Context: an optimization exercise on an open-source flow, tuned for small area, a short achievable clock period and few clock cycles per item. The choices shown serve that exercise and are no tape-out recipe. Function was checked by simulation only, so behaviour that the tests miss may differ from the original. The series may have gaps, and a smaller design here may also do less where the tests do not look.

$ cat config.mk
export PLATFORM = sky130hd
export DESIGN_NAME = Viterbi
export DESIGN_NICKNAME = Viterbi
export VERILOG_FILES = /design/flow/design.v
export SDC_FILE = /design/flow/constraint.sdc
export NUM_CORES = 4
export LEC_CHECK = 0
export CAP_MARGIN = 20
export CORE_MARGIN = 2
export CORE_UTILIZATION = 40
export PLACE_DENSITY = 0.6
export SLEW_MARGIN = 20
export SYNTH_MEMORY_MAX_BITS = 16384
$ cat constraint.sdc
create_clock -name core_clock -period 22.0 [get_ports {clk}]
set_input_delay 4.4000 -clock core_clock [delete_from_list [all_inputs] [get_ports {clk}]]
set_output_delay 4.4000 -clock core_clock [all_outputs]
set_load 0.01 [all_outputs]
$ cat design.v
module Multiply (a, b, result);
  input [31:0] a, b;
  output [31:0] result;
  wire [23:0] c1, c2;
  wire [47:0] temp;
  wire [31:0] re;
  assign re[31] = 0;
  assign re[30:23] = a[30:23] + b[30:23] - 126;
  assign c1[23] = 1;
  assign c1[22:0] = a[22:0];
  assign c2[23] = 1;
  assign c2[22:0] = b[22:0];
  assign temp = c1 * c2;
  assign re[22:0] = temp[46:24];
  assign result = (a == 0 || b == 0) ? 0:re;
endmodule
module Emission_rom (pos, word, emiss_p);
  input [3:0] pos;
  input [6:0] word;
  output reg [31:0] emiss_p;
  always @(*) begin
    case ({pos, word})
      11'd0: emiss_p = 32'h3de353f8;
      11'd7: emiss_p = 32'h3de353f8;
      11'd24: emiss_p = 32'h3de353f8;
      11'd35: emiss_p = 32'h3de353f8;
      11'd46: emiss_p = 32'h3de353f8;
      11'd56: emiss_p = 32'h3de353f8;
      11'd79: emiss_p = 32'h3de353f8;
      11'd93: emiss_p = 32'h3e6353f8;
      11'd128: emiss_p = 32'h3d4ccccd;
      11'd141: emiss_p = 32'h3f0ccccd;
      11'd157: emiss_p = 32'h3e800000;
      11'd179: emiss_p = 32'h3d4ccccd;
      11'd257: emiss_p = 32'h3d1374bc;
      11'd259: emiss_p = 32'h3e126e98;
      11'd271: emiss_p = 32'h3d916873;
      11'd277: emiss_p = 32'h3d1374bc;
      11'd279: emiss_p = 32'h3d1374bc;
      11'd283: emiss_p = 32'h3d1374bc;
      11'd286: emiss_p = 32'h3d1374bc;
      11'd290: emiss_p = 32'h3d1374bc;
      11'd292: emiss_p = 32'h3d916873;
      11'd296: emiss_p = 32'h3d1374bc;
      11'd303: emiss_p = 32'h3d1374bc;
      11'd305: emiss_p = 32'h3d1374bc;
      11'd306: emiss_p = 32'h3d1374bc;
      11'd315: emiss_p = 32'h3d1374bc;
      11'd321: emiss_p = 32'h3ddb22d1;
      11'd332: emiss_p = 32'h3d1374bc;
      11'd334: emiss_p = 32'h3d1374bc;
      11'd339: emiss_p = 32'h3d1374bc;
      11'd341: emiss_p = 32'h3d1374bc;
      11'd346: emiss_p = 32'h3d1374bc;
      11'd348: emiss_p = 32'h3d1374bc;
      11'd404: emiss_p = 32'h3eef1aa0;
      11'd406: emiss_p = 32'h3d89374c;
      11'd409: emiss_p = 32'h3d89374c;
      11'd415: emiss_p = 32'h3d89374c;
      11'd423: emiss_p = 32'h3e4ccccd;
      11'd436: emiss_p = 32'h3d89374c;
      11'd464: emiss_p = 32'h3d89374c;
      11'd516: emiss_p = 32'h3eaa7efa;
      11'd520: emiss_p = 32'h3f2ac083;
      11'd641: emiss_p = 32'h3cfdf3b6;
      11'd645: emiss_p = 32'h3cfdf3b6;
      11'd650: emiss_p = 32'h3cfdf3b6;
      11'd659: emiss_p = 32'h3cfdf3b6;
      11'd661: emiss_p = 32'h3cfdf3b6;
      11'd668: emiss_p = 32'h3cfdf3b6;
      11'd670: emiss_p = 32'h3cfdf3b6;
      11'd677: emiss_p = 32'h3cfdf3b6;
      11'd682: emiss_p = 32'h3d810625;
      11'd683: emiss_p = 32'h3cfdf3b6;
      11'd684: emiss_p = 32'h3cfdf3b6;
      11'd689: emiss_p = 32'h3cfdf3b6;
      11'd694: emiss_p = 32'h3e1fbe77;
      11'd696: emiss_p = 32'h3cfdf3b6;
      11'd700: emiss_p = 32'h3cfdf3b6;
      11'd704: emiss_p = 32'h3cfdf3b6;
      11'd706: emiss_p = 32'h3cfdf3b6;
      11'd709: emiss_p = 32'h3cfdf3b6;
      11'd710: emiss_p = 32'h3cfdf3b6;
      11'd714: emiss_p = 32'h3cfdf3b6;
      11'd715: emiss_p = 32'h3cfdf3b6;
      11'd717: emiss_p = 32'h3cfdf3b6;
      11'd721: emiss_p = 32'h3cfdf3b6;
      11'd722: emiss_p = 32'h3d810625;
      11'd724: emiss_p = 32'h3cfdf3b6;
      11'd729: emiss_p = 32'h3cfdf3b6;
      11'd774: emiss_p = 32'h3d9db22d;
      11'd777: emiss_p = 32'h3d9db22d;
      11'd784: emiss_p = 32'h3d9db22d;
      11'd792: emiss_p = 32'h3d9db22d;
      11'd803: emiss_p = 32'h3d9db22d;
      11'd806: emiss_p = 32'h3d9db22d;
      11'd814: emiss_p = 32'h3d9db22d;
      11'd816: emiss_p = 32'h3d9db22d;
      11'd825: emiss_p = 32'h3d9db22d;
      11'd829: emiss_p = 32'h3d9db22d;
      11'd831: emiss_p = 32'h3d9db22d;
      11'd855: emiss_p = 32'h3d9db22d;
      11'd856: emiss_p = 32'h3d9db22d;
      11'd903: emiss_p = 32'h3df1a9fc;
      11'd928: emiss_p = 32'h3df1a9fc;
      11'd937: emiss_p = 32'h3df1a9fc;
      11'd941: emiss_p = 32'h3df1a9fc;
      11'd949: emiss_p = 32'h3df1a9fc;
      11'd954: emiss_p = 32'h3d71a9fc;
      11'd964: emiss_p = 32'h3df1a9fc;
      11'd969: emiss_p = 32'h3df1a9fc;
      11'd990: emiss_p = 32'h3df1a9fc;
      11'd1035: emiss_p = 32'h3e126e98;
      11'd1038: emiss_p = 32'h3e126e98;
      11'd1042: emiss_p = 32'h3e126e98;
      11'd1050: emiss_p = 32'h3d916873;
      11'd1057: emiss_p = 32'h3d916873;
      11'd1079: emiss_p = 32'h3d916873;
      11'd1091: emiss_p = 32'h3d916873;
      11'd1095: emiss_p = 32'h3d916873;
      11'd1103: emiss_p = 32'h3d916873;
      11'd1110: emiss_p = 32'h3d916873;
      11'd1115: emiss_p = 32'h3d916873;
      11'd1164: emiss_p = 32'h3de353f8;
      11'd1169: emiss_p = 32'h3eaa7efa;
      11'd1214: emiss_p = 32'h3eaa7efa;
      11'd1224: emiss_p = 32'h3e6353f8;
      11'd1282: emiss_p = 32'h3f800000;
      default: emiss_p = 32'h00000000;
    endcase
  end
endmodule
module Transition_rom (previous_POS, current_POS, trans_p);
  input [3:0] previous_POS;
  input [3:0] current_POS;
  output reg [31:0] trans_p;
  always @(*) begin
    case ({previous_POS, current_POS})
      8'd1: trans_p = 32'h3eaa7efa;
      8'd5: trans_p = 32'h3de353f8;
      8'd6: trans_p = 32'h3eaa7efa;
      8'd7: trans_p = 32'h3de353f8;
      8'd8: trans_p = 32'h3de353f8;
      8'd18: trans_p = 32'h3f19999a;
      8'd19: trans_p = 32'h3d4ccccd;
      8'd24: trans_p = 32'h3eb33333;
      8'd33: trans_p = 32'h3d1ba5e3;
      8'd35: trans_p = 32'h3e449ba6;
      8'd36: trans_p = 32'h3d9db22d;
      8'd37: trans_p = 32'h3e9db22d;
      8'd38: trans_p = 32'h3e1db22d;
      8'd39: trans_p = 32'h3d9db22d;
      8'd40: trans_p = 32'h3d1ba5e3;
      8'd41: trans_p = 32'h3deb851f;
      8'd42: trans_p = 32'h3d1ba5e3;
      8'd49: trans_p = 32'h3eaa7efa;
      8'd50: trans_p = 32'h3d89374c;
      8'd53: trans_p = 32'h3eaa7efa;
      8'd55: trans_p = 32'h3e88b439;
      8'd69: trans_p = 32'h3eaa7efa;
      8'd70: trans_p = 32'h3f2ac083;
      8'd81: trans_p = 32'h3e408312;
      8'd82: trans_p = 32'h3e1fbe77;
      8'd83: trans_p = 32'h3e000000;
      8'd85: trans_p = 32'h3dc08312;
      8'd86: trans_p = 32'h3e000000;
      8'd87: trans_p = 32'h3e000000;
      8'd88: trans_p = 32'h3e000000;
      8'd89: trans_p = 32'h3d810625;
      8'd97: trans_p = 32'h3e1db22d;
      8'd99: trans_p = 32'h3e6c8b44;
      8'd101: trans_p = 32'h3ec51eb8;
      8'd103: trans_p = 32'h3e1db22d;
      8'd105: trans_p = 32'h3d9db22d;
      8'd113: trans_p = 32'h3df1a9fc;
      8'd114: trans_p = 32'h3e343958;
      8'd115: trans_p = 32'h3d71a9fc;
      8'd116: trans_p = 32'h3d71a9fc;
      8'd117: trans_p = 32'h3ef126e9;
      8'd118: trans_p = 32'h3d71a9fc;
      8'd120: trans_p = 32'h3d71a9fc;
      8'd129: trans_p = 32'h3d89374c;
      8'd130: trans_p = 32'h3eef1aa0;
      8'd131: trans_p = 32'h3d89374c;
      8'd133: trans_p = 32'h3d89374c;
      8'd134: trans_p = 32'h3d89374c;
      8'd136: trans_p = 32'h3d89374c;
      8'd137: trans_p = 32'h3e4ccccd;
      8'd145: trans_p = 32'h3eaa7efa;
      8'd149: trans_p = 32'h3de353f8;
      8'd150: trans_p = 32'h3de353f8;
      8'd151: trans_p = 32'h3ee353f8;
      8'd162: trans_p = 32'h3f800000;
      default: trans_p = 32'h00000000;
    endcase
  end
endmodule
module Viterbi (clk, reset, in_valid, in_word, in_ready,
                out_valid, out_tag, out_last, error);
    parameter word_num = 16;
    parameter word_num_bit = 4;
    parameter p_size = 32;
    parameter POS_num = 11;
    parameter POS_num_bit = 4;
    input clk, reset;
    input in_valid;
    input [7:0] in_word;
    output in_ready;
    output reg out_valid;
    output reg [POS_num_bit - 1:0] out_tag;
    output reg out_last;
    output reg error;
    localparam S_ACCEPT  = 3'd0,
               S_FIRST   = 3'd1,
               S_COMPUTE = 3'd2,
               S_FINAL   = 3'd3,
               S_BACK    = 3'd4,
               S_EMIT    = 3'd5;
reg [2:0] state;
reg [6:0] word;                               
reg [4:0] count;                              
reg [POS_num_bit - 1:0] i, j;                 
reg [p_size - 1:0] delta [POS_num - 1:0];     
reg [p_size - 1:0] delta_new [POS_num - 1:0];
reg [POS_num_bit - 1:0] back [word_num - 1:1][POS_num - 1:0];    
reg [POS_num_bit - 1:0] path [word_num - 1:0];
reg [p_size - 1:0] best;
reg [POS_num_bit - 1:0] best_j;
reg [POS_num_bit - 1:0] cur;
reg [word_num_bit - 1:0] t;
wire [p_size - 1:0] emiss_p, trans_p, p_et, p_path;
assign in_ready = (state == S_ACCEPT);
Emission_rom er (.pos(i), .word(word), .emiss_p(emiss_p));
Transition_rom tr (.previous_POS((state == S_FIRST) ? 4'd0 : j), .current_POS(i), .trans_p(trans_p));
Multiply m0 (.a(emiss_p), .b(trans_p), .result(p_et));
Multiply m1 (.a(p_et), .b(delta[j]), .result(p_path));
wire take = (j == 0) || (p_path[30:0] > best[30:0]);
wire [p_size - 1:0] best_now = take ? p_path : best;
wire [POS_num_bit - 1:0] best_j_now = take ? j : best_j;
wire take_final = (i == 0) || (delta[i][30:0] > best[30:0]);
integer k;
always @(posedge clk) begin
    out_valid <= 1'b0;
    out_last <= 1'b0;
    error <= 1'b0;
    if (!reset) begin
        state <= S_ACCEPT;
        count <= 0;
        i <= 0;
        j <= 0;
        t <= 0;
        out_tag <= 0;
    end else begin
        case (state)
        S_ACCEPT: begin
            if (in_valid) begin
                i <= 0;
                j <= 0;
                if (in_word == 8'hff) begin
                    if (count == 0)
                        error <= 1'b1;
                    else
                        state <= S_FINAL;
                end else if (in_word >= 8'd95 || count == word_num) begin
                    error <= 1'b1;
                    count <= 0;
                end else begin
                    word <= in_word[6:0];
                    state <= (count == 0) ? S_FIRST : S_COMPUTE;
                end
            end
        end
        S_FIRST: begin
            delta[i] <= p_et;
            if (i == POS_num - 1) begin
                i <= 0;
                count <= count + 1;
                state <= S_ACCEPT;
            end else
                i <= i + 1;
        end
        S_COMPUTE: begin
            best <= best_now;
            best_j <= best_j_now;
            if (j == POS_num - 1) begin
                j <= 0;
                delta_new[i] <= best_now;
                back[count[3:0]][i] <= best_j_now;
                if (i == POS_num - 1) begin
                    i <= 0;
                    for (k = 0; k < POS_num - 1; k = k + 1)
                        delta[k] <= delta_new[k];
                    delta[POS_num - 1] <= best_now;
                    count <= count + 1;
                    state <= S_ACCEPT;
                end else
                    i <= i + 1;
            end else
                j <= j + 1;
        end
        S_FINAL: begin
            if (take_final) begin
                best <= delta[i];
                cur <= i;
            end
            if (i == POS_num - 1) begin
                i <= 0;
                t <= count - 1;
                state <= S_BACK;
            end else
                i <= i + 1;
        end
        S_BACK: begin
            path[t] <= cur;
            if (t == 0) begin
                state <= S_EMIT;
            end else begin
                cur <= back[t][cur];
                t <= t - 1;
            end
        end
        S_EMIT: begin
            out_valid <= 1'b1;
            out_tag <= path[t];
            if (t == count - 1) begin
                out_last <= 1'b1;
                count <= 0;
                t <= 0;
                state <= S_ACCEPT;
            end else
                t <= t + 1;
        end
        default: state <= S_ACCEPT;
        endcase
    end
end
endmodule
$ cat run.sh
#!/bin/bash
# synth_recipe.tcl (not shown) runs the flow's synth.tcl, then flattens the netlist and writes it again
# the make line also repeats each setting of config.mk as NAME=value (left out here)
make -C /OpenROAD-flow-scripts/flow DESIGN_CONFIG=/design/flow/config.mk WORK_HOME=/design/flow/orfs CLKGATE_MAP_FILE= SYNTH_SCRIPT=/design/flow/synth_recipe.tcl finish
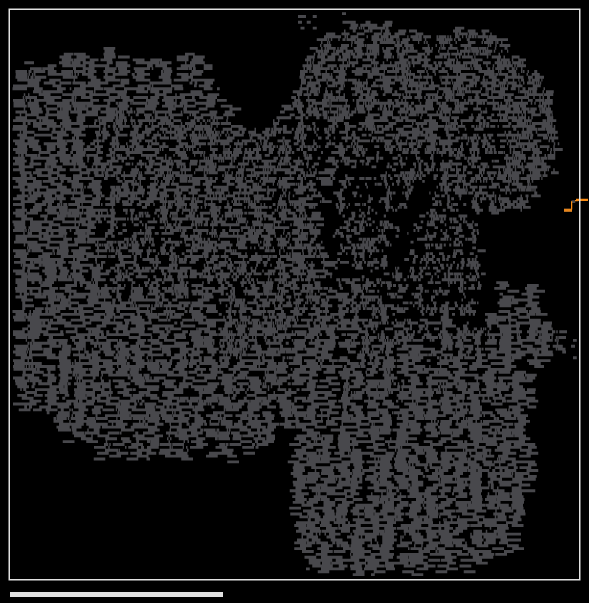
Figure 1: run 1, I/O nets highlighted.
The bar under the picture is 200 µm long.
Orange is error, bits 1, direction output, edge right, end cells 1, wire 11.8 µm.
Port Buffers: 18
Ports: 19

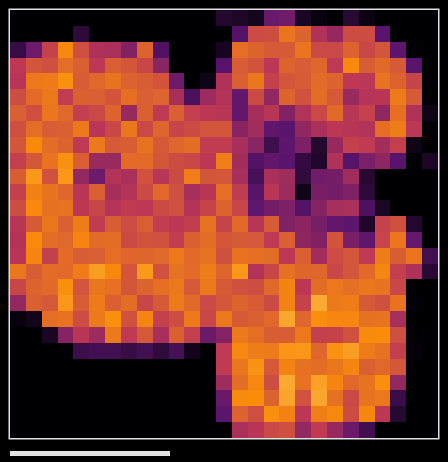
Figure 2: run 1, placement density heat map.
The bar under the picture is 200 µm long. 27 x 27 tiles, from black (low) to pale yellow (high), 0 to 100% covered.
The fullest tile reaches 82%. 3.3% of the tiles are over 75% full. The emptiest ninth of the die: lower left. The mean over all tiles is 42%. 22% of the tiles are nearly empty.

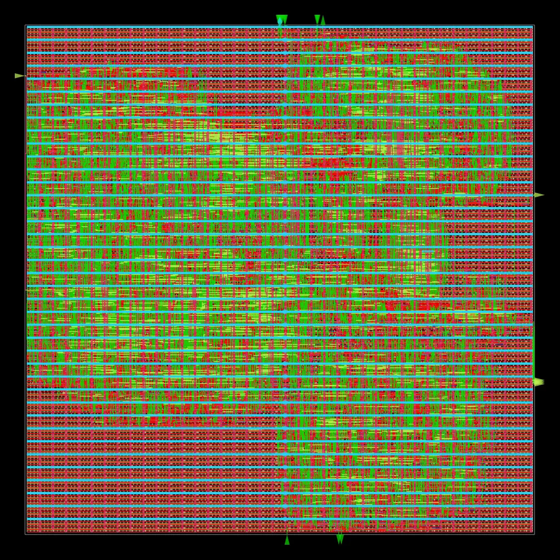
Figure 3: run 1, final layout.
Post-Route Utilization: 0.442
post-route cell area: 124000 µm²

==> impl_results.md, run 1 <==
- Max FFs per register: 660
- Hold_buf cts: 0
- Area Growth Syn to Fin: 10.2%
- Worst Setup Path Type: flop to flop
- Total of max-cap violations: 0
- Most common flop cell mapped by yosys: edfxtp_1
- R2R Path End: back[120][3]
- Total GRT Usage: 0.246
- Initial drt markers: 8066
- Sequential cell count: 1638
- Outcome: finished clean
- Reg-to-reg startpoint: word[1]
- Clk slew on worst S/H paths: 60 ps
- Min-Delay Path Class: flop to flop
- DRC: 0
- Met1 Use GR: 0.330
- Hold Crit Endpoint: delta[5][5]
- Area-dominant class: multi-input combinational cells
- Non-clock buffers, area share: 0.0211
- GR peak layer: met2
- CTS tree: yes
- Share of the synthesized area in the top cell type: 0.427
- Ys Warns: 3
- Crit path from: word[1]
- Largest family of logic cells by synthesized area: adder cells
- First-pass GRT wire length: 520000 µm
Testbench counts for the RTL of run 1, summed over its fixed seeds: cycles 448,208, words 3,918.
Figure 4. Metal layers overlaid (run 1).
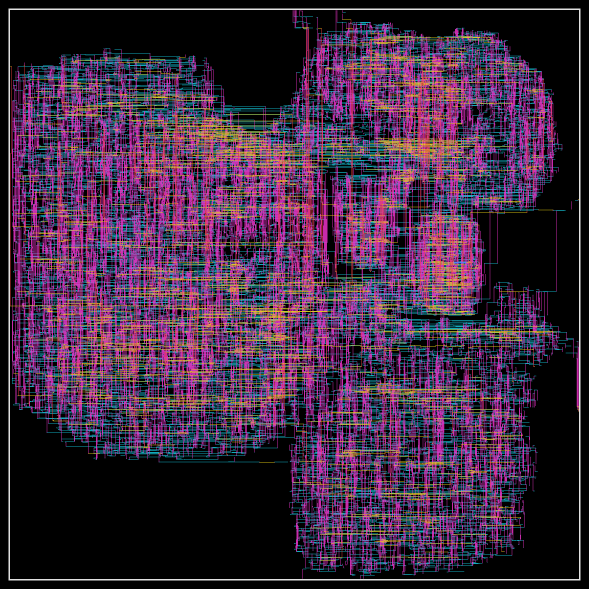

==> run 2: a larger rewrite; changed files in full <==
==> design.v <==
module Multiply (a, b, result);
  input [31:0] a, b;
  output [31:0] result;
  wire [23:0] c1, c2;
  wire [47:0] temp;
  wire [31:0] re;
  assign re[31] = 0;
  assign re[30:23] = a[30:23] + b[30:23] - 126;
  assign c1[23] = 1;
  assign c1[22:0] = a[22:0];
  assign c2[23] = 1;
  assign c2[22:0] = b[22:0];
  assign temp = c1 * c2;
  assign re[22:0] = temp[46:24];
  assign result = (a == 0 || b == 0) ? 0:re;
endmodule
module Emission_rom (word, slots);
  input [6:0] word;
  output reg [15:0] slots;
  always @(*) begin
    case (word)
      7'd0: slots = 16'h0089;
      7'd1: slots = 16'ha991;
      7'd2: slots = 16'h00d1;
      7'd3: slots = 16'h0094;
      7'd4: slots = 16'h00a1;
      7'd5: slots = 16'h00a9;
      7'd6: slots = 16'h00b1;
      7'd7: slots = 16'h00ba;
      7'd8: slots = 16'h00a2;
      7'd9: slots = 16'h00b1;
      7'd10: slots = 16'h00a9;
      7'd11: slots = 16'h00c2;
      7'd12: slots = 16'h00c9;
      7'd13: slots = 16'h008b;
      7'd14: slots = 16'h00c2;
      7'd15: slots = 16'h0092;
      7'd16: slots = 16'h00b1;
      7'd17: slots = 16'h00cb;
      7'd18: slots = 16'h00c2;
      7'd19: slots = 16'h00a9;
      7'd20: slots = 16'h009b;
      7'd21: slots = 16'ha991;
      7'd22: slots = 16'h0099;
      7'd23: slots = 16'h0091;
      7'd24: slots = 16'h00b1;
      7'd25: slots = 16'h0099;
      7'd26: slots = 16'h00c1;
      7'd27: slots = 16'h0091;
      7'd28: slots = 16'h00a9;
      7'd29: slots = 16'h008a;
      7'd30: slots = 16'ha991;
      7'd31: slots = 16'h0099;
      7'd32: slots = 16'h00ba;
      7'd33: slots = 16'h00c1;
      7'd34: slots = 16'h0091;
      7'd35: slots = 16'h00b1;
      7'd36: slots = 16'h0092;
      7'd37: slots = 16'h00a9;
      7'd38: slots = 16'h00b1;
      7'd39: slots = 16'h009a;
      7'd40: slots = 16'h0091;
      7'd41: slots = 16'h00ba;
      7'd42: slots = 16'h00aa;
      7'd43: slots = 16'h00a9;
      7'd44: slots = 16'h00a9;
      7'd45: slots = 16'h00ba;
      7'd46: slots = 16'h00b1;
      7'd47: slots = 16'h0091;
      7'd48: slots = 16'h00b1;
      7'd49: slots = 16'ha991;
      7'd50: slots = 16'h0091;
      7'd51: slots = 16'h0089;
      7'd52: slots = 16'h0099;
      7'd53: slots = 16'h00ba;
      7'd54: slots = 16'h00ab;
      7'd55: slots = 16'h00c1;
      7'd56: slots = 16'h00a9;
      7'd57: slots = 16'h00b1;
      7'd58: slots = 16'h00b9;
      7'd59: slots = 16'h0091;
      7'd60: slots = 16'h00a9;
      7'd61: slots = 16'h00b1;
      7'd62: slots = 16'h00cb;
      7'd63: slots = 16'h00b1;
      7'd64: slots = 16'h00a9;
      7'd65: slots = 16'h0093;
      7'd66: slots = 16'h00a9;
      7'd67: slots = 16'h00c1;
      7'd68: slots = 16'h00ba;
      7'd69: slots = 16'h00a9;
      7'd70: slots = 16'h00a9;
      7'd71: slots = 16'h00c1;
      7'd72: slots = 16'h00ca;
      7'd73: slots = 16'h00ba;
      7'd74: slots = 16'h00a9;
      7'd75: slots = 16'h00a9;
      7'd76: slots = 16'h0091;
      7'd77: slots = 16'h00a9;
      7'd78: slots = 16'h0091;
      7'd79: slots = 16'h00c1;
      7'd80: slots = 16'h0099;
      7'd81: slots = 16'h00a9;
      7'd82: slots = 16'h00aa;
      7'd83: slots = 16'h0091;
      7'd84: slots = 16'h00a9;
      7'd85: slots = 16'h0091;
      7'd86: slots = 16'h00c1;
      7'd87: slots = 16'h00b1;
      7'd88: slots = 16'h00b1;
      7'd89: slots = 16'h00a9;
      7'd90: slots = 16'h0091;
      7'd91: slots = 16'h00c1;
      7'd92: slots = 16'h0091;
      7'd93: slots = 16'h0000;
      7'd94: slots = 16'h00ba;
      default: slots = 16'h0000;
    endcase
  end
endmodule
module Transition_nz (j, i, nz);
  input [3:0] j, i;
  output reg nz;
  always @(*) begin
    case ({j, i})
      8'd1: nz = 1'b1;
      8'd5: nz = 1'b1;
      8'd6: nz = 1'b1;
      8'd7: nz = 1'b1;
      8'd8: nz = 1'b1;
      8'd18: nz = 1'b1;
      8'd19: nz = 1'b1;
      8'd24: nz = 1'b1;
      8'd33: nz = 1'b1;
      8'd35: nz = 1'b1;
      8'd36: nz = 1'b1;
      8'd37: nz = 1'b1;
      8'd38: nz = 1'b1;
      8'd39: nz = 1'b1;
      8'd40: nz = 1'b1;
      8'd41: nz = 1'b1;
      8'd42: nz = 1'b1;
      8'd49: nz = 1'b1;
      8'd50: nz = 1'b1;
      8'd53: nz = 1'b1;
      8'd55: nz = 1'b1;
      8'd69: nz = 1'b1;
      8'd70: nz = 1'b1;
      8'd81: nz = 1'b1;
      8'd82: nz = 1'b1;
      8'd83: nz = 1'b1;
      8'd85: nz = 1'b1;
      8'd86: nz = 1'b1;
      8'd87: nz = 1'b1;
      8'd88: nz = 1'b1;
      8'd89: nz = 1'b1;
      8'd97: nz = 1'b1;
      8'd99: nz = 1'b1;
      8'd101: nz = 1'b1;
      8'd103: nz = 1'b1;
      8'd105: nz = 1'b1;
      8'd113: nz = 1'b1;
      8'd114: nz = 1'b1;
      8'd115: nz = 1'b1;
      8'd116: nz = 1'b1;
      8'd117: nz = 1'b1;
      8'd118: nz = 1'b1;
      8'd120: nz = 1'b1;
      8'd129: nz = 1'b1;
      8'd130: nz = 1'b1;
      8'd131: nz = 1'b1;
      8'd133: nz = 1'b1;
      8'd134: nz = 1'b1;
      8'd136: nz = 1'b1;
      8'd137: nz = 1'b1;
      8'd145: nz = 1'b1;
      8'd149: nz = 1'b1;
      8'd150: nz = 1'b1;
      8'd151: nz = 1'b1;
      8'd162: nz = 1'b1;
      default: nz = 1'b0;
    endcase
  end
endmodule
module Transition_rom (j, i, e, pet);
  input [3:0] j, i;
  input [2:0] e;
  output reg [30:0] pet;
  always @(*) begin
    case ({j, i, e})
      11'd9: pet = 31'h3c886594;
      11'd10: pet = 31'h3e553f7d;
      11'd11: pet = 31'h3eddc5d6;
      11'd41: pet = 31'h3b618266;
      11'd42: pet = 31'h3c7292c4;
      11'd43: pet = 31'h3c8dda49;
      11'd49: pet = 31'h3d690689;
      11'd57: pet = 31'h3bd698fe;
      11'd58: pet = 31'h3c5698fe;
      11'd65: pet = 31'h3c011f4f;
      11'd66: pet = 31'h3c820818;
      11'd145: pet = 31'h3d58793d;
      11'd146: pet = 31'h3dd73eab;
      11'd147: pet = 31'h3d837b4a;
      11'd148: pet = 31'h3e57dbf5;
      11'd153: pet = 31'h3bedc5d6;
      11'd154: pet = 31'h3c23d70a;
      11'd155: pet = 31'h3cbf4880;
      11'd193: pet = 31'h3d65c91d;
      11'd194: pet = 31'h3de6809d;
      11'd265: pet = 31'h3b7c84b5;
      11'd266: pet = 31'h3ccdd2f1;
      11'd267: pet = 31'h3d559b3c;
      11'd281: pet = 31'h3ce961c3;
      11'd282: pet = 31'h3d1d4951;
      11'd283: pet = 31'h3db7a1c2;
      11'd289: pet = 31'h3d690689;
      11'd290: pet = 31'h3de92ee8;
      11'd297: pet = 31'h3c1c6f36;
      11'd298: pet = 31'h3d4f7a91;
      11'd299: pet = 31'h3de266fd;
      11'd305: pet = 31'h3ce12407;
      11'd313: pet = 31'h3b94dd72;
      11'd314: pet = 31'h3c14dd72;
      11'd321: pet = 31'h3bd86876;
      11'd322: pet = 31'h3c5907d9;
      11'd329: pet = 31'h3c51244a;
      11'd330: pet = 31'h3cd1244a;
      11'd331: pet = 31'h3d1cdb38;
      11'd337: pet = 31'h3dcdd2f1;
      11'd393: pet = 31'h3c886594;
      11'd394: pet = 31'h3e553f7d;
      11'd395: pet = 31'h3eddc5d6;
      11'd401: pet = 31'h3bcf0952;
      11'd402: pet = 31'h3c4df04e;
      11'd403: pet = 31'h3c7574f7;
      11'd404: pet = 31'h3cce7cd0;
      11'd425: pet = 31'h3c2921cc;
      11'd426: pet = 31'h3d55ee13;
      11'd427: pet = 31'h3dea63b6;
      11'd441: pet = 31'h3c810c6f;
      11'd442: pet = 31'h3d010c6f;
      11'd553: pet = 31'h3c2921cc;
      11'd554: pet = 31'h3d55ee13;
      11'd555: pet = 31'h3dea63b6;
      11'd561: pet = 31'h3de92ee8;
      11'd649: pet = 31'h3c1a0274;
      11'd650: pet = 31'h3de04189;
      11'd651: pet = 31'h3e69e1b0;
      11'd657: pet = 31'h3c5c0335;
      11'd658: pet = 31'h3cdabc0e;
      11'd659: pet = 31'h3c88bda9;
      11'd660: pet = 31'h3d5b5fa2;
      11'd665: pet = 31'h3cc49ba6;
      11'd666: pet = 31'h3d666666;
      11'd667: pet = 31'h3df78d50;
      11'd681: pet = 31'h3b3ef8ce;
      11'd682: pet = 31'h3c6106aa;
      11'd683: pet = 31'h3cf820a2;
      11'd689: pet = 31'h3cced916;
      11'd697: pet = 31'h3c78d4fe;
      11'd698: pet = 31'h3cf8d4fe;
      11'd705: pet = 31'h3cc8b439;
      11'd706: pet = 31'h3d49374c;
      11'd713: pet = 31'h3c7292c4;
      11'd714: pet = 31'h3cf292c4;
      11'd715: pet = 31'h3d55ee13;
      11'd777: pet = 31'h3c7e2824;
      11'd778: pet = 31'h3dced916;
      11'd779: pet = 31'h3e56bb98;
      11'd793: pet = 31'h3cfec99f;
      11'd794: pet = 31'h3d3d3c36;
      11'd795: pet = 31'h3ddcee9e;
      11'd809: pet = 31'h3c438b04;
      11'd810: pet = 31'h3d635935;
      11'd811: pet = 31'h3dfb00bc;
      11'd825: pet = 31'h3c14dd72;
      11'd826: pet = 31'h3c94dd72;
      11'd841: pet = 31'h3c0c08b7;
      11'd842: pet = 31'h3c8c08b7;
      11'd843: pet = 31'h3d690689;
      11'd905: pet = 31'h3bc154c9;
      11'd906: pet = 31'h3d78d4fe;
      11'd907: pet = 31'h3d84ea4a;
      11'd913: pet = 31'h3c67cf1b;
      11'd914: pet = 31'h3ce65e03;
      11'd915: pet = 31'h3c9a4591;
      11'd916: pet = 31'h3d67168f;
      11'd921: pet = 31'h3b81882b;
      11'd922: pet = 31'h3c4154c9;
      11'd923: pet = 31'h3ce1b6d4;
      11'd929: pet = 31'h3ca0f2bf;
      11'd930: pet = 31'h3d21309c;
      11'd937: pet = 31'h3c6f3907;
      11'd938: pet = 31'h3d798a65;
      11'd939: pet = 31'h3d967a95;
      11'd945: pet = 31'h3b94dd72;
      11'd961: pet = 31'h3b8943e1;
      11'd962: pet = 31'h3c0a3b58;
      11'd1033: pet = 31'h3bedc5d6;
      11'd1034: pet = 31'h3d449ba6;
      11'd1035: pet = 31'h3dcb7803;
      11'd1041: pet = 31'h3c89b951;
      11'd1042: pet = 31'h3d07cfa2;
      11'd1043: pet = 31'h3d4cac4b;
      11'd1044: pet = 31'h3d88c47a;
      11'd1049: pet = 31'h3c498c3b;
      11'd1050: pet = 31'h3cedc5d6;
      11'd1051: pet = 31'h3d0028e5;
      11'd1065: pet = 31'h3b081e47;
      11'd1066: pet = 31'h3c452828;
      11'd1067: pet = 31'h3cd59f6f;
      11'd1073: pet = 31'h3c54866a;
      11'd1089: pet = 31'h3c4df04e;
      11'd1090: pet = 31'h3cce7cd0;
      11'd1097: pet = 31'h3cb5dcc6;
      11'd1098: pet = 31'h3d35dcc6;
      11'd1099: pet = 31'h3d886594;
      11'd1161: pet = 31'h3c886594;
      11'd1162: pet = 31'h3e553f7d;
      11'd1163: pet = 31'h3eddc5d6;
      11'd1193: pet = 31'h3b618266;
      11'd1194: pet = 31'h3c7292c4;
      11'd1195: pet = 31'h3c8dda49;
      11'd1201: pet = 31'h3c0c08b7;
      11'd1209: pet = 31'h3cd698fe;
      11'd1210: pet = 31'h3d5698fe;
      11'd1297: pet = 31'h3dc9ba5e;
      11'd1298: pet = 31'h3e48b439;
      11'd1299: pet = 31'h3e6d9168;
      11'd1300: pet = 31'h3ec9374c;
      default: pet = 31'h0;
    endcase
  end
endmodule
module Viterbi (clk, reset, in_valid, in_word, in_ready,
                out_valid, out_tag, out_last, error);
    input clk, reset;
    input in_valid;
    input [7:0] in_word;
    output in_ready;
    output reg out_valid;
    output reg [3:0] out_tag;
    output reg out_last;
    output reg error;
reg hv, sv;
reg [7:0] hw, sw;
wire pop;
assign in_ready = ~sv;
wire in_acc = in_valid & ~sv;
always @(posedge clk) begin
    if (!reset) begin
        hv <= 1'b0;
        sv <= 1'b0;
    end else begin
        if (sv) begin
            if (pop) begin hw <= sw; sv <= 1'b0; end
        end else if (hv) begin
            if (pop) begin
                hv <= in_acc;
                if (in_acc) hw <= in_word;
            end else if (in_acc) begin
                sw <= in_word; sv <= 1'b1;
            end
        end else if (in_acc) begin
            hw <= in_word; hv <= 1'b1;
        end
    end
end
reg [4:0] wcnt;                
reg [1:0] live;                
reg [3:0] b0, b1;              
reg [1:0] pos;                 
reg tok_started;
reg prev_k;
wire is_ff = (hw == 8'hff);
wire is_word = (hw < 8'd95);
wire mode_err = hv & ((is_word & (wcnt == 5'd16)) | (is_ff & (wcnt == 5'd0)) | (~is_ff & ~is_word));
wire mode_init = hv & is_word & (wcnt == 5'd0);
wire mode_norm = hv & is_word & (wcnt != 5'd0) & (wcnt != 5'd16);
wire mode_fin = hv & is_ff & (wcnt != 5'd0);
wire [15:0] slots;
Emission_rom erom (.word(hw[6:0]), .slots(slots));
wire v0 = slots[7], v1 = slots[15];
wire [3:0] a0 = slots[6:3], a1 = slots[14:11];
wire [2:0] e0 = slots[2:0], e1 = slots[10:8];
wire [3:0] j0 = mode_init ? 4'd0 : b0;
wire nz00, nz01, nz10, nz11;
Transition_nz tz00 (.j(j0), .i(a0), .nz(nz00));
Transition_nz tz01 (.j(b1), .i(a0), .nz(nz01));
Transition_nz tz10 (.j(j0), .i(a1), .nz(nz10));
Transition_nz tz11 (.j(b1), .i(a1), .nz(nz11));
wire l0 = mode_init | live[0];
wire l1 = ~mode_init & live[1];
wire [3:0] mask = {(mode_init | mode_norm) & v1 & l1 & nz11,
                   (mode_init | mode_norm) & v1 & l0 & nz10,
                   (mode_init | mode_norm) & v0 & l1 & nz01,
                   (mode_init | mode_norm) & v0 & l0 & nz00};
wire [3:0] thr = mask & (4'hf << pos);
wire [3:0] thr_low = thr & (~thr + 1'b1);
wire any = |thr;
wire more = |(thr ^ thr_low);
wire sel_k = thr_low[2] | thr_low[3];
wire sel_m = thr_low[1] | thr_low[3];
wire [1:0] newlive = {mask[2] | mask[3], mask[0] | mask[1]};
wire [3:0] sel_j = sel_m ? b1 : j0;
wire [3:0] sel_i = sel_k ? a1 : a0;
wire [2:0] sel_e = sel_k ? e1 : e0;
wire [30:0] sel_pet;
Transition_rom prom (.j(sel_j), .i(sel_i), .e(sel_e), .pet(sel_pet));
reg p0_v;
reg [1:0] p0_op;               
reg p0_first, p0_wend, p0_k, p0_m;
reg [30:0] p0_pet, p0_dval;
reg [4:0] p0_n;
reg [30:0] d0, d1;             
reg [30:0] acc, hold;
reg bj, hbp;
wire [30:0] acc_n;
wire bj_n;
wire s1_wend = p0_v & ~p0_op[1] & p0_wend;
wire [30:0] d0_n = p0_k ? hold : acc_n;
wire [30:0] d0_f = s1_wend ? d0_n : d0;      
wire [30:0] d1_f = s1_wend ? acc_n : d1;
reg em_busy, em_err;
reg [3:0] em_idx;
wire em_soon = ~em_busy | (em_idx <= 4'd1);   
wire marker_ok = em_soon & ~(p0_v & p0_op[1]);
reg issue, popr, iss_first;
reg [1:0] iss_op;
always @(*) begin
    issue = 1'b0; iss_op = 2'd0; popr = 1'b0;
    iss_first = ~tok_started | (sel_k != prev_k);
    if (mode_err) begin
        if (marker_ok) begin issue = 1'b1; iss_op = 2'd3; popr = 1'b1; end
    end else if (mode_init | mode_norm) begin
        if (any) begin issue = 1'b1; iss_op = {1'b0, mode_init}; popr = ~more; end
        else popr = 1'b1;
    end else if (mode_fin) begin
        if (marker_ok) begin issue = 1'b1; iss_op = 2'd2; popr = 1'b1; end
    end
end
assign pop = popr;
always @(posedge clk) begin
    if (!reset) begin
        wcnt <= 5'd0;
        pos <= 2'd0;
        tok_started <= 1'b0;
        p0_v <= 1'b0;
    end else begin
        p0_v <= issue;
        if (issue) begin
            p0_op <= iss_op;
            p0_first <= iss_first;
            p0_wend <= ~more;
            p0_k <= sel_k;
            p0_m <= sel_m;
            p0_n <= wcnt;
            if (mode_fin) begin
                p0_pet <= live[0] ? d0_f : 31'd0;
                p0_dval <= live[1] ? d1_f : 31'd0;
            end else begin
                p0_pet <= sel_pet;
                p0_dval <= sel_m ? d1_f : d0_f;
            end
        end
        if (popr) begin
            pos <= 2'd0;
            tok_started <= 1'b0;
            if (mode_err | mode_fin) wcnt <= 5'd0;
            else begin
                wcnt <= wcnt + 5'd1;
                live <= newlive;
                b0 <= a0;
                b1 <= a1;
            end
        end else if (issue) begin
            pos <= {sel_k, sel_m} + 2'd1;
            tok_started <= 1'b1;
            prev_k <= sel_k;
        end
    end
end
wire [31:0] mres;
Multiply mul (.a({1'b0, p0_pet}), .b({1'b0, p0_dval}), .result(mres));
wire [30:0] cand = (p0_op == 2'd0) ? mres[30:0] : p0_pet;
wire [30:0] acc_e = p0_first ? 31'd0 : acc;
wire bj_e = p0_first ? 1'b0 : bj;
wire take = cand > acc_e;
assign acc_n = take ? cand : acc_e;
assign bj_n = take ? p0_m : bj_e;
wire fin1 = p0_dval > p0_pet;
wire fin0 = ~fin1 & (p0_pet != 31'd0);
reg [3:0] surv0 [0:15];
reg [3:0] surv1 [0:15];
reg [3:0] ebuf [0:15];
wire bp0 = p0_k ? hbp : bj_n;
wire bp1 = bj_n;
integer u;
always @(posedge clk) begin
    if (p0_v && !p0_op[1]) begin
        acc <= acc_n;
        bj <= bj_n;
        if (!p0_k) begin hold <= acc_n; hbp <= bj_n; end
        if (p0_wend) begin
            d0 <= d0_n;
            d1 <= acc_n;
            surv0[0] <= b0;
            surv1[0] <= b1;
            for (u = 1; u < 16; u = u + 1) begin
                surv0[u] <= bp0 ? surv1[u-1] : surv0[u-1];
                surv1[u] <= bp1 ? surv1[u-1] : surv0[u-1];
            end
        end
    end
    if (p0_v && p0_op == 2'd2) begin
        for (u = 0; u < 16; u = u + 1)
            ebuf[u] <= fin1 ? surv1[u] : fin0 ? surv0[u] : 4'd0;
    end
end
always @(posedge clk) begin
    out_valid <= 1'b0;
    out_last <= 1'b0;
    error <= 1'b0;
    if (!reset) begin
        em_busy <= 1'b0;
    end else begin
        if (p0_v && p0_op[1]) begin
            em_busy <= 1'b1;
            em_err <= p0_op[0];
            em_idx <= p0_op[0] ? 4'd0 : (p0_n[3:0] - 4'd1);
        end else if (em_busy) begin
            if (em_idx == 4'd0) em_busy <= 1'b0;
            em_idx <= em_idx - 4'd1;
        end
        if (em_busy) begin
            out_valid <= ~em_err;
            error <= em_err;
            out_tag <= ebuf[em_idx];
            out_last <= (em_idx == 4'd0);
        end
    end
end
endmodule
==> config.mk <==
export PLATFORM = sky130hd
export DESIGN_NAME = Viterbi
export DESIGN_NICKNAME = Viterbi
export VERILOG_FILES = /design/flow/design.v
export SDC_FILE = /design/flow/constraint.sdc
export NUM_CORES = 4
export LEC_CHECK = 0
export ABC_CLOCK_PERIOD_IN_PS = 5000
export CAP_MARGIN = 20
export CORE_MARGIN = 2
export CORE_UTILIZATION = 40
export PLACE_DENSITY = 0.6
export SLEW_MARGIN = 20
export SYNTH_MEMORY_MAX_BITS = 16384
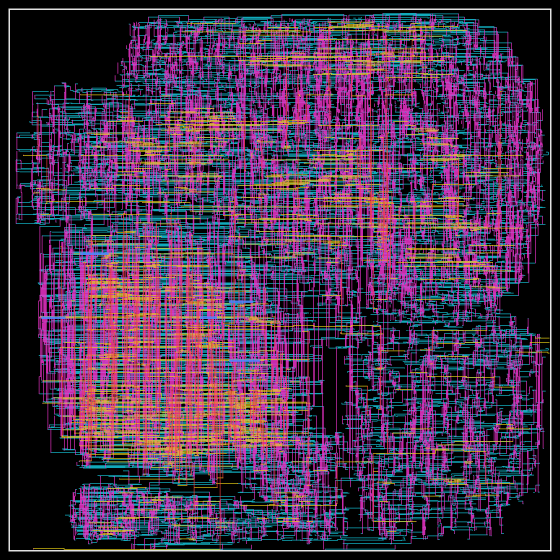
Figure 5: run 2, metal layers overlaid.
Yellow is M3, wire length 14900 µm. Magenta is M2, wire length 79.3 mm. Blue is M5, wire length 71.8 µm. Red is M4, wire length 7520 µm. Cyan is M1, wire length 81.0 mm.
WL per Instance: 27.8 µm
Total GRT Usage: 0.309
final wirelength: 183000 µm
detailed-route via count: 38.8k

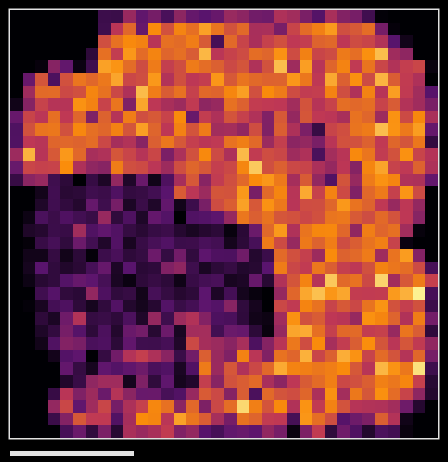
Figure 6: run 2, placement density heat map.
The bar under the picture is 100 µm long. 34 x 34 tiles, from black (low) to pale yellow (high), 0 to 100% covered.
The mean over all tiles is 41%. The fullest tile reaches 97%. 6.4% of the tiles are over 75% full. 9.5% of the tiles are nearly empty.
starting density of the core: 0.404
Post-Route Utilization: 0.439
core area: 115000 µm²

==> impl_results.md, run 2 <==
- Reg-to-reg startpoint: p0_pet[18] (was word[1])
- Clock buffer depth: 3 (was 4)
- Setup-failing EPs final: 0 (unchanged)
- Clk slew on worst S/H paths: 60 ps (about the same)
- Global routing usage on met3: 0.0532 (was 0.0428)
- R2R Path End: surv0[8][3] (was back[120][3])
- Outcome: finished clean (unchanged)
- Ports: 19 (unchanged)
- Total of max-cap violations: 0 (unchanged)
- Min-Delay Path Class: flop to flop (unchanged)
- Area Growth Syn to Fin: 8.56% (was 10.2%)
- DRC: 0 (unchanged)
- DP Area: 48400 µm² (was 118000 µm²)
- Largest family of logic cells by synthesized area: adder cells (unchanged)
- Non-CTS buffers: 165 (was 321)
- Cells after DPL: 6469 (was 12.7k)
- Initial drt markers: 4459 (was 8066)
- Share of the synthesized area in the top cell type: 0.273 (was 0.427)
- Worst Reg-to-Reg Cells: 37 (was 76)
- CTS tree: yes (unchanged)
- Worst Path Max Fanout: 118 (was 94)
- Largest area contributor in the netlist: edfxtp_1 (unchanged)
- Port Buffers: 18 (unchanged)
- Top-count cell post-synth: inv_1 (was edfxtp_1)
- Via density: 5.91 (was 5.76)
- Met1 Use GR: 0.448 (was 0.330)
- Hold Crit Endpoint: b1[0] (was delta[5][5])
- Area-dominant class: multi-input combinational cells (unchanged)
- RSZ-0062 raised after global routing: no (unchanged)
- GR peak layer: met2 (unchanged)
- Sequential cell count: 444 (was 1638)
- Most common flop cell mapped by yosys: edfxtp_1 (unchanged)
- Setup ws final: 9710 ps (was 942 ps)
- Non-clock buffers, area share: 0.0256 (was 0.0211)
- Synthesized flop and latch total: 444 (was 1638)
- ClkCell Share: 0.0348 (was 0.0460)
- Ys Warns: 7 (was 3)
- Worst Setup Path Type: flop to flop (unchanged)
- Final-layout clock buffer total: 66 (was 214)
- Hold_buf cts: 0 (unchanged)
- Slowest cell on crit path: edfxtp_1 (was or4b_1)
- Mux share of post-synthesis cell area: 0.0319 (was 0.112)
- Crit path from: p0_pet[18] (was word[1])
- Startpoint types: flop (unchanged)
- GR Util met2: 0.464 (was 0.401)
- CP Capture Type: flop (unchanged)
- First-pass GRT wire length: 268000 µm (was 520000 µm)
Testbench counts for the RTL of run 2, summed over its fixed seeds: cycles 5,473, words 3,918.
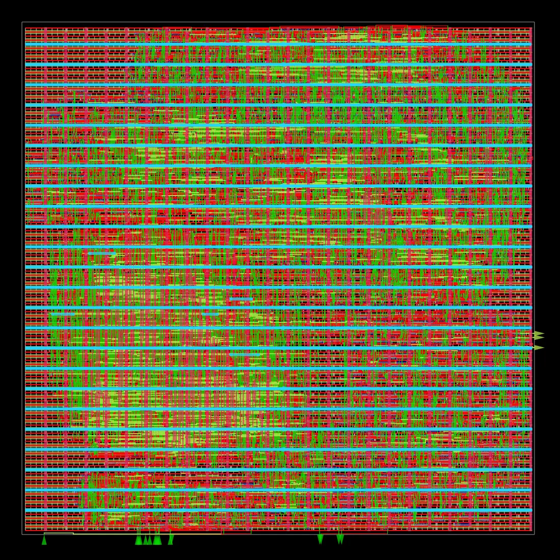
Figure 7: run 2, final layout.
die area: 118000 µm²
post-route cell area: 50200 µm²
die height: 344 µm
Finished Layout Cells: 6567
FP Rows: 124

--- run 3 (diff from run 2) ---
--- a/config.mk
+++ b/config.mk
@@ -5,7 +5,6 @@
 export SDC_FILE = /design/flow/constraint.sdc
 export NUM_CORES = 4
 export LEC_CHECK = 0
-export ABC_CLOCK_PERIOD_IN_PS = 5000
 export CAP_MARGIN = 20
 export CORE_MARGIN = 2
 export CORE_UTILIZATION = 40
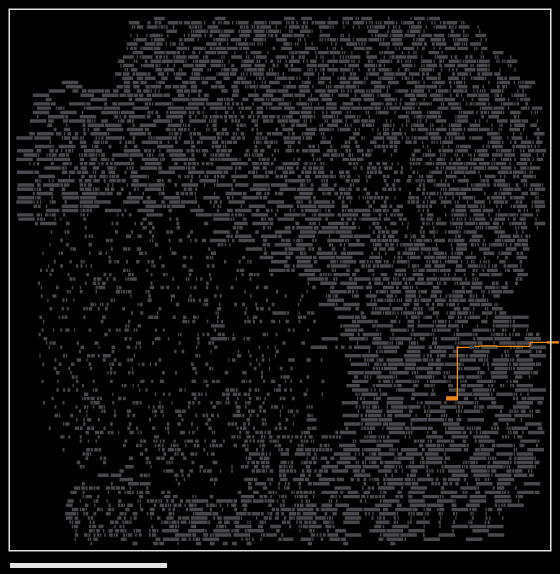
Figure 8: run 3, I/O nets highlighted.
The bar under the picture is 100 µm long.

==> impl_results.md, run 3 <==
- Finished Layout Cells: 6567 (unchanged)
- Synthesized flop and latch total: 444 (unchanged)
- Total GRT Usage: 0.309 (unchanged)
- Ports: 19 (unchanged)
- Post-Route Utilization: 0.439 (unchanged)
- Min-Delay Path Class: flop to flop (unchanged)
- Total of max-cap violations: 0 (unchanged)
- Initial drt markers: 4459 (unchanged)
- Hold Crit Endpoint: b1[0] (unchanged)
- Final wirelength: 183000 µm (unchanged)
- Met1 Use GR: 0.448 (unchanged)
- WL per Instance: 27.8 µm (unchanged)
- R2R Path End: surv0[8][3] (unchanged)
- Ys Warns: 7 (unchanged)
- Die area: 118000 µm² (unchanged)
- Setup-failing EPs final: 0 (unchanged)
- Final-layout clock buffer total: 66 (unchanged)
- Clock buffer depth: 3 (unchanged)
- Mux share of post-synthesis cell area: 0.0319 (unchanged)
- CP Capture Type: flop (unchanged)
- Port Buffers: 18 (unchanged)
- Hold_buf cts: 0 (unchanged)
- Post-route cell area: 50200 µm² (unchanged)
- Startpoint types: flop (unchanged)
- RSZ-0062 raised after global routing: no (unchanged)
- First-pass GRT wire length: 268000 µm (unchanged)
- Area-dominant class: multi-input combinational cells (unchanged)
- Outcome: finished clean (unchanged)
- DP Area: 48400 µm² (unchanged)
- Core area: 115000 µm² (unchanged)
- DRC: 0 (unchanged)
- Via density: 5.91 (unchanged)
- Starting density of the core: 0.404 (unchanged)
- Clk slew on worst S/H paths: 60 ps (about the same)
- Share of the synthesized area in the top cell type: 0.273 (unchanged)
- Sequential cell count: 444 (unchanged)
- GR Util met2: 0.464 (unchanged)
- Die height: 344 µm (unchanged)
- CTS tree: yes (unchanged)
- Worst Path Max Fanout: 118 (unchanged)
- Largest family of logic cells by synthesized area: adder cells (unchanged)
- Most common flop cell mapped by yosys: edfxtp_1 (unchanged)
- Worst Reg-to-Reg Cells: 37 (unchanged)
- Cells after DPL: 6469 (unchanged)
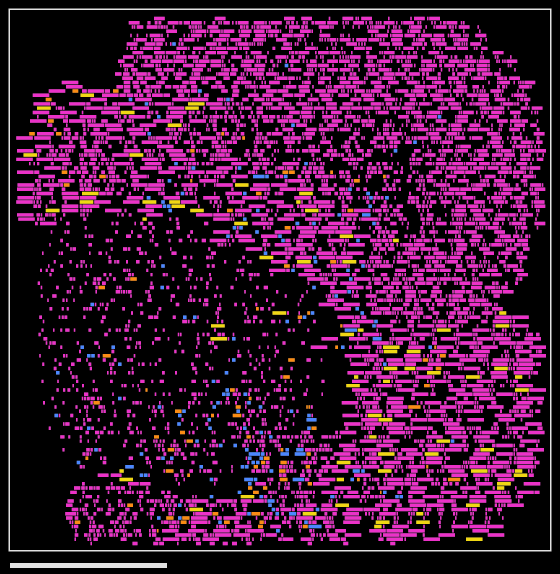
Figure 9: run 3, sizing map.
The bar under the picture is 100 µm long.
Magenta is x1 and smaller, cells 4723, share 94%. Orange is x2, cells 88, share 1.7%. Blue is x3 and x4, cells 164, share 3.2%. Yellow is x6 and larger, cells 74, share 1.5%.
Non-CTS buffers: 165
setup ws final: 9710 ps
Area Growth Syn to Fin: 8.56%

--- run 4 (diff from run 3) ---
--- a/design.v
+++ b/design.v
@@ -410,28 +410,45 @@
 Transition_rom prom (.j(sel_j), .i(sel_i), .e(sel_e), .pet(sel_pet));
 reg p0_v;
 reg [1:0] p0_op;               
-reg p0_first, p0_wend, p0_k, p0_m;
+reg p0_first, p0_kend, p0_wend, p0_k, p0_m;
 reg [30:0] p0_pet, p0_dval;
 reg [4:0] p0_n;
 reg [30:0] d0, d1;             
-reg [30:0] acc, hold;
-reg bj, hbp;
-wire [30:0] acc_n;
-wire bj_n;
-wire s1_wend = p0_v & ~p0_op[1] & p0_wend;
-wire [30:0] d0_n = p0_k ? hold : acc_n;
-wire [30:0] d0_f = s1_wend ? d0_n : d0;      
-wire [30:0] d1_f = s1_wend ? acc_n : d1;
-reg em_busy, em_err;
+reg [30:0] acc;                
+reg bj, hbp;                   
+reg fx;                        
+reg [30:0] candr;
+reg fx_m, fx_k, fx_kend, fx_wend;
+wire [30:0] mres_w;
+wire [30:0] cand;
+wire cmp_gt;
+wire wb_v = fx | (p0_v & ~p0_op[1] & p0_first);
+wire [30:0] wb_val = fx ? (cmp_gt ? candr : acc) : cand;
+wire wb_bj = fx ? (cmp_gt ? fx_m : bj) : p0_m;
+wire wb_k = fx ? fx_k : p0_k;
+wire wb_kend = fx ? fx_kend : p0_kend;
+wire wb_wend = fx ? fx_wend : p0_wend;
+wire wb_fwd = wb_v & wb_wend;          
+wire [30:0] d0_f = (wb_fwd & ~wb_k) ? wb_val : d0;
+wire [30:0] d1_f = (wb_fwd & wb_k) ? wb_val : d1;
+reg [1:0] q_cnt;
+reg q_rd, q_wr;
 reg [3:0] em_idx;
-wire em_soon = ~em_busy | (em_idx <= 4'd1);   
-wire marker_ok = em_soon & ~(p0_v & p0_op[1]);
+reg [3:0] eb_len [0:1];
+reg eb_err [0:1];
+wire em_busy = (q_cnt != 2'd0);
+wire em_last = em_busy & (em_idx == 4'd0);
+wire p0_mk = p0_v & p0_op[1];
+wire marker_ok = ({1'b0, q_cnt} + {2'b0, p0_mk} - {2'b0, em_last}) <= 3'd1;
+wire bub = p0_v & ~p0_op[1] & ~p0_first;
+wire sel_kend = sel_k | ~(thr_low[0] & thr[1]);
 reg issue, popr, iss_first;
 reg [1:0] iss_op;
 always @(*) begin
     issue = 1'b0; iss_op = 2'd0; popr = 1'b0;
     iss_first = ~tok_started | (sel_k != prev_k);
-    if (mode_err) begin
+    if (bub) begin
+    end else if (mode_err) begin
         if (marker_ok) begin issue = 1'b1; iss_op = 2'd3; popr = 1'b1; end
     end else if (mode_init | mode_norm) begin
         if (any) begin issue = 1'b1; iss_op = {1'b0, mode_init}; popr = ~more; end
@@ -452,6 +469,7 @@
         if (issue) begin
             p0_op <= iss_op;
             p0_first <= iss_first;
+            p0_kend <= sel_kend;
             p0_wend <= ~more;
             p0_k <= sel_k;
             p0_m <= sel_m;
@@ -483,28 +501,37 @@
 end
 wire [31:0] mres;
 Multiply mul (.a({1'b0, p0_pet}), .b({1'b0, p0_dval}), .result(mres));
-wire [30:0] cand = (p0_op == 2'd0) ? mres[30:0] : p0_pet;
-wire [30:0] acc_e = p0_first ? 31'd0 : acc;
-wire bj_e = p0_first ? 1'b0 : bj;
-wire take = cand > acc_e;
-assign acc_n = take ? cand : acc_e;
-assign bj_n = take ? p0_m : bj_e;
-wire fin1 = p0_dval > p0_pet;
-wire fin0 = ~fin1 & (p0_pet != 31'd0);
+assign cand = (p0_op == 2'd0) ? mres[30:0] : p0_pet;
+wire [30:0] cmp_a = fx ? candr : p0_dval;
+wire [30:0] cmp_b = fx ? acc : p0_pet;
+assign cmp_gt = cmp_a > cmp_b;
+wire fin1 = cmp_gt;
+wire fin0 = ~cmp_gt & (p0_pet != 31'd0);
 reg [3:0] surv0 [0:15];
 reg [3:0] surv1 [0:15];
-reg [3:0] ebuf [0:15];
-wire bp0 = p0_k ? hbp : bj_n;
-wire bp1 = bj_n;
+reg [3:0] eb0 [0:15];
+reg [3:0] eb1 [0:15];
+wire bp0 = wb_k ? hbp : wb_bj;
+wire bp1 = wb_bj;
 integer u;
 always @(posedge clk) begin
-    if (p0_v && !p0_op[1]) begin
-        acc <= acc_n;
-        bj <= bj_n;
-        if (!p0_k) begin hold <= acc_n; hbp <= bj_n; end
-        if (p0_wend) begin
-            d0 <= d0_n;
-            d1 <= acc_n;
+    if (!reset) fx <= 1'b0;
+    else fx <= bub;
+    if (bub) begin
+        candr <= cand;
+        fx_m <= p0_m;
+        fx_k <= p0_k;
+        fx_kend <= p0_kend;
+        fx_wend <= p0_wend;
+    end
+    if (wb_v) begin
+        acc <= wb_val;
+        bj <= wb_bj;
+        if (wb_kend) begin
+            if (wb_k) d1 <= wb_val;
+            else begin d0 <= wb_val; hbp <= wb_bj; end
+        end
+        if (wb_wend) begin
             surv0[0] <= b0;
             surv1[0] <= b1;
             for (u = 1; u < 16; u = u + 1) begin
@@ -514,30 +541,39 @@
         end
     end
     if (p0_v && p0_op == 2'd2) begin
-        for (u = 0; u < 16; u = u + 1)
-            ebuf[u] <= fin1 ? surv1[u] : fin0 ? surv0[u] : 4'd0;
+        for (u = 0; u < 16; u = u + 1) begin
+            if (q_wr) eb1[u] <= fin1 ? surv1[u] : fin0 ? surv0[u] : 4'd0;
+            else eb0[u] <= fin1 ? surv1[u] : fin0 ? surv0[u] : 4'd0;
+        end
     end
 end
+wire [3:0] ld_len = p0_op[0] ? 4'd0 : (p0_n[3:0] - 4'd1);
 always @(posedge clk) begin
     out_valid <= 1'b0;
     out_last <= 1'b0;
     error <= 1'b0;
     if (!reset) begin
-        em_busy <= 1'b0;
+        q_cnt <= 2'd0;
+        q_rd <= 1'b0;
+        q_wr <= 1'b0;
     end else begin
-        if (p0_v && p0_op[1]) begin
-            em_busy <= 1'b1;
-            em_err <= p0_op[0];
-            em_idx <= p0_op[0] ? 4'd0 : (p0_n[3:0] - 4'd1);
-        end else if (em_busy) begin
-            if (em_idx == 4'd0) em_busy <= 1'b0;
-            em_idx <= em_idx - 4'd1;
+        q_cnt <= q_cnt + {1'b0, p0_mk} - {1'b0, em_last};
+        if (p0_mk) begin
+            eb_len[q_wr] <= ld_len;
+            eb_err[q_wr] <= p0_op[0];
+            q_wr <= ~q_wr;
         end
+        if (!em_busy || em_last) begin
+            if (em_last) q_rd <= ~q_rd;
+            if (em_last && q_cnt == 2'd2) em_idx <= eb_len[~q_rd];
+            else em_idx <= ld_len;           
+        end else
+            em_idx <= em_idx - 4'd1;
         if (em_busy) begin
-            out_valid <= ~em_err;
-            error <= em_err;
-            out_tag <= ebuf[em_idx];
-            out_last <= (em_idx == 4'd0);
+            out_valid <= ~eb_err[q_rd];
+            error <= eb_err[q_rd];
+            out_tag <= q_rd ? eb1[em_idx] : eb0[em_idx];
+            out_last <= em_last;
         end
     end
 end
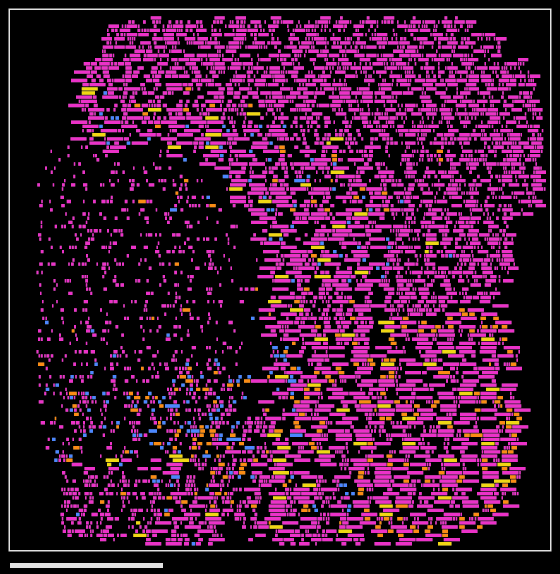
Figure 10: run 4, sizing map.
The bar under the picture is 100 µm long.
Yellow is x6 and larger, cells 71, share 1.4%. Orange is x2, cells 249, share 5.1%. Blue is x3 and x4, cells 165, share 3.4%. Magenta is x1 and smaller, cells 4413, share 90%.
Area Growth Syn to Fin: 9.00%
setup ws final: 12680 ps
Non-CTS buffers: 167
post-route cell area: 52800 µm²

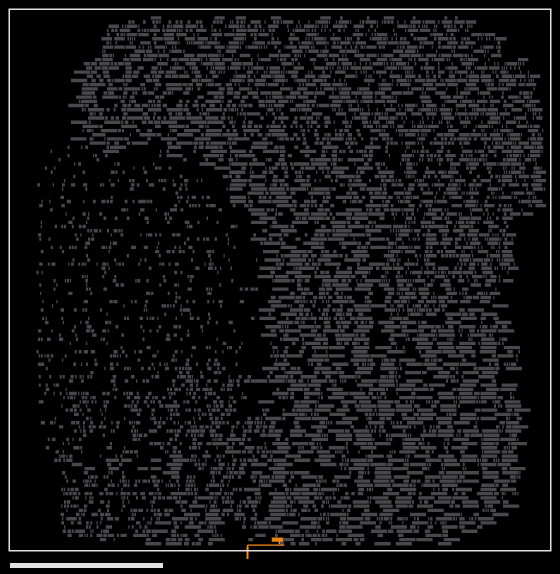
Figure 11: run 4, I/O nets highlighted.
The bar under the picture is 100 µm long.

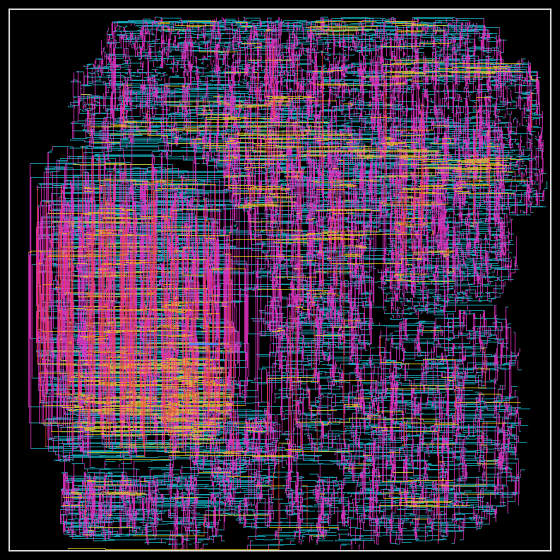
Figure 12: run 4, metal layers overlaid.
Red is M4, wire length 10100 µm. Blue is M5, wire length 17.5 µm. Yellow is M3, wire length 13400 µm. Magenta is M2, wire length 81.2 mm. Cyan is M1, wire length 76.8 mm.
WL per Instance: 27.9 µm
detailed-route via count: 38.6k
Total GRT Usage: 0.290
final wirelength: 182000 µm

==> impl_results.md, run 4 <==
- CP Capture Type: flop (unchanged)
- Die height: 352 µm (was 344 µm)
- Ys Warns: 8 (was 7)
- Crit path from: p0_dval[2] (was p0_pet[18])
- GR Util met2: 0.448 (was 0.464)
- Startpoint types: flop (unchanged)
- Total of max-cap violations: 0 (unchanged)
- Core area: 120000 µm² (was 115000 µm²)
- RSZ-0062 raised after global routing: no (unchanged)
- Finished Layout Cells: 6514 (was 6567)
- Port Buffers: 18 (unchanged)
- Post-Route Utilization: 0.440 (was 0.439)
- Area-dominant class: multi-input combinational cells (unchanged)
- Ports: 19 (unchanged)
- Most common flop cell mapped by yosys: edfxtp_1 (unchanged)
- Non-clock buffers, area share: 0.0248 (was 0.0256)
- DP Area: 50900 µm² (was 48400 µm²)
- Die area: 124000 µm² (was 118000 µm²)
- Final-layout clock buffer total: 67 (was 66)
- First-pass GRT wire length: 267000 µm (was 268000 µm)
- CTS tree: yes (unchanged)
- Worst Setup Path Type: flop to flop (unchanged)
- Worst Reg-to-Reg Cells: 27 (was 37)
- Initial drt markers: 4018 (was 4459)
- Met1 Use GR: 0.398 (was 0.448)
- Hold Crit Endpoint: fx_kend (was b1[0])
- DRC: 0 (unchanged)
- Setup-failing EPs final: 0 (unchanged)
- Via density: 5.92 (was 5.91)
- Starting density of the core: 0.404 (about the same)
- Outcome: finished clean (unchanged)
- Worst Path Max Fanout: 17 (was 118)
- FP Rows: 127 (was 124)
- R2R Path End: p0_pet[16] (was surv0[8][3])
- Sequential cell count: 527 (was 444)
- Share of the synthesized area in the top cell type: 0.309 (was 0.273)
- Largest family of logic cells by synthesized area: adder cells (unchanged)
- Mux share of post-synthesis cell area: 0.0610 (was 0.0319)
- Slowest cell on crit path: edfxtp_1 (unchanged)
- Clk slew on worst S/H paths: 70 ps (was 60 ps)
- Hold_buf cts: 0 (unchanged)
- Min-Delay Path Class: flop to flop (unchanged)
Testbench counts for the RTL of run 4, summed over its fixed seeds: cycles 4,871, words 3,918.
Figure 13. Final layout (run 4).
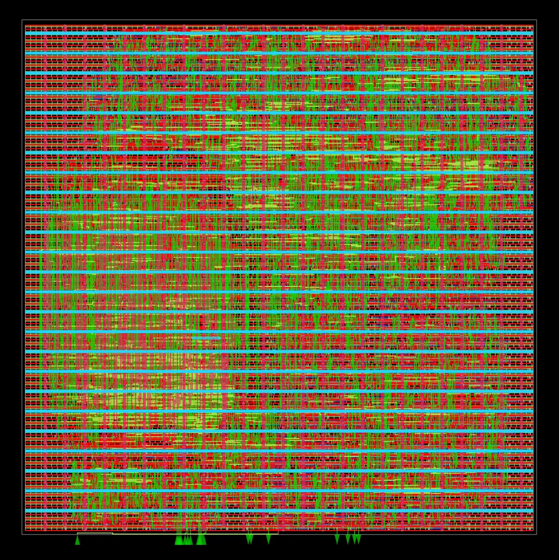

==> run 5: too many edits to list; what changed since run 4 <==
design.v: 580 -> 1514 lines; modules unchanged: 4
  Multiply: edited, 16 -> 11 lines
  Mant_mul: new, 939 lines
==> module Multiply as of run 5 <==
module Multiply (a, b, result);
  input [31:0] a, b;
  output [31:0] result;
  wire [47:0] temp;
  wire [31:0] re;
  assign re[31] = 0;
  assign re[30:23] = a[30:23] + b[30:23] - 126;
  Mant_mul mm (.x({1'b1, a[22:0]}), .y({1'b1, b[22:0]}), .p(temp));
  assign re[22:0] = temp[46:24];
  assign result = (a == 0 || b == 0) ? 0:re;
endmodule
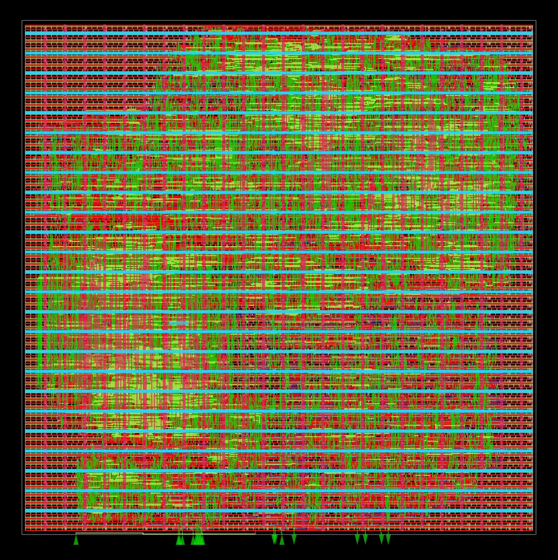
Figure 14: run 5, final layout.
die area: 124000 µm²
die extent in x: 352 µm
die height: 352 µm
Finished Layout Cells: 6939

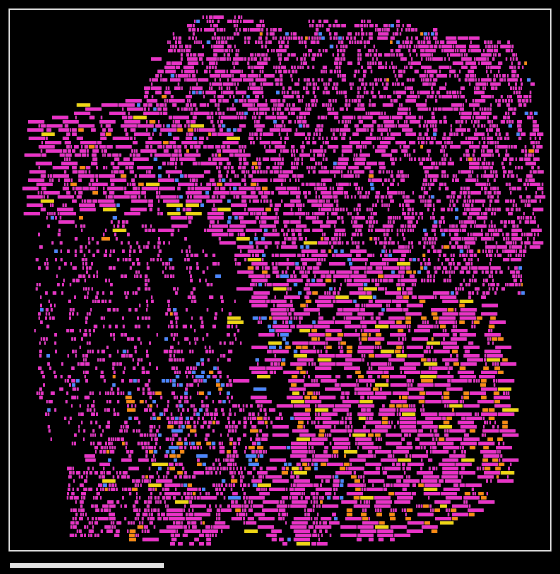
Figure 15: run 5, sizing map.
The bar under the picture is 100 µm long.
setup ws final: 13380 ps
Area Growth Syn to Fin: 7.28%
post-route cell area: 51800 µm²
Non-CTS buffers: 191

==> impl_results.md, run 5 <==
- Delay-heaviest family, CP: adder cells (unchanged)
- Share of the synthesized area in the top cell type: 0.310 (was 0.309)
- GR Util met2: 0.474 (was 0.448)
- FP Rows: 127 (unchanged)
- Worst Path Max Fanout: 51 (was 17)
- CP Capture Type: flop (unchanged)
- Most common flop cell mapped by yosys: edfxtp_1 (unchanged)
- DRC: 0 (unchanged)
- Worst Setup Path Type: flop to flop (unchanged)
- R2R Path End: p0_pet[14] (was p0_pet[16])
- Core area: 120000 µm² (about the same)
- Cells after DPL: 6834 (was 6399)
- Reg-to-reg startpoint: p0_dval[11] (was p0_dval[2])
- Min-Delay Path Class: flop to flop (unchanged)
- Global routing usage on met3: 0.0621 (was 0.0441)
- Met1 Use GR: 0.426 (was 0.398)
- First-pass GRT wire length: 290000 µm (was 267000 µm)
- Synth top cells by count: nand2_1 (537), edfxtp_1 (498), nor2_1 (474), inv_1 (420), a21oi_1 (418) (was inv_1 (659), nand2_1 (631), edfxtp_1 (498), fa_1 (484), and2_1 (259))
- Setup-failing EPs final: 0 (unchanged)
- Starting density of the core: 0.403 (was 0.404)
- CTS tree: yes (unchanged)
- Outcome: finished clean (unchanged)
- Non-clock buffers, area share: 0.0287 (was 0.0248)
- WL per Instance: 28.3 µm (was 27.9 µm)
- Top-count cell post-synth: nand2_1 (was inv_1)
- Largest area contributor in the netlist: edfxtp_1 (unchanged)
- DP Area: 50000 µm² (was 50900 µm²)
- Port Buffers: 18 (unchanged)
- Largest family of logic cells by synthesized area: compound AO/OA/AOI/OAI gates (was adder cells)
- Startpoint types: flop (unchanged)
- Worst Reg-to-Reg Cells: 24 (was 27)
- Sequential cell count: 527 (unchanged)
- Final-layout clock buffer total: 77 (was 67)
- Mux share of post-synthesis cell area: 0.0647 (was 0.0610)
- Clk slew on worst S/H paths: 60 ps (was 70 ps)
- Detailed-route via count: 45.2k (was 38.6k)
- Post-Route Utilization: 0.432 (was 0.440)
- ClkCell Share: 0.0352 (was 0.0358)
- Ports: 19 (unchanged)
- Hold Crit Endpoint: fx_m (was fx_kend)
- Total of max-cap violations: 0 (unchanged)
- Crit path from: p0_dval[11] (was p0_dval[2])
- Sequential area share after synthesis: 0.322 (was 0.321)
- Multi-input combinational area share: 0.566 (was 0.559)
- Clock buffer depth: 3 (unchanged)
- Hold_buf cts: 0 (unchanged)
- RSZ-0062 raised after global routing: no (unchanged)
Testbench counts for the RTL of run 5, summed over its fixed seeds: cycles 4,871, words 3,918.
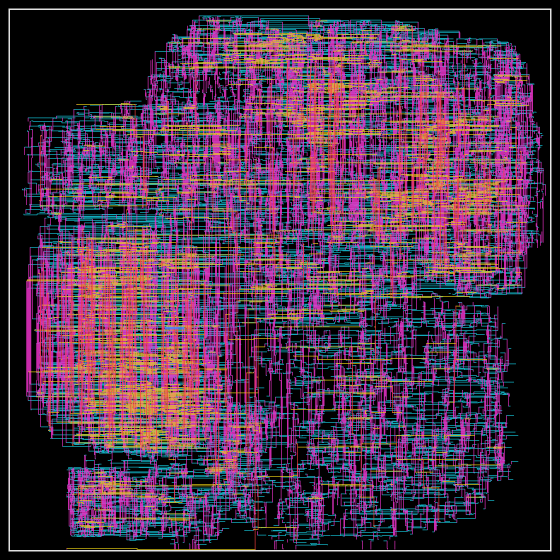
Figure 16: run 5, metal layers overlaid.
Blue is M5, wire length 11.0 µm. Magenta is M2, wire length 85.3 mm. Cyan is M1, wire length 80.7 mm. Yellow is M3, wire length 19700 µm. Red is M4, wire length 10700 µm.
final wirelength: 196000 µm
Total GRT Usage: 0.312

Figure 17. I/O nets highlighted (run 5).
The bar under the picture is 100 µm long.
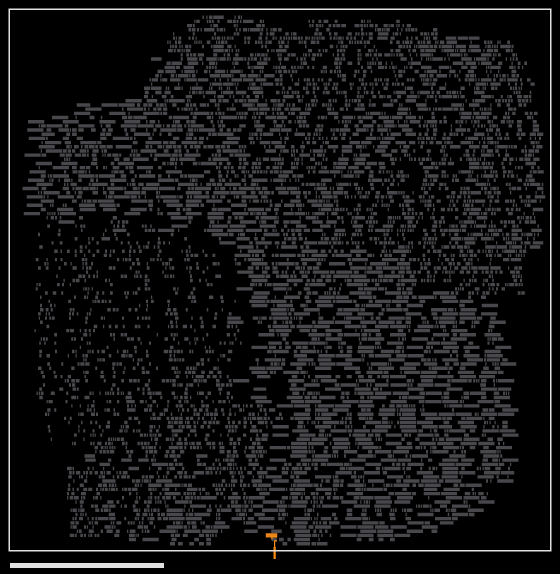

==> run 6: too many edits to list; what changed since run 5 <==
design.v: 1514 -> 1780 lines; modules unchanged: 2
  Multiply: edited, 11 -> 16 lines
  Multiply_booth: new, 9 lines
  Mant_mul: edited, 939 -> 1189 lines
  Transition_rom: edited, 151 -> 151 lines
  Viterbi: edited, 245 -> 247 lines
==> module Multiply as of run 6 <==
module Multiply (a, b, result);
  input [31:0] a, b;
  output [31:0] result;
  wire [23:0] c1, c2;
  wire [47:0] temp;
  wire [31:0] re;
  assign re[31] = 0;
  assign re[30:23] = a[30:23] + b[30:23] - 126;
  assign c1[23] = 1;
  assign c1[22:0] = a[22:0];
  assign c2[23] = 1;
  assign c2[22:0] = b[22:0];
  assign temp = c1 * c2;
  assign re[22:0] = temp[46:24];
  assign result = (a == 0 || b == 0) ? 0:re;
endmodule
==> module Viterbi as of run 6 <==
module Viterbi (clk, reset, in_valid, in_word, in_ready,
                out_valid, out_tag, out_last, error);
    input clk, reset;
    input in_valid;
    input [7:0] in_word;
    output in_ready;
    output reg out_valid;
    output reg [3:0] out_tag;
    output reg out_last;
    output reg error;
reg hv, sv;
reg [7:0] hw, sw;
wire pop;
assign in_ready = ~sv;
wire in_acc = in_valid & ~sv;
always @(posedge clk) begin
    if (!reset) begin
        hv <= 1'b0;
        sv <= 1'b0;
    end else begin
        if (sv) begin
            if (pop) begin hw <= sw; sv <= 1'b0; end
        end else if (hv) begin
            if (pop) begin
                hv <= in_acc;
                if (in_acc) hw <= in_word;
            end else if (in_acc) begin
                sw <= in_word; sv <= 1'b1;
            end
        end else if (in_acc) begin
            hw <= in_word; hv <= 1'b1;
        end
    end
end
reg [4:0] wcnt;                
reg [1:0] live;                
reg [3:0] b0;                  
localparam [3:0] A1 = 4'd5;   
reg [1:0] pos;                 
reg tok_started;
reg prev_k;
wire is_ff = (hw == 8'hff);
wire is_word = (hw < 8'd95);
wire mode_err = hv & ((is_word & (wcnt == 5'd16)) | (is_ff & (wcnt == 5'd0)) | (~is_ff & ~is_word));
wire mode_init = hv & is_word & (wcnt == 5'd0);
wire mode_norm = hv & is_word & (wcnt != 5'd0) & (wcnt != 5'd16);
wire mode_fin = hv & is_ff & (wcnt != 5'd0);
wire [15:0] slots;
Emission_rom erom (.word(hw[6:0]), .slots(slots));
wire v0 = slots[7], v1 = slots[15];
wire [3:0] a0 = slots[6:3];
wire [3:0] a1 = A1;
wire [3:0] b1 = A1;
wire [2:0] e0 = slots[2:0], e1 = slots[10:8];
wire [3:0] j0 = mode_init ? 4'd0 : b0;
wire nz00, nz01, nz10, nz11;
Transition_nz tz00 (.j(j0), .i(a0), .nz(nz00));
Transition_nz tz01 (.j(b1), .i(a0), .nz(nz01));
Transition_nz tz10 (.j(j0), .i(a1), .nz(nz10));
Transition_nz tz11 (.j(b1), .i(a1), .nz(nz11));
wire l0 = mode_init | live[0];
wire l1 = ~mode_init & live[1];
wire [3:0] mask = {(mode_init | mode_norm) & v1 & l1 & nz11,
                   (mode_init | mode_norm) & v1 & l0 & nz10,
                   (mode_init | mode_norm) & v0 & l1 & nz01,
                   (mode_init | mode_norm) & v0 & l0 & nz00};
wire [3:0] thr = mask & (4'hf << pos);
wire [3:0] thr_low = thr & (~thr + 1'b1);
wire any = |thr;
wire more = |(thr ^ thr_low);
wire sel_k = thr_low[2] | thr_low[3];
wire sel_m = thr_low[1] | thr_low[3];
wire [1:0] newlive = {mask[2] | mask[3], mask[0] | mask[1]};
wire [3:0] sel_j = sel_m ? b1 : j0;
wire [3:0] sel_i = sel_k ? a1 : a0;
wire [2:0] sel_e = sel_k ? e1 : e0;
wire [43:0] sel_pet;
Transition_rom prom (.j(sel_j), .i(sel_i), .e(sel_e), .pet(sel_pet));
reg p0_v;
reg [1:0] p0_op;               
reg p0_first, p0_kend, p0_wend, p0_k, p0_m;
reg [43:0] p0_pet;               
reg [30:0] p0_dval;              
reg [4:0] p0_n;
reg [30:0] d0, d1;             
reg [30:0] acc;                
reg bj, hbp;                   
reg fx;                        
reg [30:0] candr;
reg fx_m, fx_k, fx_kend, fx_wend;
wire [30:0] mres_w;
wire [30:0] cand;
wire cmp_gt;
wire wb_v = fx | (p0_v & ~p0_op[1] & p0_first);
wire [30:0] wb_val = fx ? (cmp_gt ? candr : acc) : cand;
wire wb_bj = fx ? (cmp_gt ? fx_m : bj) : p0_m;
wire wb_k = fx ? fx_k : p0_k;
wire wb_kend = fx ? fx_kend : p0_kend;
wire wb_wend = fx ? fx_wend : p0_wend;
wire wb_fwd = wb_v & wb_wend;          
wire [30:0] d0_f = (wb_fwd & ~wb_k) ? wb_val : d0;
wire [30:0] d1_f = (wb_fwd & wb_k) ? wb_val : d1;
reg [1:0] q_cnt;
reg q_rd, q_wr;
reg [3:0] em_idx;
reg [3:0] eb_len [0:1];
reg eb_err [0:1];
wire em_busy = (q_cnt != 2'd0);
wire em_last = em_busy & (em_idx == 4'd0);
wire p0_mk = p0_v & p0_op[1];
wire marker_ok = ({1'b0, q_cnt} + {2'b0, p0_mk} - {2'b0, em_last}) <= 3'd1;
wire bub = p0_v & ~p0_op[1] & ~p0_first;
wire sel_kend = sel_k | ~(thr_low[0] & thr[1]);
reg issue, popr, iss_first;
reg [1:0] iss_op;
always @(*) begin
    issue = 1'b0; iss_op = 2'd0; popr = 1'b0;
    iss_first = ~tok_started | (sel_k != prev_k);
    if (bub) begin
    end else if (mode_err) begin
        if (marker_ok) begin issue = 1'b1; iss_op = 2'd3; popr = 1'b1; end
    end else if (mode_init | mode_norm) begin
        if (any) begin issue = 1'b1; iss_op = {1'b0, mode_init}; popr = ~more; end
        else popr = 1'b1;
    end else if (mode_fin) begin
        if (marker_ok) begin issue = 1'b1; iss_op = 2'd2; popr = 1'b1; end
    end
end
assign pop = popr;
always @(posedge clk) begin
    if (!reset) begin
        wcnt <= 5'd0;
        pos <= 2'd0;
        tok_started <= 1'b0;
        p0_v <= 1'b0;
    end else begin
        p0_v <= issue;
        if (issue) begin
            p0_op <= iss_op;
            p0_first <= iss_first;
            p0_kend <= sel_kend;
            p0_wend <= ~more;
            p0_k <= sel_k;
            p0_m <= sel_m;
            p0_n <= wcnt;
            if (mode_fin) begin
                p0_pet <= {13'd0, (live[0] ? d0_f : 31'd0)};
                p0_dval <= live[1] ? d1_f : 31'd0;
            end else begin
                p0_pet <= sel_pet;
                p0_dval <= mode_init ? sel_pet[30:0] : sel_m ? d1_f : d0_f;
            end
        end
        if (popr) begin
            pos <= 2'd0;
            tok_started <= 1'b0;
            if (mode_err | mode_fin) wcnt <= 5'd0;
            else begin
                wcnt <= wcnt + 5'd1;
                live <= newlive;
                b0 <= a0;
            end
        end else if (issue) begin
            pos <= {sel_k, sel_m} + 2'd1;
            tok_started <= 1'b1;
            prev_k <= sel_k;
        end
    end
end
wire [30:0] mres;
Multiply_booth mul (.a_enc(p0_pet), .b(p0_dval), .result(mres));
assign cand = (p0_op == 2'd0) ? mres : p0_dval;
wire [30:0] cmp_a = fx ? candr : p0_dval;
wire [30:0] cmp_b = fx ? acc : p0_pet[30:0];
assign cmp_gt = cmp_a > cmp_b;
wire fin1 = cmp_gt;
wire fin0 = ~cmp_gt & (p0_pet[30:0] != 31'd0);
reg [3:0] sa0 [0:15];
reg [15:0] sb0, sb1;
reg [3:0] eb0 [0:15];
reg [3:0] eb1 [0:15];
wire bp0 = wb_k ? hbp : wb_bj;
wire bp1 = wb_bj;
wire [15:0] fbits = fin1 ? sb1 : sb0;
integer u;
always @(posedge clk) begin
    if (!reset) fx <= 1'b0;
    else fx <= bub;
    if (bub) begin
        candr <= cand;
        fx_m <= p0_m;
        fx_k <= p0_k;
        fx_kend <= p0_kend;
        fx_wend <= p0_wend;
    end
    if (wb_v) begin
        acc <= wb_val;
        bj <= wb_bj;
        if (wb_kend) begin
            if (wb_k) d1 <= wb_val;
            else begin d0 <= wb_val; hbp <= wb_bj; end
        end
        if (wb_wend) begin
            sa0[0] <= b0;
            for (u = 1; u < 16; u = u + 1) sa0[u] <= sa0[u-1];
            sb0 <= {(bp0 ? sb1[14:0] : sb0[14:0]), 1'b0};
            sb1 <= {(bp1 ? sb1[14:0] : sb0[14:0]), 1'b1};
        end
    end
    if (p0_v && p0_op == 2'd2) begin
        for (u = 0; u < 16; u = u + 1) begin
            if (q_wr) eb1[u] <= (fin1 | fin0) ? (fbits[u] ? A1 : sa0[u]) : 4'd0;
            else eb0[u] <= (fin1 | fin0) ? (fbits[u] ? A1 : sa0[u]) : 4'd0;
        end
    end
end
wire [3:0] ld_len = p0_op[0] ? 4'd0 : (p0_n[3:0] - 4'd1);
always @(posedge clk) begin
    out_valid <= 1'b0;
    out_last <= 1'b0;
    error <= 1'b0;
    if (!reset) begin
        q_cnt <= 2'd0;
        q_rd <= 1'b0;
        q_wr <= 1'b0;
    end else begin
        q_cnt <= q_cnt + {1'b0, p0_mk} - {1'b0, em_last};
        if (p0_mk) begin
            eb_len[q_wr] <= ld_len;
            eb_err[q_wr] <= p0_op[0];
            q_wr <= ~q_wr;
        end
        if (!em_busy || em_last) begin
            if (em_last) q_rd <= ~q_rd;
            if (em_last && q_cnt == 2'd2) em_idx <= eb_len[~q_rd];
            else em_idx <= ld_len;           
        end else
            em_idx <= em_idx - 4'd1;
        if (em_busy) begin
            out_valid <= ~eb_err[q_rd];
            error <= eb_err[q_rd];
            out_tag <= q_rd ? eb1[em_idx] : eb0[em_idx];
            out_last <= em_last;
        end
    end
end
endmodule
==> module Multiply_booth as of run 6 <==
module Multiply_booth (a_enc, b, result);
  input [43:0] a_enc;
  input [30:0] b;
  output [30:0] result;
  wire [22:0] mant;
  wire [7:0] ex = a_enc[43:36] + b[30:23] - 8'd126;
  Mant_mul mm (.x({1'b1, b[22:0]}), .bd(a_enc[35:0]), .s(mant));
  assign result = (b == 31'd0) ? 31'd0 : {ex, mant};
endmodule
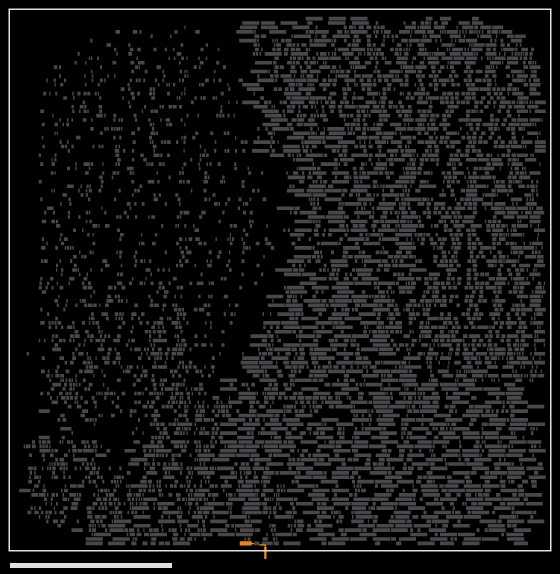
Figure 18: run 6, I/O nets highlighted.
The bar under the picture is 100 µm long.
Orange is error, bits 1, direction output, edge bottom, end cells 1, wire 9.10 µm.

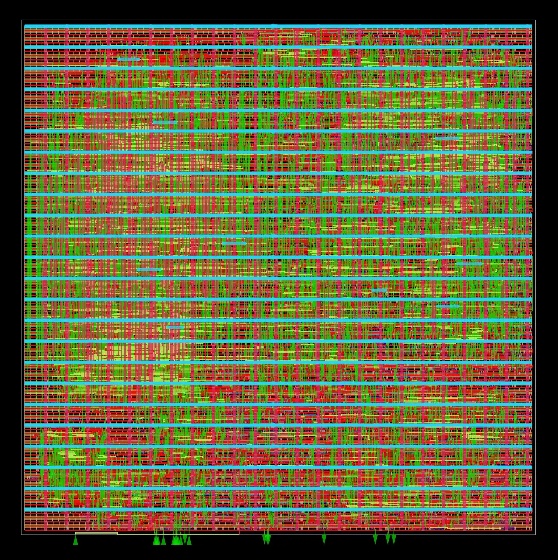
Figure 19: run 6, final layout.
die height: 333 µm
Post-Route Utilization: 0.445

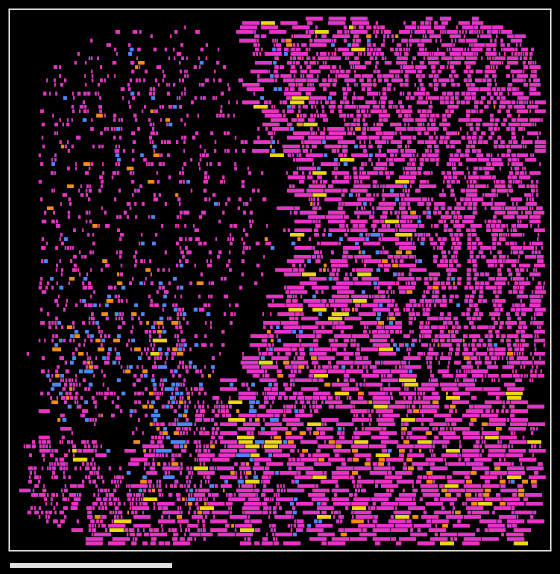
Figure 20: run 6, sizing map.
The bar under the picture is 100 µm long.
Yellow is x6 and larger, cells 69, share 1.5%. Blue is x3 and x4, cells 224, share 5.0%. Magenta is x1 and smaller, cells 4055, share 90%. Orange is x2, cells 174, share 3.8%.

==> impl_results.md, run 6 <==
- Outcome: finished clean (unchanged)
- Slowest cell on crit path: edfxtp_1 (was and3_1)
- WL per Instance: 34.5 µm (was 28.3 µm)
- Non-CTS buffers: 219 (was 191)
- Port Buffers: 18 (unchanged)
- R2R Path End: p0_dval[21] (was p0_pet[14])
- Worst Path Max Fanout: 20 (was 51)
- Top-count cell post-synth: edfxtp_1 (was nand2_1)
- Reg-to-reg startpoint: mul.a_enc[8] (was p0_dval[11])
- First-pass GRT wire length: 292000 µm (was 290000 µm)
- Delay-heaviest family, CP: adder cells (unchanged)
- Worst Setup Path Type: flop to flop (unchanged)
- Starting density of the core: 0.404 (was 0.403)
- Clock buffer depth: 3 (unchanged)
- Area Growth Syn to Fin: 10.0% (was 7.28%)
- Setup ws final: 12720 ps (was 13380 ps)
- Die extent in x: 333 µm (was 352 µm)
- Non-clock buffers, area share: 0.0354 (was 0.0287)
- Largest family of logic cells by synthesized area: compound AO/OA/AOI/OAI gates (unchanged)
- Detailed-route via count: 38.7k (was 45.2k)
- Multi-input combinational area share: 0.544 (was 0.566)
- GR Util met2: 0.579 (was 0.474)
- Final-layout clock buffer total: 60 (was 77)
- GR peak layer: met2 (unchanged)
Testbench counts for the RTL of run 6, summed over its fixed seeds: cycles 4,871, words 3,918.
Figure 21. Placement density heat map (run 6).
The bar under the picture is 100 µm long. 33 x 33 tiles, from black (low) to pale yellow (high), 0 to 100% covered.
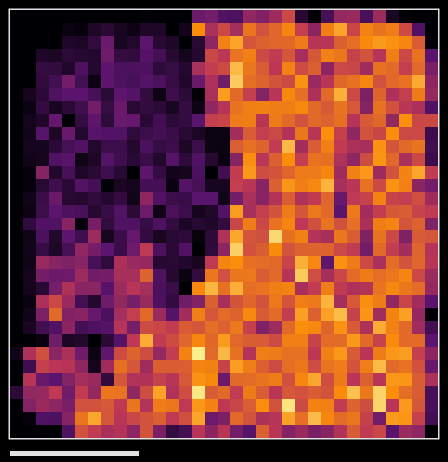

--- run 7 (diff from run 6) ---
--- a/design.v
+++ b/design.v
@@ -1619,17 +1619,15 @@
 reg [30:0] acc;                
 reg bj, hbp;                   
 reg fx;                        
-reg [30:0] candr;
-reg fx_m, fx_k, fx_kend, fx_wend;
 wire [30:0] mres_w;
 wire [30:0] cand;
 wire cmp_gt;
 wire wb_v = fx | (p0_v & ~p0_op[1] & p0_first);
-wire [30:0] wb_val = fx ? (cmp_gt ? candr : acc) : cand;
-wire wb_bj = fx ? (cmp_gt ? fx_m : bj) : p0_m;
-wire wb_k = fx ? fx_k : p0_k;
-wire wb_kend = fx ? fx_kend : p0_kend;
-wire wb_wend = fx ? fx_wend : p0_wend;
+wire [30:0] wb_val = fx ? (cmp_gt ? p0_dval : acc) : cand;
+wire wb_bj = fx ? (cmp_gt ? p0_m : bj) : p0_m;
+wire wb_k = p0_k;
+wire wb_kend = p0_kend;
+wire wb_wend = p0_wend;
 wire wb_fwd = wb_v & wb_wend;          
 wire [30:0] d0_f = (wb_fwd & ~wb_k) ? wb_val : d0;
 wire [30:0] d1_f = (wb_fwd & wb_k) ? wb_val : d1;
@@ -1683,7 +1681,8 @@
                 p0_pet <= sel_pet;
                 p0_dval <= mode_init ? sel_pet[30:0] : sel_m ? d1_f : d0_f;
             end
-        end
+        end else if (bub)
+            p0_dval <= cand;
         if (popr) begin
             pos <= 2'd0;
             tok_started <= 1'b0;
@@ -1703,7 +1702,7 @@
 wire [30:0] mres;
 Multiply_booth mul (.a_enc(p0_pet), .b(p0_dval), .result(mres));
 assign cand = (p0_op == 2'd0) ? mres : p0_dval;
-wire [30:0] cmp_a = fx ? candr : p0_dval;
+wire [30:0] cmp_a = p0_dval;
 wire [30:0] cmp_b = fx ? acc : p0_pet[30:0];
 assign cmp_gt = cmp_a > cmp_b;
 wire fin1 = cmp_gt;
@@ -1719,13 +1718,6 @@
 always @(posedge clk) begin
     if (!reset) fx <= 1'b0;
     else fx <= bub;
-    if (bub) begin
-        candr <= cand;
-        fx_m <= p0_m;
-        fx_k <= p0_k;
-        fx_kend <= p0_kend;
-        fx_wend <= p0_wend;
-    end
     if (wb_v) begin
         acc <= wb_val;
         bj <= wb_bj;
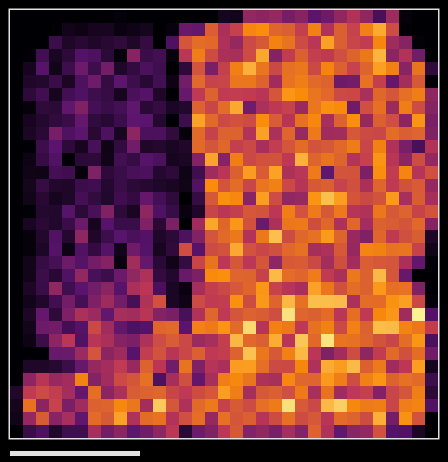
Figure 22: run 7, placement density heat map.
The bar under the picture is 100 µm long. 33 x 33 tiles, from black (low) to pale yellow (high), 0 to 100% covered.
The mean over all tiles is 41%. The emptiest ninth of the die: upper left. 7.1% of the tiles are over 75% full.

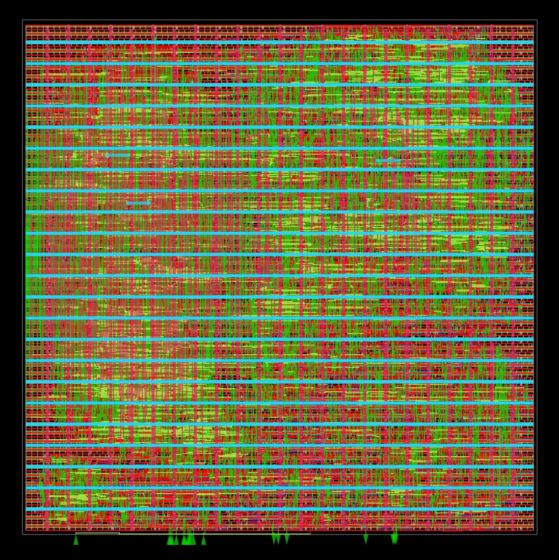
Figure 23: run 7, final layout.
Finished Layout Cells: 5894
die area: 109000 µm²
die height: 330 µm
FP Rows: 119

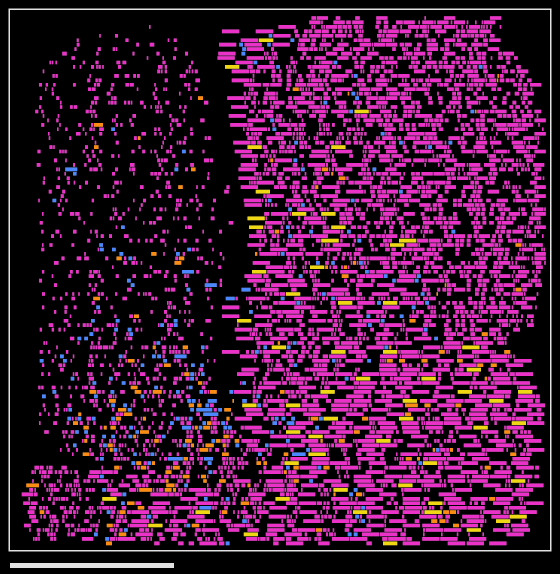
Figure 24: run 7, sizing map.
The bar under the picture is 100 µm long.
setup ws final: 13250 ps
post-route cell area: 46600 µm²
Area Growth Syn to Fin: 9.60%
Non-CTS buffers: 223

==> impl_results.md, run 7 <==
- RSZ-0062 raised after global routing: no (unchanged)
- Final wirelength: 207000 µm (was 205000 µm)
- Cells after DPL: 5790 (was 5821)
- Min-Delay Path Class: flop to flop (unchanged)
- First-pass GRT wire length: 292000 µm (about the same)
- Total GRT Usage: 0.377 (was 0.365)
- Setup-failing EPs final: 0 (unchanged)
- Hold Crit Endpoint: sa0[2][3] (was sa0[3][1])
- Outcome: finished clean (unchanged)
- Initial drt markers: 5219 (was 5083)
- Die extent in x: 330 µm (was 333 µm)
- Largest family of logic cells by synthesized area: compound AO/OA/AOI/OAI gates (unchanged)
- Worst Path Max Fanout: 25 (was 20)
- Crit path from: mul.a_enc[4] (was mul.a_enc[8])
- Detailed-route via count: 39.0k (was 38.7k)
- Starting density of the core: 0.404 (about the same)
- Synthesized flop and latch total: 470 (was 505)
- Slowest cell on crit path: edfxtp_1 (unchanged)
- Share of the synthesized area in the top cell type: 0.312 (was 0.330)
- Startpoint types: flop (unchanged)
- Post-Route Utilization: 0.442 (was 0.445)
- GR Util met2: 0.594 (was 0.579)
- Global routing usage on met3: 0.0783 (was 0.0759)
- Ys Warns: 7 (unchanged)
- Via density: 6.62 (was 6.52)
- Port Buffers: 18 (unchanged)
- ClkCell Share: 0.0361 (was 0.0396)
- Clk slew on worst S/H paths: 60 ps (about the same)
- WL per Instance: 35.1 µm (was 34.5 µm)
- Worst Setup Path Type: flop to flop (unchanged)
- CTS tree: yes (unchanged)
- Synth top cells by count: edfxtp_1 (441), inv_1 (394), nand2_1 (336), a22oi_1 (309), xnor2_1 (295) (was edfxtp_1 (476), inv_1 (394), xnor2_1 (294), nand2_1 (292), nor2_1 (289))
- Clock buffer depth: 3 (unchanged)
- Final-layout clock buffer total: 59 (was 60)
- CP Capture Type: flop (unchanged)
- DP Area: 44800 µm² (was 45700 µm²)
- Total of max-cap violations: 0 (unchanged)
- Ports: 19 (unchanged)
- Most common flop cell mapped by yosys: edfxtp_1 (unchanged)
- Reg-to-reg startpoint: mul.a_enc[4] (was mul.a_enc[8])
- Largest area contributor in the netlist: edfxtp_1 (unchanged)
Testbench counts for the RTL of run 7, summed over its fixed seeds: cycles 4,871, words 3,918.
Figure 25. I/O nets highlighted (run 7).
The bar under the picture is 100 µm long.
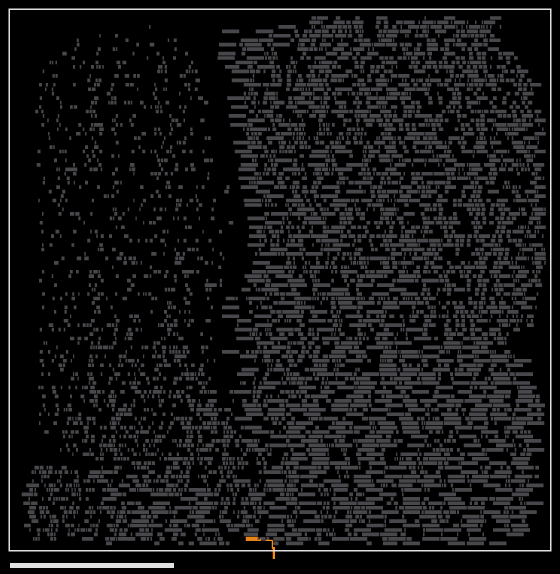

--- run 8 (diff from run 7) ---
==> flow/run.sh (new file) <==
#!/bin/bash
# Standard ORFS layout (standard.sh), with the post-CTS and post-route
# timing repair aiming for a setup slack of 16 ns at the design's clock period.
set -euo pipefail
bash standard.sh SETUP_SLACK_MARGIN=16 finish > flow_make.log 2>&1
==> standard.sh (new file) <==
#!/bin/bash
# synth_recipe.tcl (not shown) runs the flow's synth.tcl, then flattens the netlist and writes it again
# the make line also repeats each setting of config.mk as NAME=value (left out here)
make -C /OpenROAD-flow-scripts/flow DESIGN_CONFIG=/design/flow/config.mk WORK_HOME=/design/flow/orfs CLKGATE_MAP_FILE= SYNTH_SCRIPT=/design/flow/synth_recipe.tcl "${@:-finish}"
removed: run.sh
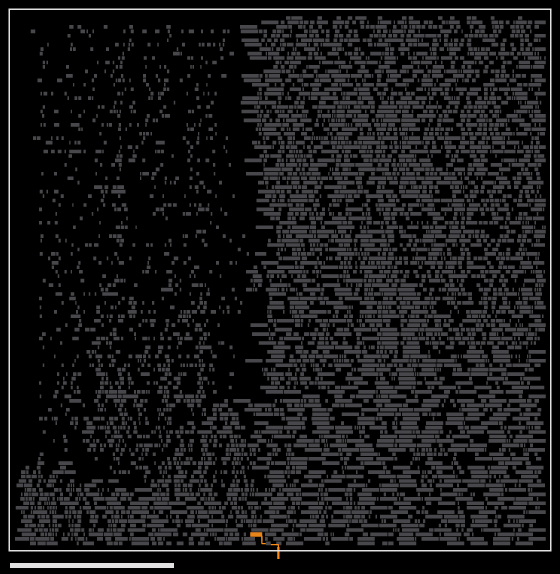
Figure 26: run 8, I/O nets highlighted.
The bar under the picture is 100 µm long.
Orange is error, bits 1, direction output, edge bottom, end cells 1, wire 14.6 µm.

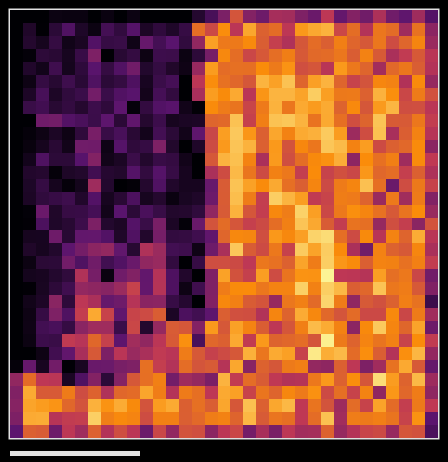
Figure 27: run 8, placement density heat map.
The bar under the picture is 100 µm long. 33 x 33 tiles, from black (low) to pale yellow (high), 0 to 100% covered.
The fullest tile reaches 98%. The emptiest ninth of the die: upper left. 5.6% of the tiles are nearly empty. The mean over all tiles is 46%.

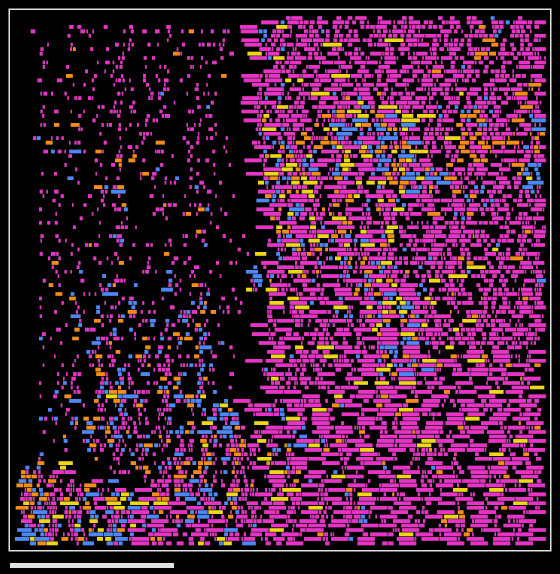
Figure 28: run 8, sizing map.
The bar under the picture is 100 µm long.
Yellow is x6 and larger, cells 175, share 3.7%. Magenta is x1 and smaller, cells 3750, share 79%. Orange is x2, cells 360, share 7.6%. Blue is x3 and x4, cells 469, share 9.9%.

==> impl_results.md, run 8 <==
- Outcome: finished clean (unchanged)
- Mux share of post-synthesis cell area: 0.0447 (unchanged)
- Non-clock buffers, area share: 0.0896 (was 0.0369)
- Largest area contributor in the netlist: edfxtp_1 (unchanged)
- Die area: 109000 µm² (unchanged)
- Reg-to-reg startpoint: mul.a_enc[15] (was mul.a_enc[4])
- Total of max-cap violations: 0 (unchanged)
- Hold Crit Endpoint: sa0[10][3] (was sa0[2][3])
- Area Growth Syn to Fin: 21.1% (was 9.60%)
- Final-layout clock buffer total: 70 (was 59)
- Total GRT Usage: 0.406 (was 0.377)
- Met1 Use GR: 0.493 (was 0.464)
- Worst Reg-to-Reg Cells: 30 (was 31)
- Area-dominant class: multi-input combinational cells (unchanged)
- Via density: 6.63 (was 6.62)
- Largest family of logic cells by synthesized area: compound AO/OA/AOI/OAI gates (unchanged)
- Hold_buf cts: 0 (unchanged)
- Comb_multi_in: 3306 (was 3305)
- GR Util met2: 0.643 (was 0.594)
- R2R Path End: p0_dval[15] (unchanged)
- Ys Warns: 7 (unchanged)
- Die height: 330 µm (unchanged)
- Synthesized flop and latch total: 470 (unchanged)
- WL per Instance: 36.6 µm (was 35.1 µm)
- Starting density of the core: 0.404 (unchanged)
- DP Area: 45200 µm² (was 44800 µm²)
- Clock buffer depth: 3 (unchanged)
- Finished Layout Cells: 6149 (was 5894)
- Multi-input combinational area share: 0.546 (was 0.560)
- Die extent in x: 330 µm (unchanged)
- Initial drt markers: 5238 (was 5219)
- DRC: 0 (unchanged)
- ClkCell Share: 0.0312 (was 0.0361)
- Synth top cells by count: edfxtp_1 (441), inv_1 (394), nand2_1 (336), a22oi_1 (309), xnor2_1 (295) (unchanged)
- Setup ws final: 14560 ps (was 13250 ps)
- Sequential cell count: 470 (unchanged)
- CTS tree: yes (unchanged)
- Worst Setup Path Type: flop to flop (unchanged)
- Post-Route Utilization: 0.489 (was 0.442)
- Crit path from: mul.a_enc[15] (was mul.a_enc[4])
- Core area: 105000 µm² (unchanged)
- Global routing usage on met3: 0.0841 (was 0.0783)
- Port Buffers: 18 (unchanged)
- Share of the synthesized area in the top cell type: 0.312 (unchanged)
- GR peak layer: met2 (unchanged)
- Post-route cell area: 51400 µm² (was 46600 µm²)
- FP Rows: 119 (unchanged)
- Setup-failing EPs final: 0 (unchanged)
- Startpoint types: flop (unchanged)
Figure 29. Metal layers overlaid (run 8).
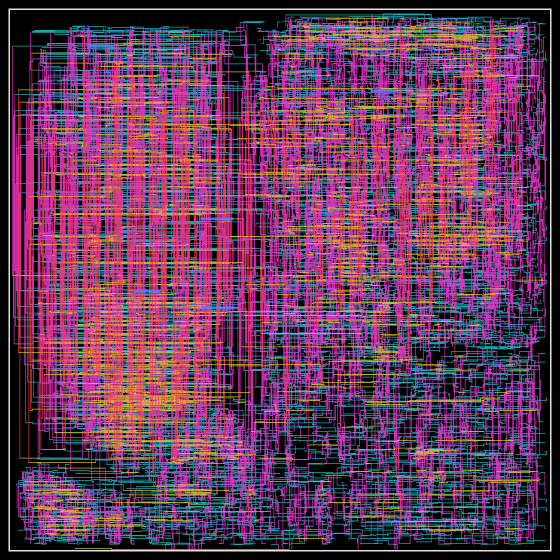

## Run 9: large edit since run 8, in outline
design.v: 1772 -> 1859 lines; modules unchanged: 2
  Multiply_booth: edited, 9 -> 9 lines
  Emission_rom: edited, 104 -> 115 lines
  Transition_nz: edited, 64 -> 61 lines
  Transition_rom: edited, 151 -> 190 lines
  Viterbi: edited, 239 -> 279 lines
==> module Multiply_booth as of run 9 <==
module Multiply_booth (a_enc, b, result);
  input [43:0] a_enc;
  input [30:0] b;
  output [30:0] result;
  wire [22:0] mant;
  wire [7:0] ex = a_enc[43:36] + b[30:23] - 8'd126;
  Mant_mul mm (.x({1'b1, b[22:0]}), .bd(a_enc[35:0]), .s(mant));
  assign result = {ex, mant};
endmodule
==> module Transition_nz as of run 9 <==
module Transition_nz (ji, nz);
  input [7:0] ji;
  output [0:0] nz;
  wire [54:0] hit;
  assign hit[0] = (ji == 8'd1);
  assign hit[1] = (ji == 8'd5);
  assign hit[2] = (ji == 8'd6);
  assign hit[3] = (ji == 8'd7);
  assign hit[4] = (ji == 8'd8);
  assign hit[5] = (ji == 8'd18);
  assign hit[6] = (ji == 8'd19);
  assign hit[7] = (ji == 8'd24);
  assign hit[8] = (ji == 8'd33);
  assign hit[9] = (ji == 8'd35);
  assign hit[10] = (ji == 8'd36);
  assign hit[11] = (ji == 8'd37);
  assign hit[12] = (ji == 8'd38);
  assign hit[13] = (ji == 8'd39);
  assign hit[14] = (ji == 8'd40);
  assign hit[15] = (ji == 8'd41);
  assign hit[16] = (ji == 8'd42);
  assign hit[17] = (ji == 8'd49);
  assign hit[18] = (ji == 8'd50);
  assign hit[19] = (ji == 8'd53);
  assign hit[20] = (ji == 8'd55);
  assign hit[21] = (ji == 8'd69);
  assign hit[22] = (ji == 8'd70);
  assign hit[23] = (ji == 8'd81);
  assign hit[24] = (ji == 8'd82);
  assign hit[25] = (ji == 8'd83);
  assign hit[26] = (ji == 8'd85);
  assign hit[27] = (ji == 8'd86);
  assign hit[28] = (ji == 8'd87);
  assign hit[29] = (ji == 8'd88);
  assign hit[30] = (ji == 8'd89);
  assign hit[31] = (ji == 8'd97);
  assign hit[32] = (ji == 8'd99);
  assign hit[33] = (ji == 8'd101);
  assign hit[34] = (ji == 8'd103);
  assign hit[35] = (ji == 8'd105);
  assign hit[36] = (ji == 8'd113);
  assign hit[37] = (ji == 8'd114);
  assign hit[38] = (ji == 8'd115);
  assign hit[39] = (ji == 8'd116);
  assign hit[40] = (ji == 8'd117);
  assign hit[41] = (ji == 8'd118);
  assign hit[42] = (ji == 8'd120);
  assign hit[43] = (ji == 8'd129);
  assign hit[44] = (ji == 8'd130);
  assign hit[45] = (ji == 8'd131);
  assign hit[46] = (ji == 8'd133);
  assign hit[47] = (ji == 8'd134);
  assign hit[48] = (ji == 8'd136);
  assign hit[49] = (ji == 8'd137);
  assign hit[50] = (ji == 8'd145);
  assign hit[51] = (ji == 8'd149);
  assign hit[52] = (ji == 8'd150);
  assign hit[53] = (ji == 8'd151);
  assign hit[54] = (ji == 8'd162);
  assign nz[0] = hit[0] | hit[1] | hit[2] | hit[3] | hit[4] | hit[5] | hit[6] | hit[7] | hit[8] | hit[9] | hit[10] | hit[11] | hit[12] | hit[13] | hit[14] | hit[15] | hit[16] | hit[17] | hit[18] | hit[19] | hit[20] | hit[21] | hit[22] | hit[23] | hit[24] | hit[25] | hit[26] | hit[27] | hit[28] | hit[29] | hit[30] | hit[31] | hit[32] | hit[33] | hit[34] | hit[35] | hit[36] | hit[37] | hit[38] | hit[39] | hit[40] | hit[41] | hit[42] | hit[43] | hit[44] | hit[45] | hit[46] | hit[47] | hit[48] | hit[49] | hit[50] | hit[51] | hit[52] | hit[53] | hit[54];
endmodule
==> flow/run.sh (replaced) <==
#!/bin/bash
# Standard ORFS layout (standard.sh), with the post-CTS and post-route
# timing repair aiming for a setup slack of 15 ns at the design's clock period.
set -euo pipefail
bash standard.sh SETUP_SLACK_MARGIN=15 finish > flow_make.log 2>&1
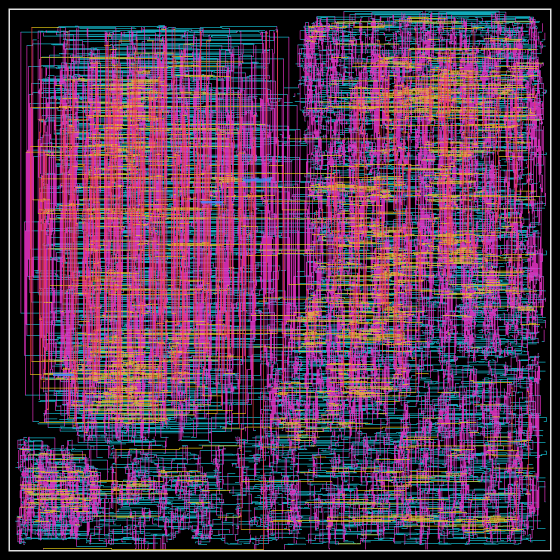
Figure 30: run 9, metal layers overlaid.
final wirelength: 215000 µm
WL per Instance: 36.3 µm
Total GRT Usage: 0.390

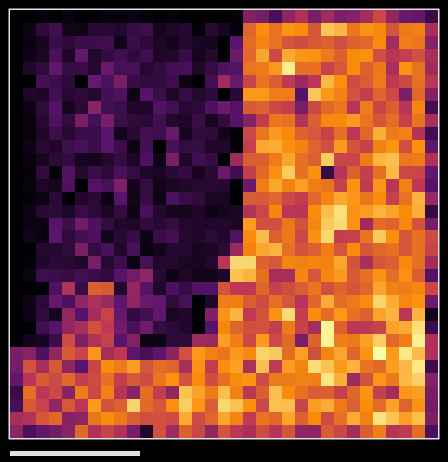
Figure 31: run 9, placement density heat map.
The bar under the picture is 100 µm long. 33 x 33 tiles, from black (low) to pale yellow (high), 0 to 100% covered.
6.2% of the tiles are nearly empty. The fullest tile reaches 100%. 15% of the tiles are over 75% full.

==> impl_results.md, run 9 <==
- Outcome: finished clean (unchanged)
- Mux share of post-synthesis cell area: 0.0368 (was 0.0447)
- Die height: 330 µm (about the same)
- Initial drt markers: 5078 (was 5238)
- GR peak layer: met2 (unchanged)
- Worst Setup Path Type: flop to flop (unchanged)
- Comb_multi_in: 3300 (was 3306)
- Worst Path Max Fanout: 26 (unchanged)
- Finished Layout Cells: 5912 (was 6149)
- Area Growth Syn to Fin: 11.9% (was 21.1%)
- Startpoint types: flop (unchanged)
- Most common flop cell mapped by yosys: edfxtp_1 (unchanged)
- Global routing usage on met3: 0.0722 (was 0.0841)
- R2R Path End: d0[18] (was p0_dval[15])
- Post-route cell area: 47500 µm² (was 51400 µm²)
- Die extent in x: 330 µm (about the same)
- Ys Warns: 4 (was 7)
- Area-dominant class: multi-input combinational cells (unchanged)
- CTS tree: yes (unchanged)
- DP Area: 44700 µm² (was 45200 µm²)
- Met1 Use GR: 0.485 (was 0.493)
- Largest area contributor in the netlist: edfxtp_1 (unchanged)
- First-pass GRT wire length: 298000 µm (was 311000 µm)
- Sequential area share after synthesis: 0.337 (was 0.325)
- Setup ws final: 15100 ps (was 14560 ps)
- Post-Route Utilization: 0.452 (was 0.489)
- Slowest cell on crit path: fa_1 (unchanged)
- Setup-failing EPs final: 0 (unchanged)
- Die area: 109000 µm² (about the same)
- Crit path from: p0_dval[21] (was mul.a_enc[15])
- RSZ-0062 raised after global routing: yes (unchanged)
- Reg-to-reg startpoint: p0_dval[21] (was mul.a_enc[15])
- Largest family of logic cells by synthesized area: compound AO/OA/AOI/OAI gates (unchanged)
- Non-clock buffers, area share: 0.0480 (was 0.0896)
- Via density: 6.61 (was 6.63)
- Top-count cell post-synth: edfxtp_1 (unchanged)
- CP Capture Type: flop (unchanged)
- Hold_buf cts: 0 (unchanged)
- Share of the synthesized area in the top cell type: 0.312 (about the same)
- Detailed-route via count: 39.1k (was 40.7k)
- GR Util met2: 0.620 (was 0.643)
- Delay-heaviest family, CP: adder cells (unchanged)
- Core area: 105000 µm² (unchanged)
- Cells after DPL: 5768 (was 5792)
Testbench counts for the RTL of run 9, summed over its fixed seeds: cycles 4,915, words 3,918.
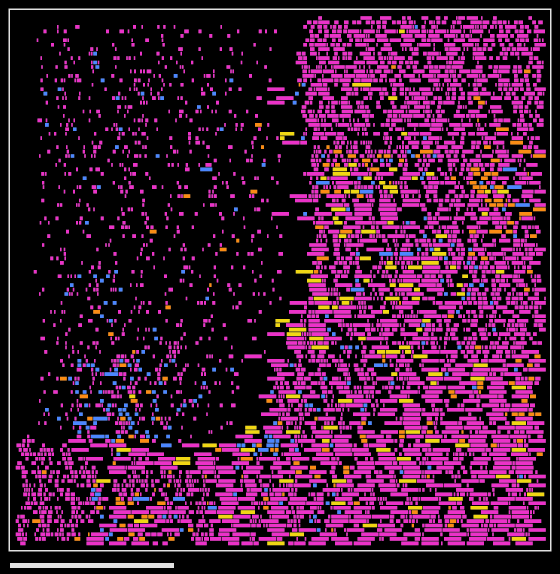
Figure 32: run 9, sizing map.
The bar under the picture is 100 µm long.
Blue is x3 and x4, cells 234, share 5.2%. Yellow is x6 and larger, cells 115, share 2.5%. Magenta is x1 and smaller, cells 3990, share 88%. Orange is x2, cells 175, share 3.9%.

Figure 33. I/O nets highlighted (run 9).
The bar under the picture is 100 µm long.
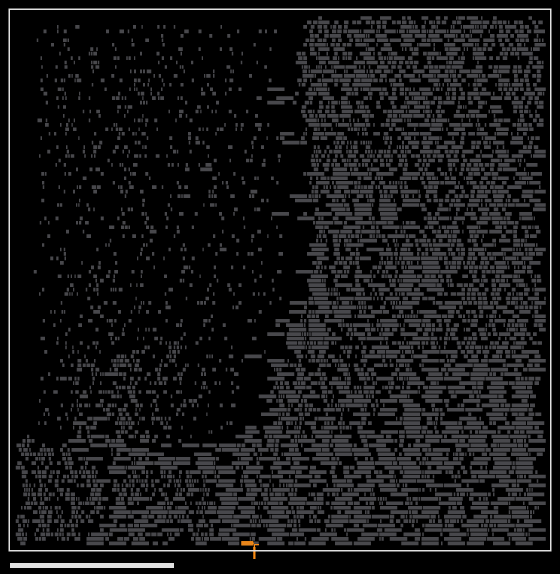

--- run 10 (diff from run 9) ---
==> run.sh (new file) <==
#!/bin/bash
# synth_recipe.tcl (not shown) runs the flow's synth.tcl, then flattens the netlist and writes it again
# the make line also repeats each setting of config.mk as NAME=value (left out here)
make -C /OpenROAD-flow-scripts/flow DESIGN_CONFIG=/design/flow/config.mk WORK_HOME=/design/flow/orfs CLKGATE_MAP_FILE= SYNTH_SCRIPT=/design/flow/synth_recipe.tcl finish
removed: flow/run.sh
removed: standard.sh
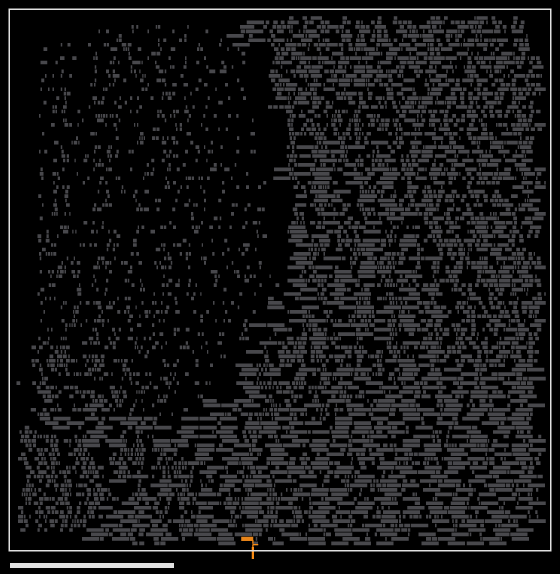
Figure 34: run 10, I/O nets highlighted.
The bar under the picture is 100 µm long.
Orange is error, bits 1, direction output, edge bottom, end cells 1, wire 8.20 µm.

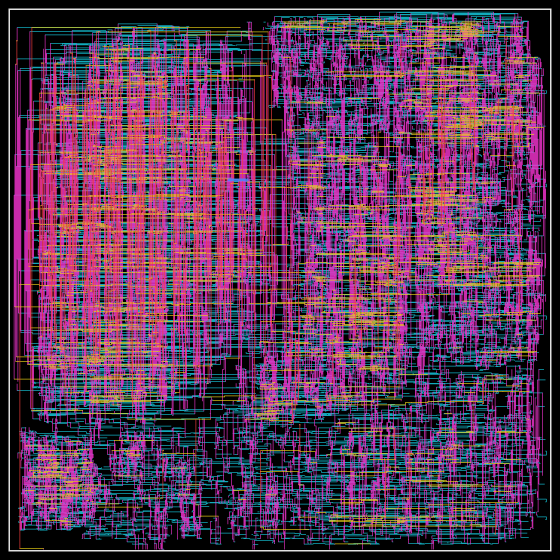
Figure 35: run 10, metal layers overlaid.
Magenta is M2, wire length 93.6 mm. Yellow is M3, wire length 17800 µm. Red is M4, wire length 15000 µm. Cyan is M1, wire length 80.3 mm. Blue is M5, wire length 11.0 µm.

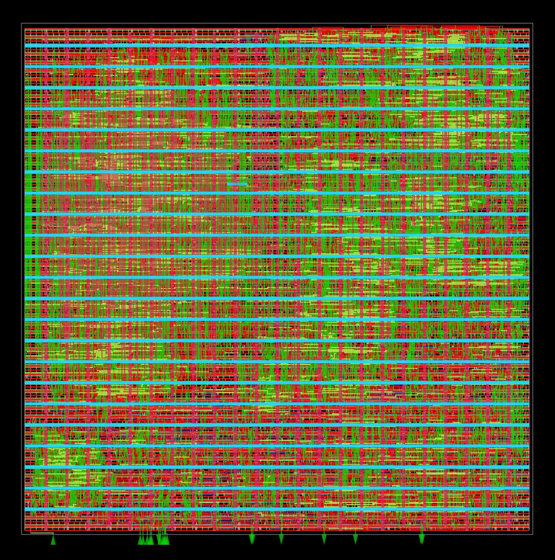
Figure 36: run 10, final layout.
final wirelength: 207000 µm
Post-Route Utilization: 0.443
Finished Layout Cells: 5866

==> impl_results.md, run 10 <==
- Sequential area share after synthesis: 0.337 (unchanged)
- DP Area: 44600 µm² (was 44700 µm²)
- Synthesized flop and latch total: 495 (unchanged)
- CTS tree: yes (unchanged)
- DRC: 0 (unchanged)
- Crit path from: p0_pet[5] (was p0_dval[21])
- Global routing usage on met3: 0.0639 (was 0.0722)
- Hold_buf cts: 0 (unchanged)
- Met1 Use GR: 0.487 (was 0.485)
- Ys Warns: 4 (unchanged)
- Area Growth Syn to Fin: 9.66% (was 11.9%)
- Detailed-route via count: 38.5k (was 39.1k)
- Worst Reg-to-Reg Cells: 26 (was 20)
- Hold Crit Endpoint: sa0[2][1] (was sa0[3][3])
- Outcome: finished clean (unchanged)
- Ports: 19 (unchanged)
- WL per Instance: 35.2 µm (was 36.3 µm)
- Sequential cell count: 495 (unchanged)
- Worst Setup Path Type: flop to flop (unchanged)
- Port Buffers: 18 (unchanged)
- Core area: 105000 µm² (unchanged)
- R2R Path End: p0_pet[17] (was d0[18])
- FP Rows: 119 (unchanged)
- Die height: 330 µm (unchanged)
- Post-route cell area: 46600 µm² (was 47500 µm²)
- Clk slew on worst S/H paths: 60 ps (about the same)
- Synth top cells by count: edfxtp_1 (442), nor2_1 (361), inv_1 (346), nand2_1 (302), xnor2_1 (289) (unchanged)
- Startpoint types: flop (unchanged)
- Setup-failing EPs final: 0 (unchanged)
- Comb_multi_in: 3300 (unchanged)
- Clock buffer depth: 3 (unchanged)
- First-pass GRT wire length: 292000 µm (was 298000 µm)
- Final-layout clock buffer total: 66 (was 63)
- Top-count cell post-synth: edfxtp_1 (unchanged)
- Slowest cell on crit path: clkinv_1 (was fa_1)
- Starting density of the core: 0.404 (unchanged)
- Reg-to-reg startpoint: p0_pet[5] (was p0_dval[21])
- Area-dominant class: multi-input combinational cells (unchanged)

==> layout pictures side by side <==
Placement density heat map.
(a)
The bar under the picture is 100 µm long. 33 x 33 tiles, from black (low) to pale yellow (high), 0 to 100% covered.
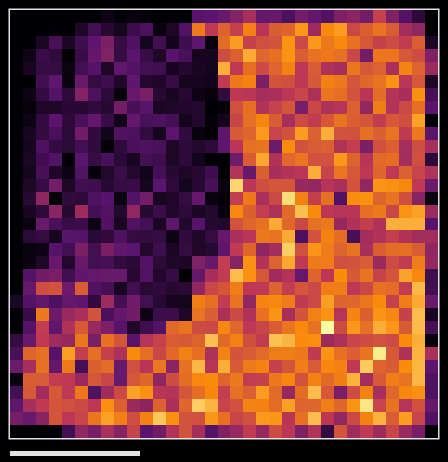
(b)
The bar under the picture is 100 µm long. 35 x 35 tiles, from black (low) to pale yellow (high), 0 to 100% covered.
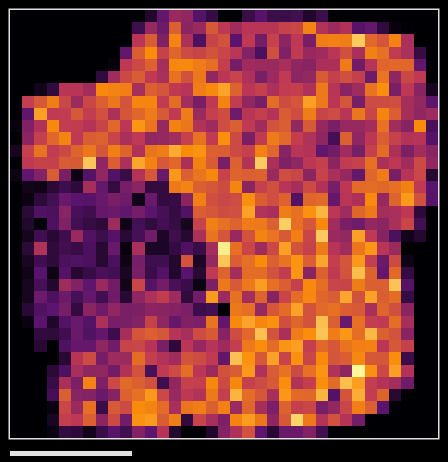
(a) -> run 10
(b) -> run 5

re-timing with driven ports:
No port has a modelled driver above. Below, the same layouts with a new extraction and two added sets of constraints.
Step 1 sets driving cells, clkbuf_16 on the clock port and buf_2 on the other inputs (assumed; they add their load-dependent delay and slew).
Step 2 adds t to the input delays and takes it off the output delays; t is the mean of the earliest and latest rising clock arrival at the registers after step 1. Input paths then give back, and output paths get back, about the clock's delay inside the block.
Slacks: ideal / step 1 / step 2; pairs: ideal / step 1.
| run | t, ns | setup slack, ns | worst setup path after step 2 | clock arrival spread, ns | worst slew at a driven data input, ns |
|---|---|---|---|---|---|
| run 1 | 0.952 | 0.942 / 0.942 / 0.942 | register to register | 0.102 / 0.102 | 0.20 |
| run 2 | 0.686 | 9.711 / 9.711 / 9.711 | register to register | 0.045 / 0.045 | 0.07 |
| run 3 | 0.686 | 9.711 / 9.711 / 9.711 | register to register | 0.045 / 0.045 | 0.07 |
| run 4 | 0.710 | 12.677 / 12.677 / 12.677 | register to register | 0.071 / 0.071 | 0.03 |
| run 5 | 0.688 | 13.381 / 13.381 / 13.381 | register to register | 0.052 / 0.052 | 0.04 |
| run 6 | 0.693 | 12.718 / 12.718 / 12.718 | register to register | 0.102 / 0.102 | 0.05 |
| run 7 | 0.678 | 13.245 / 13.245 / 13.245 | register to register | 0.055 / 0.055 | 0.05 |
| run 8 | 0.671 | 14.558 / 14.558 / 14.558 | register to register | 0.060 / 0.060 | 0.06 |
| run 9 | 0.670 | 15.097 / 15.097 / 15.097 | register to register | 0.057 / 0.057 | 0.04 |
| run 10 | 0.713 | 13.419 / 13.419 / 13.419 | register to register | 0.067 / 0.067 | 0.05 |
After both steps every run listed still meets setup and hold.
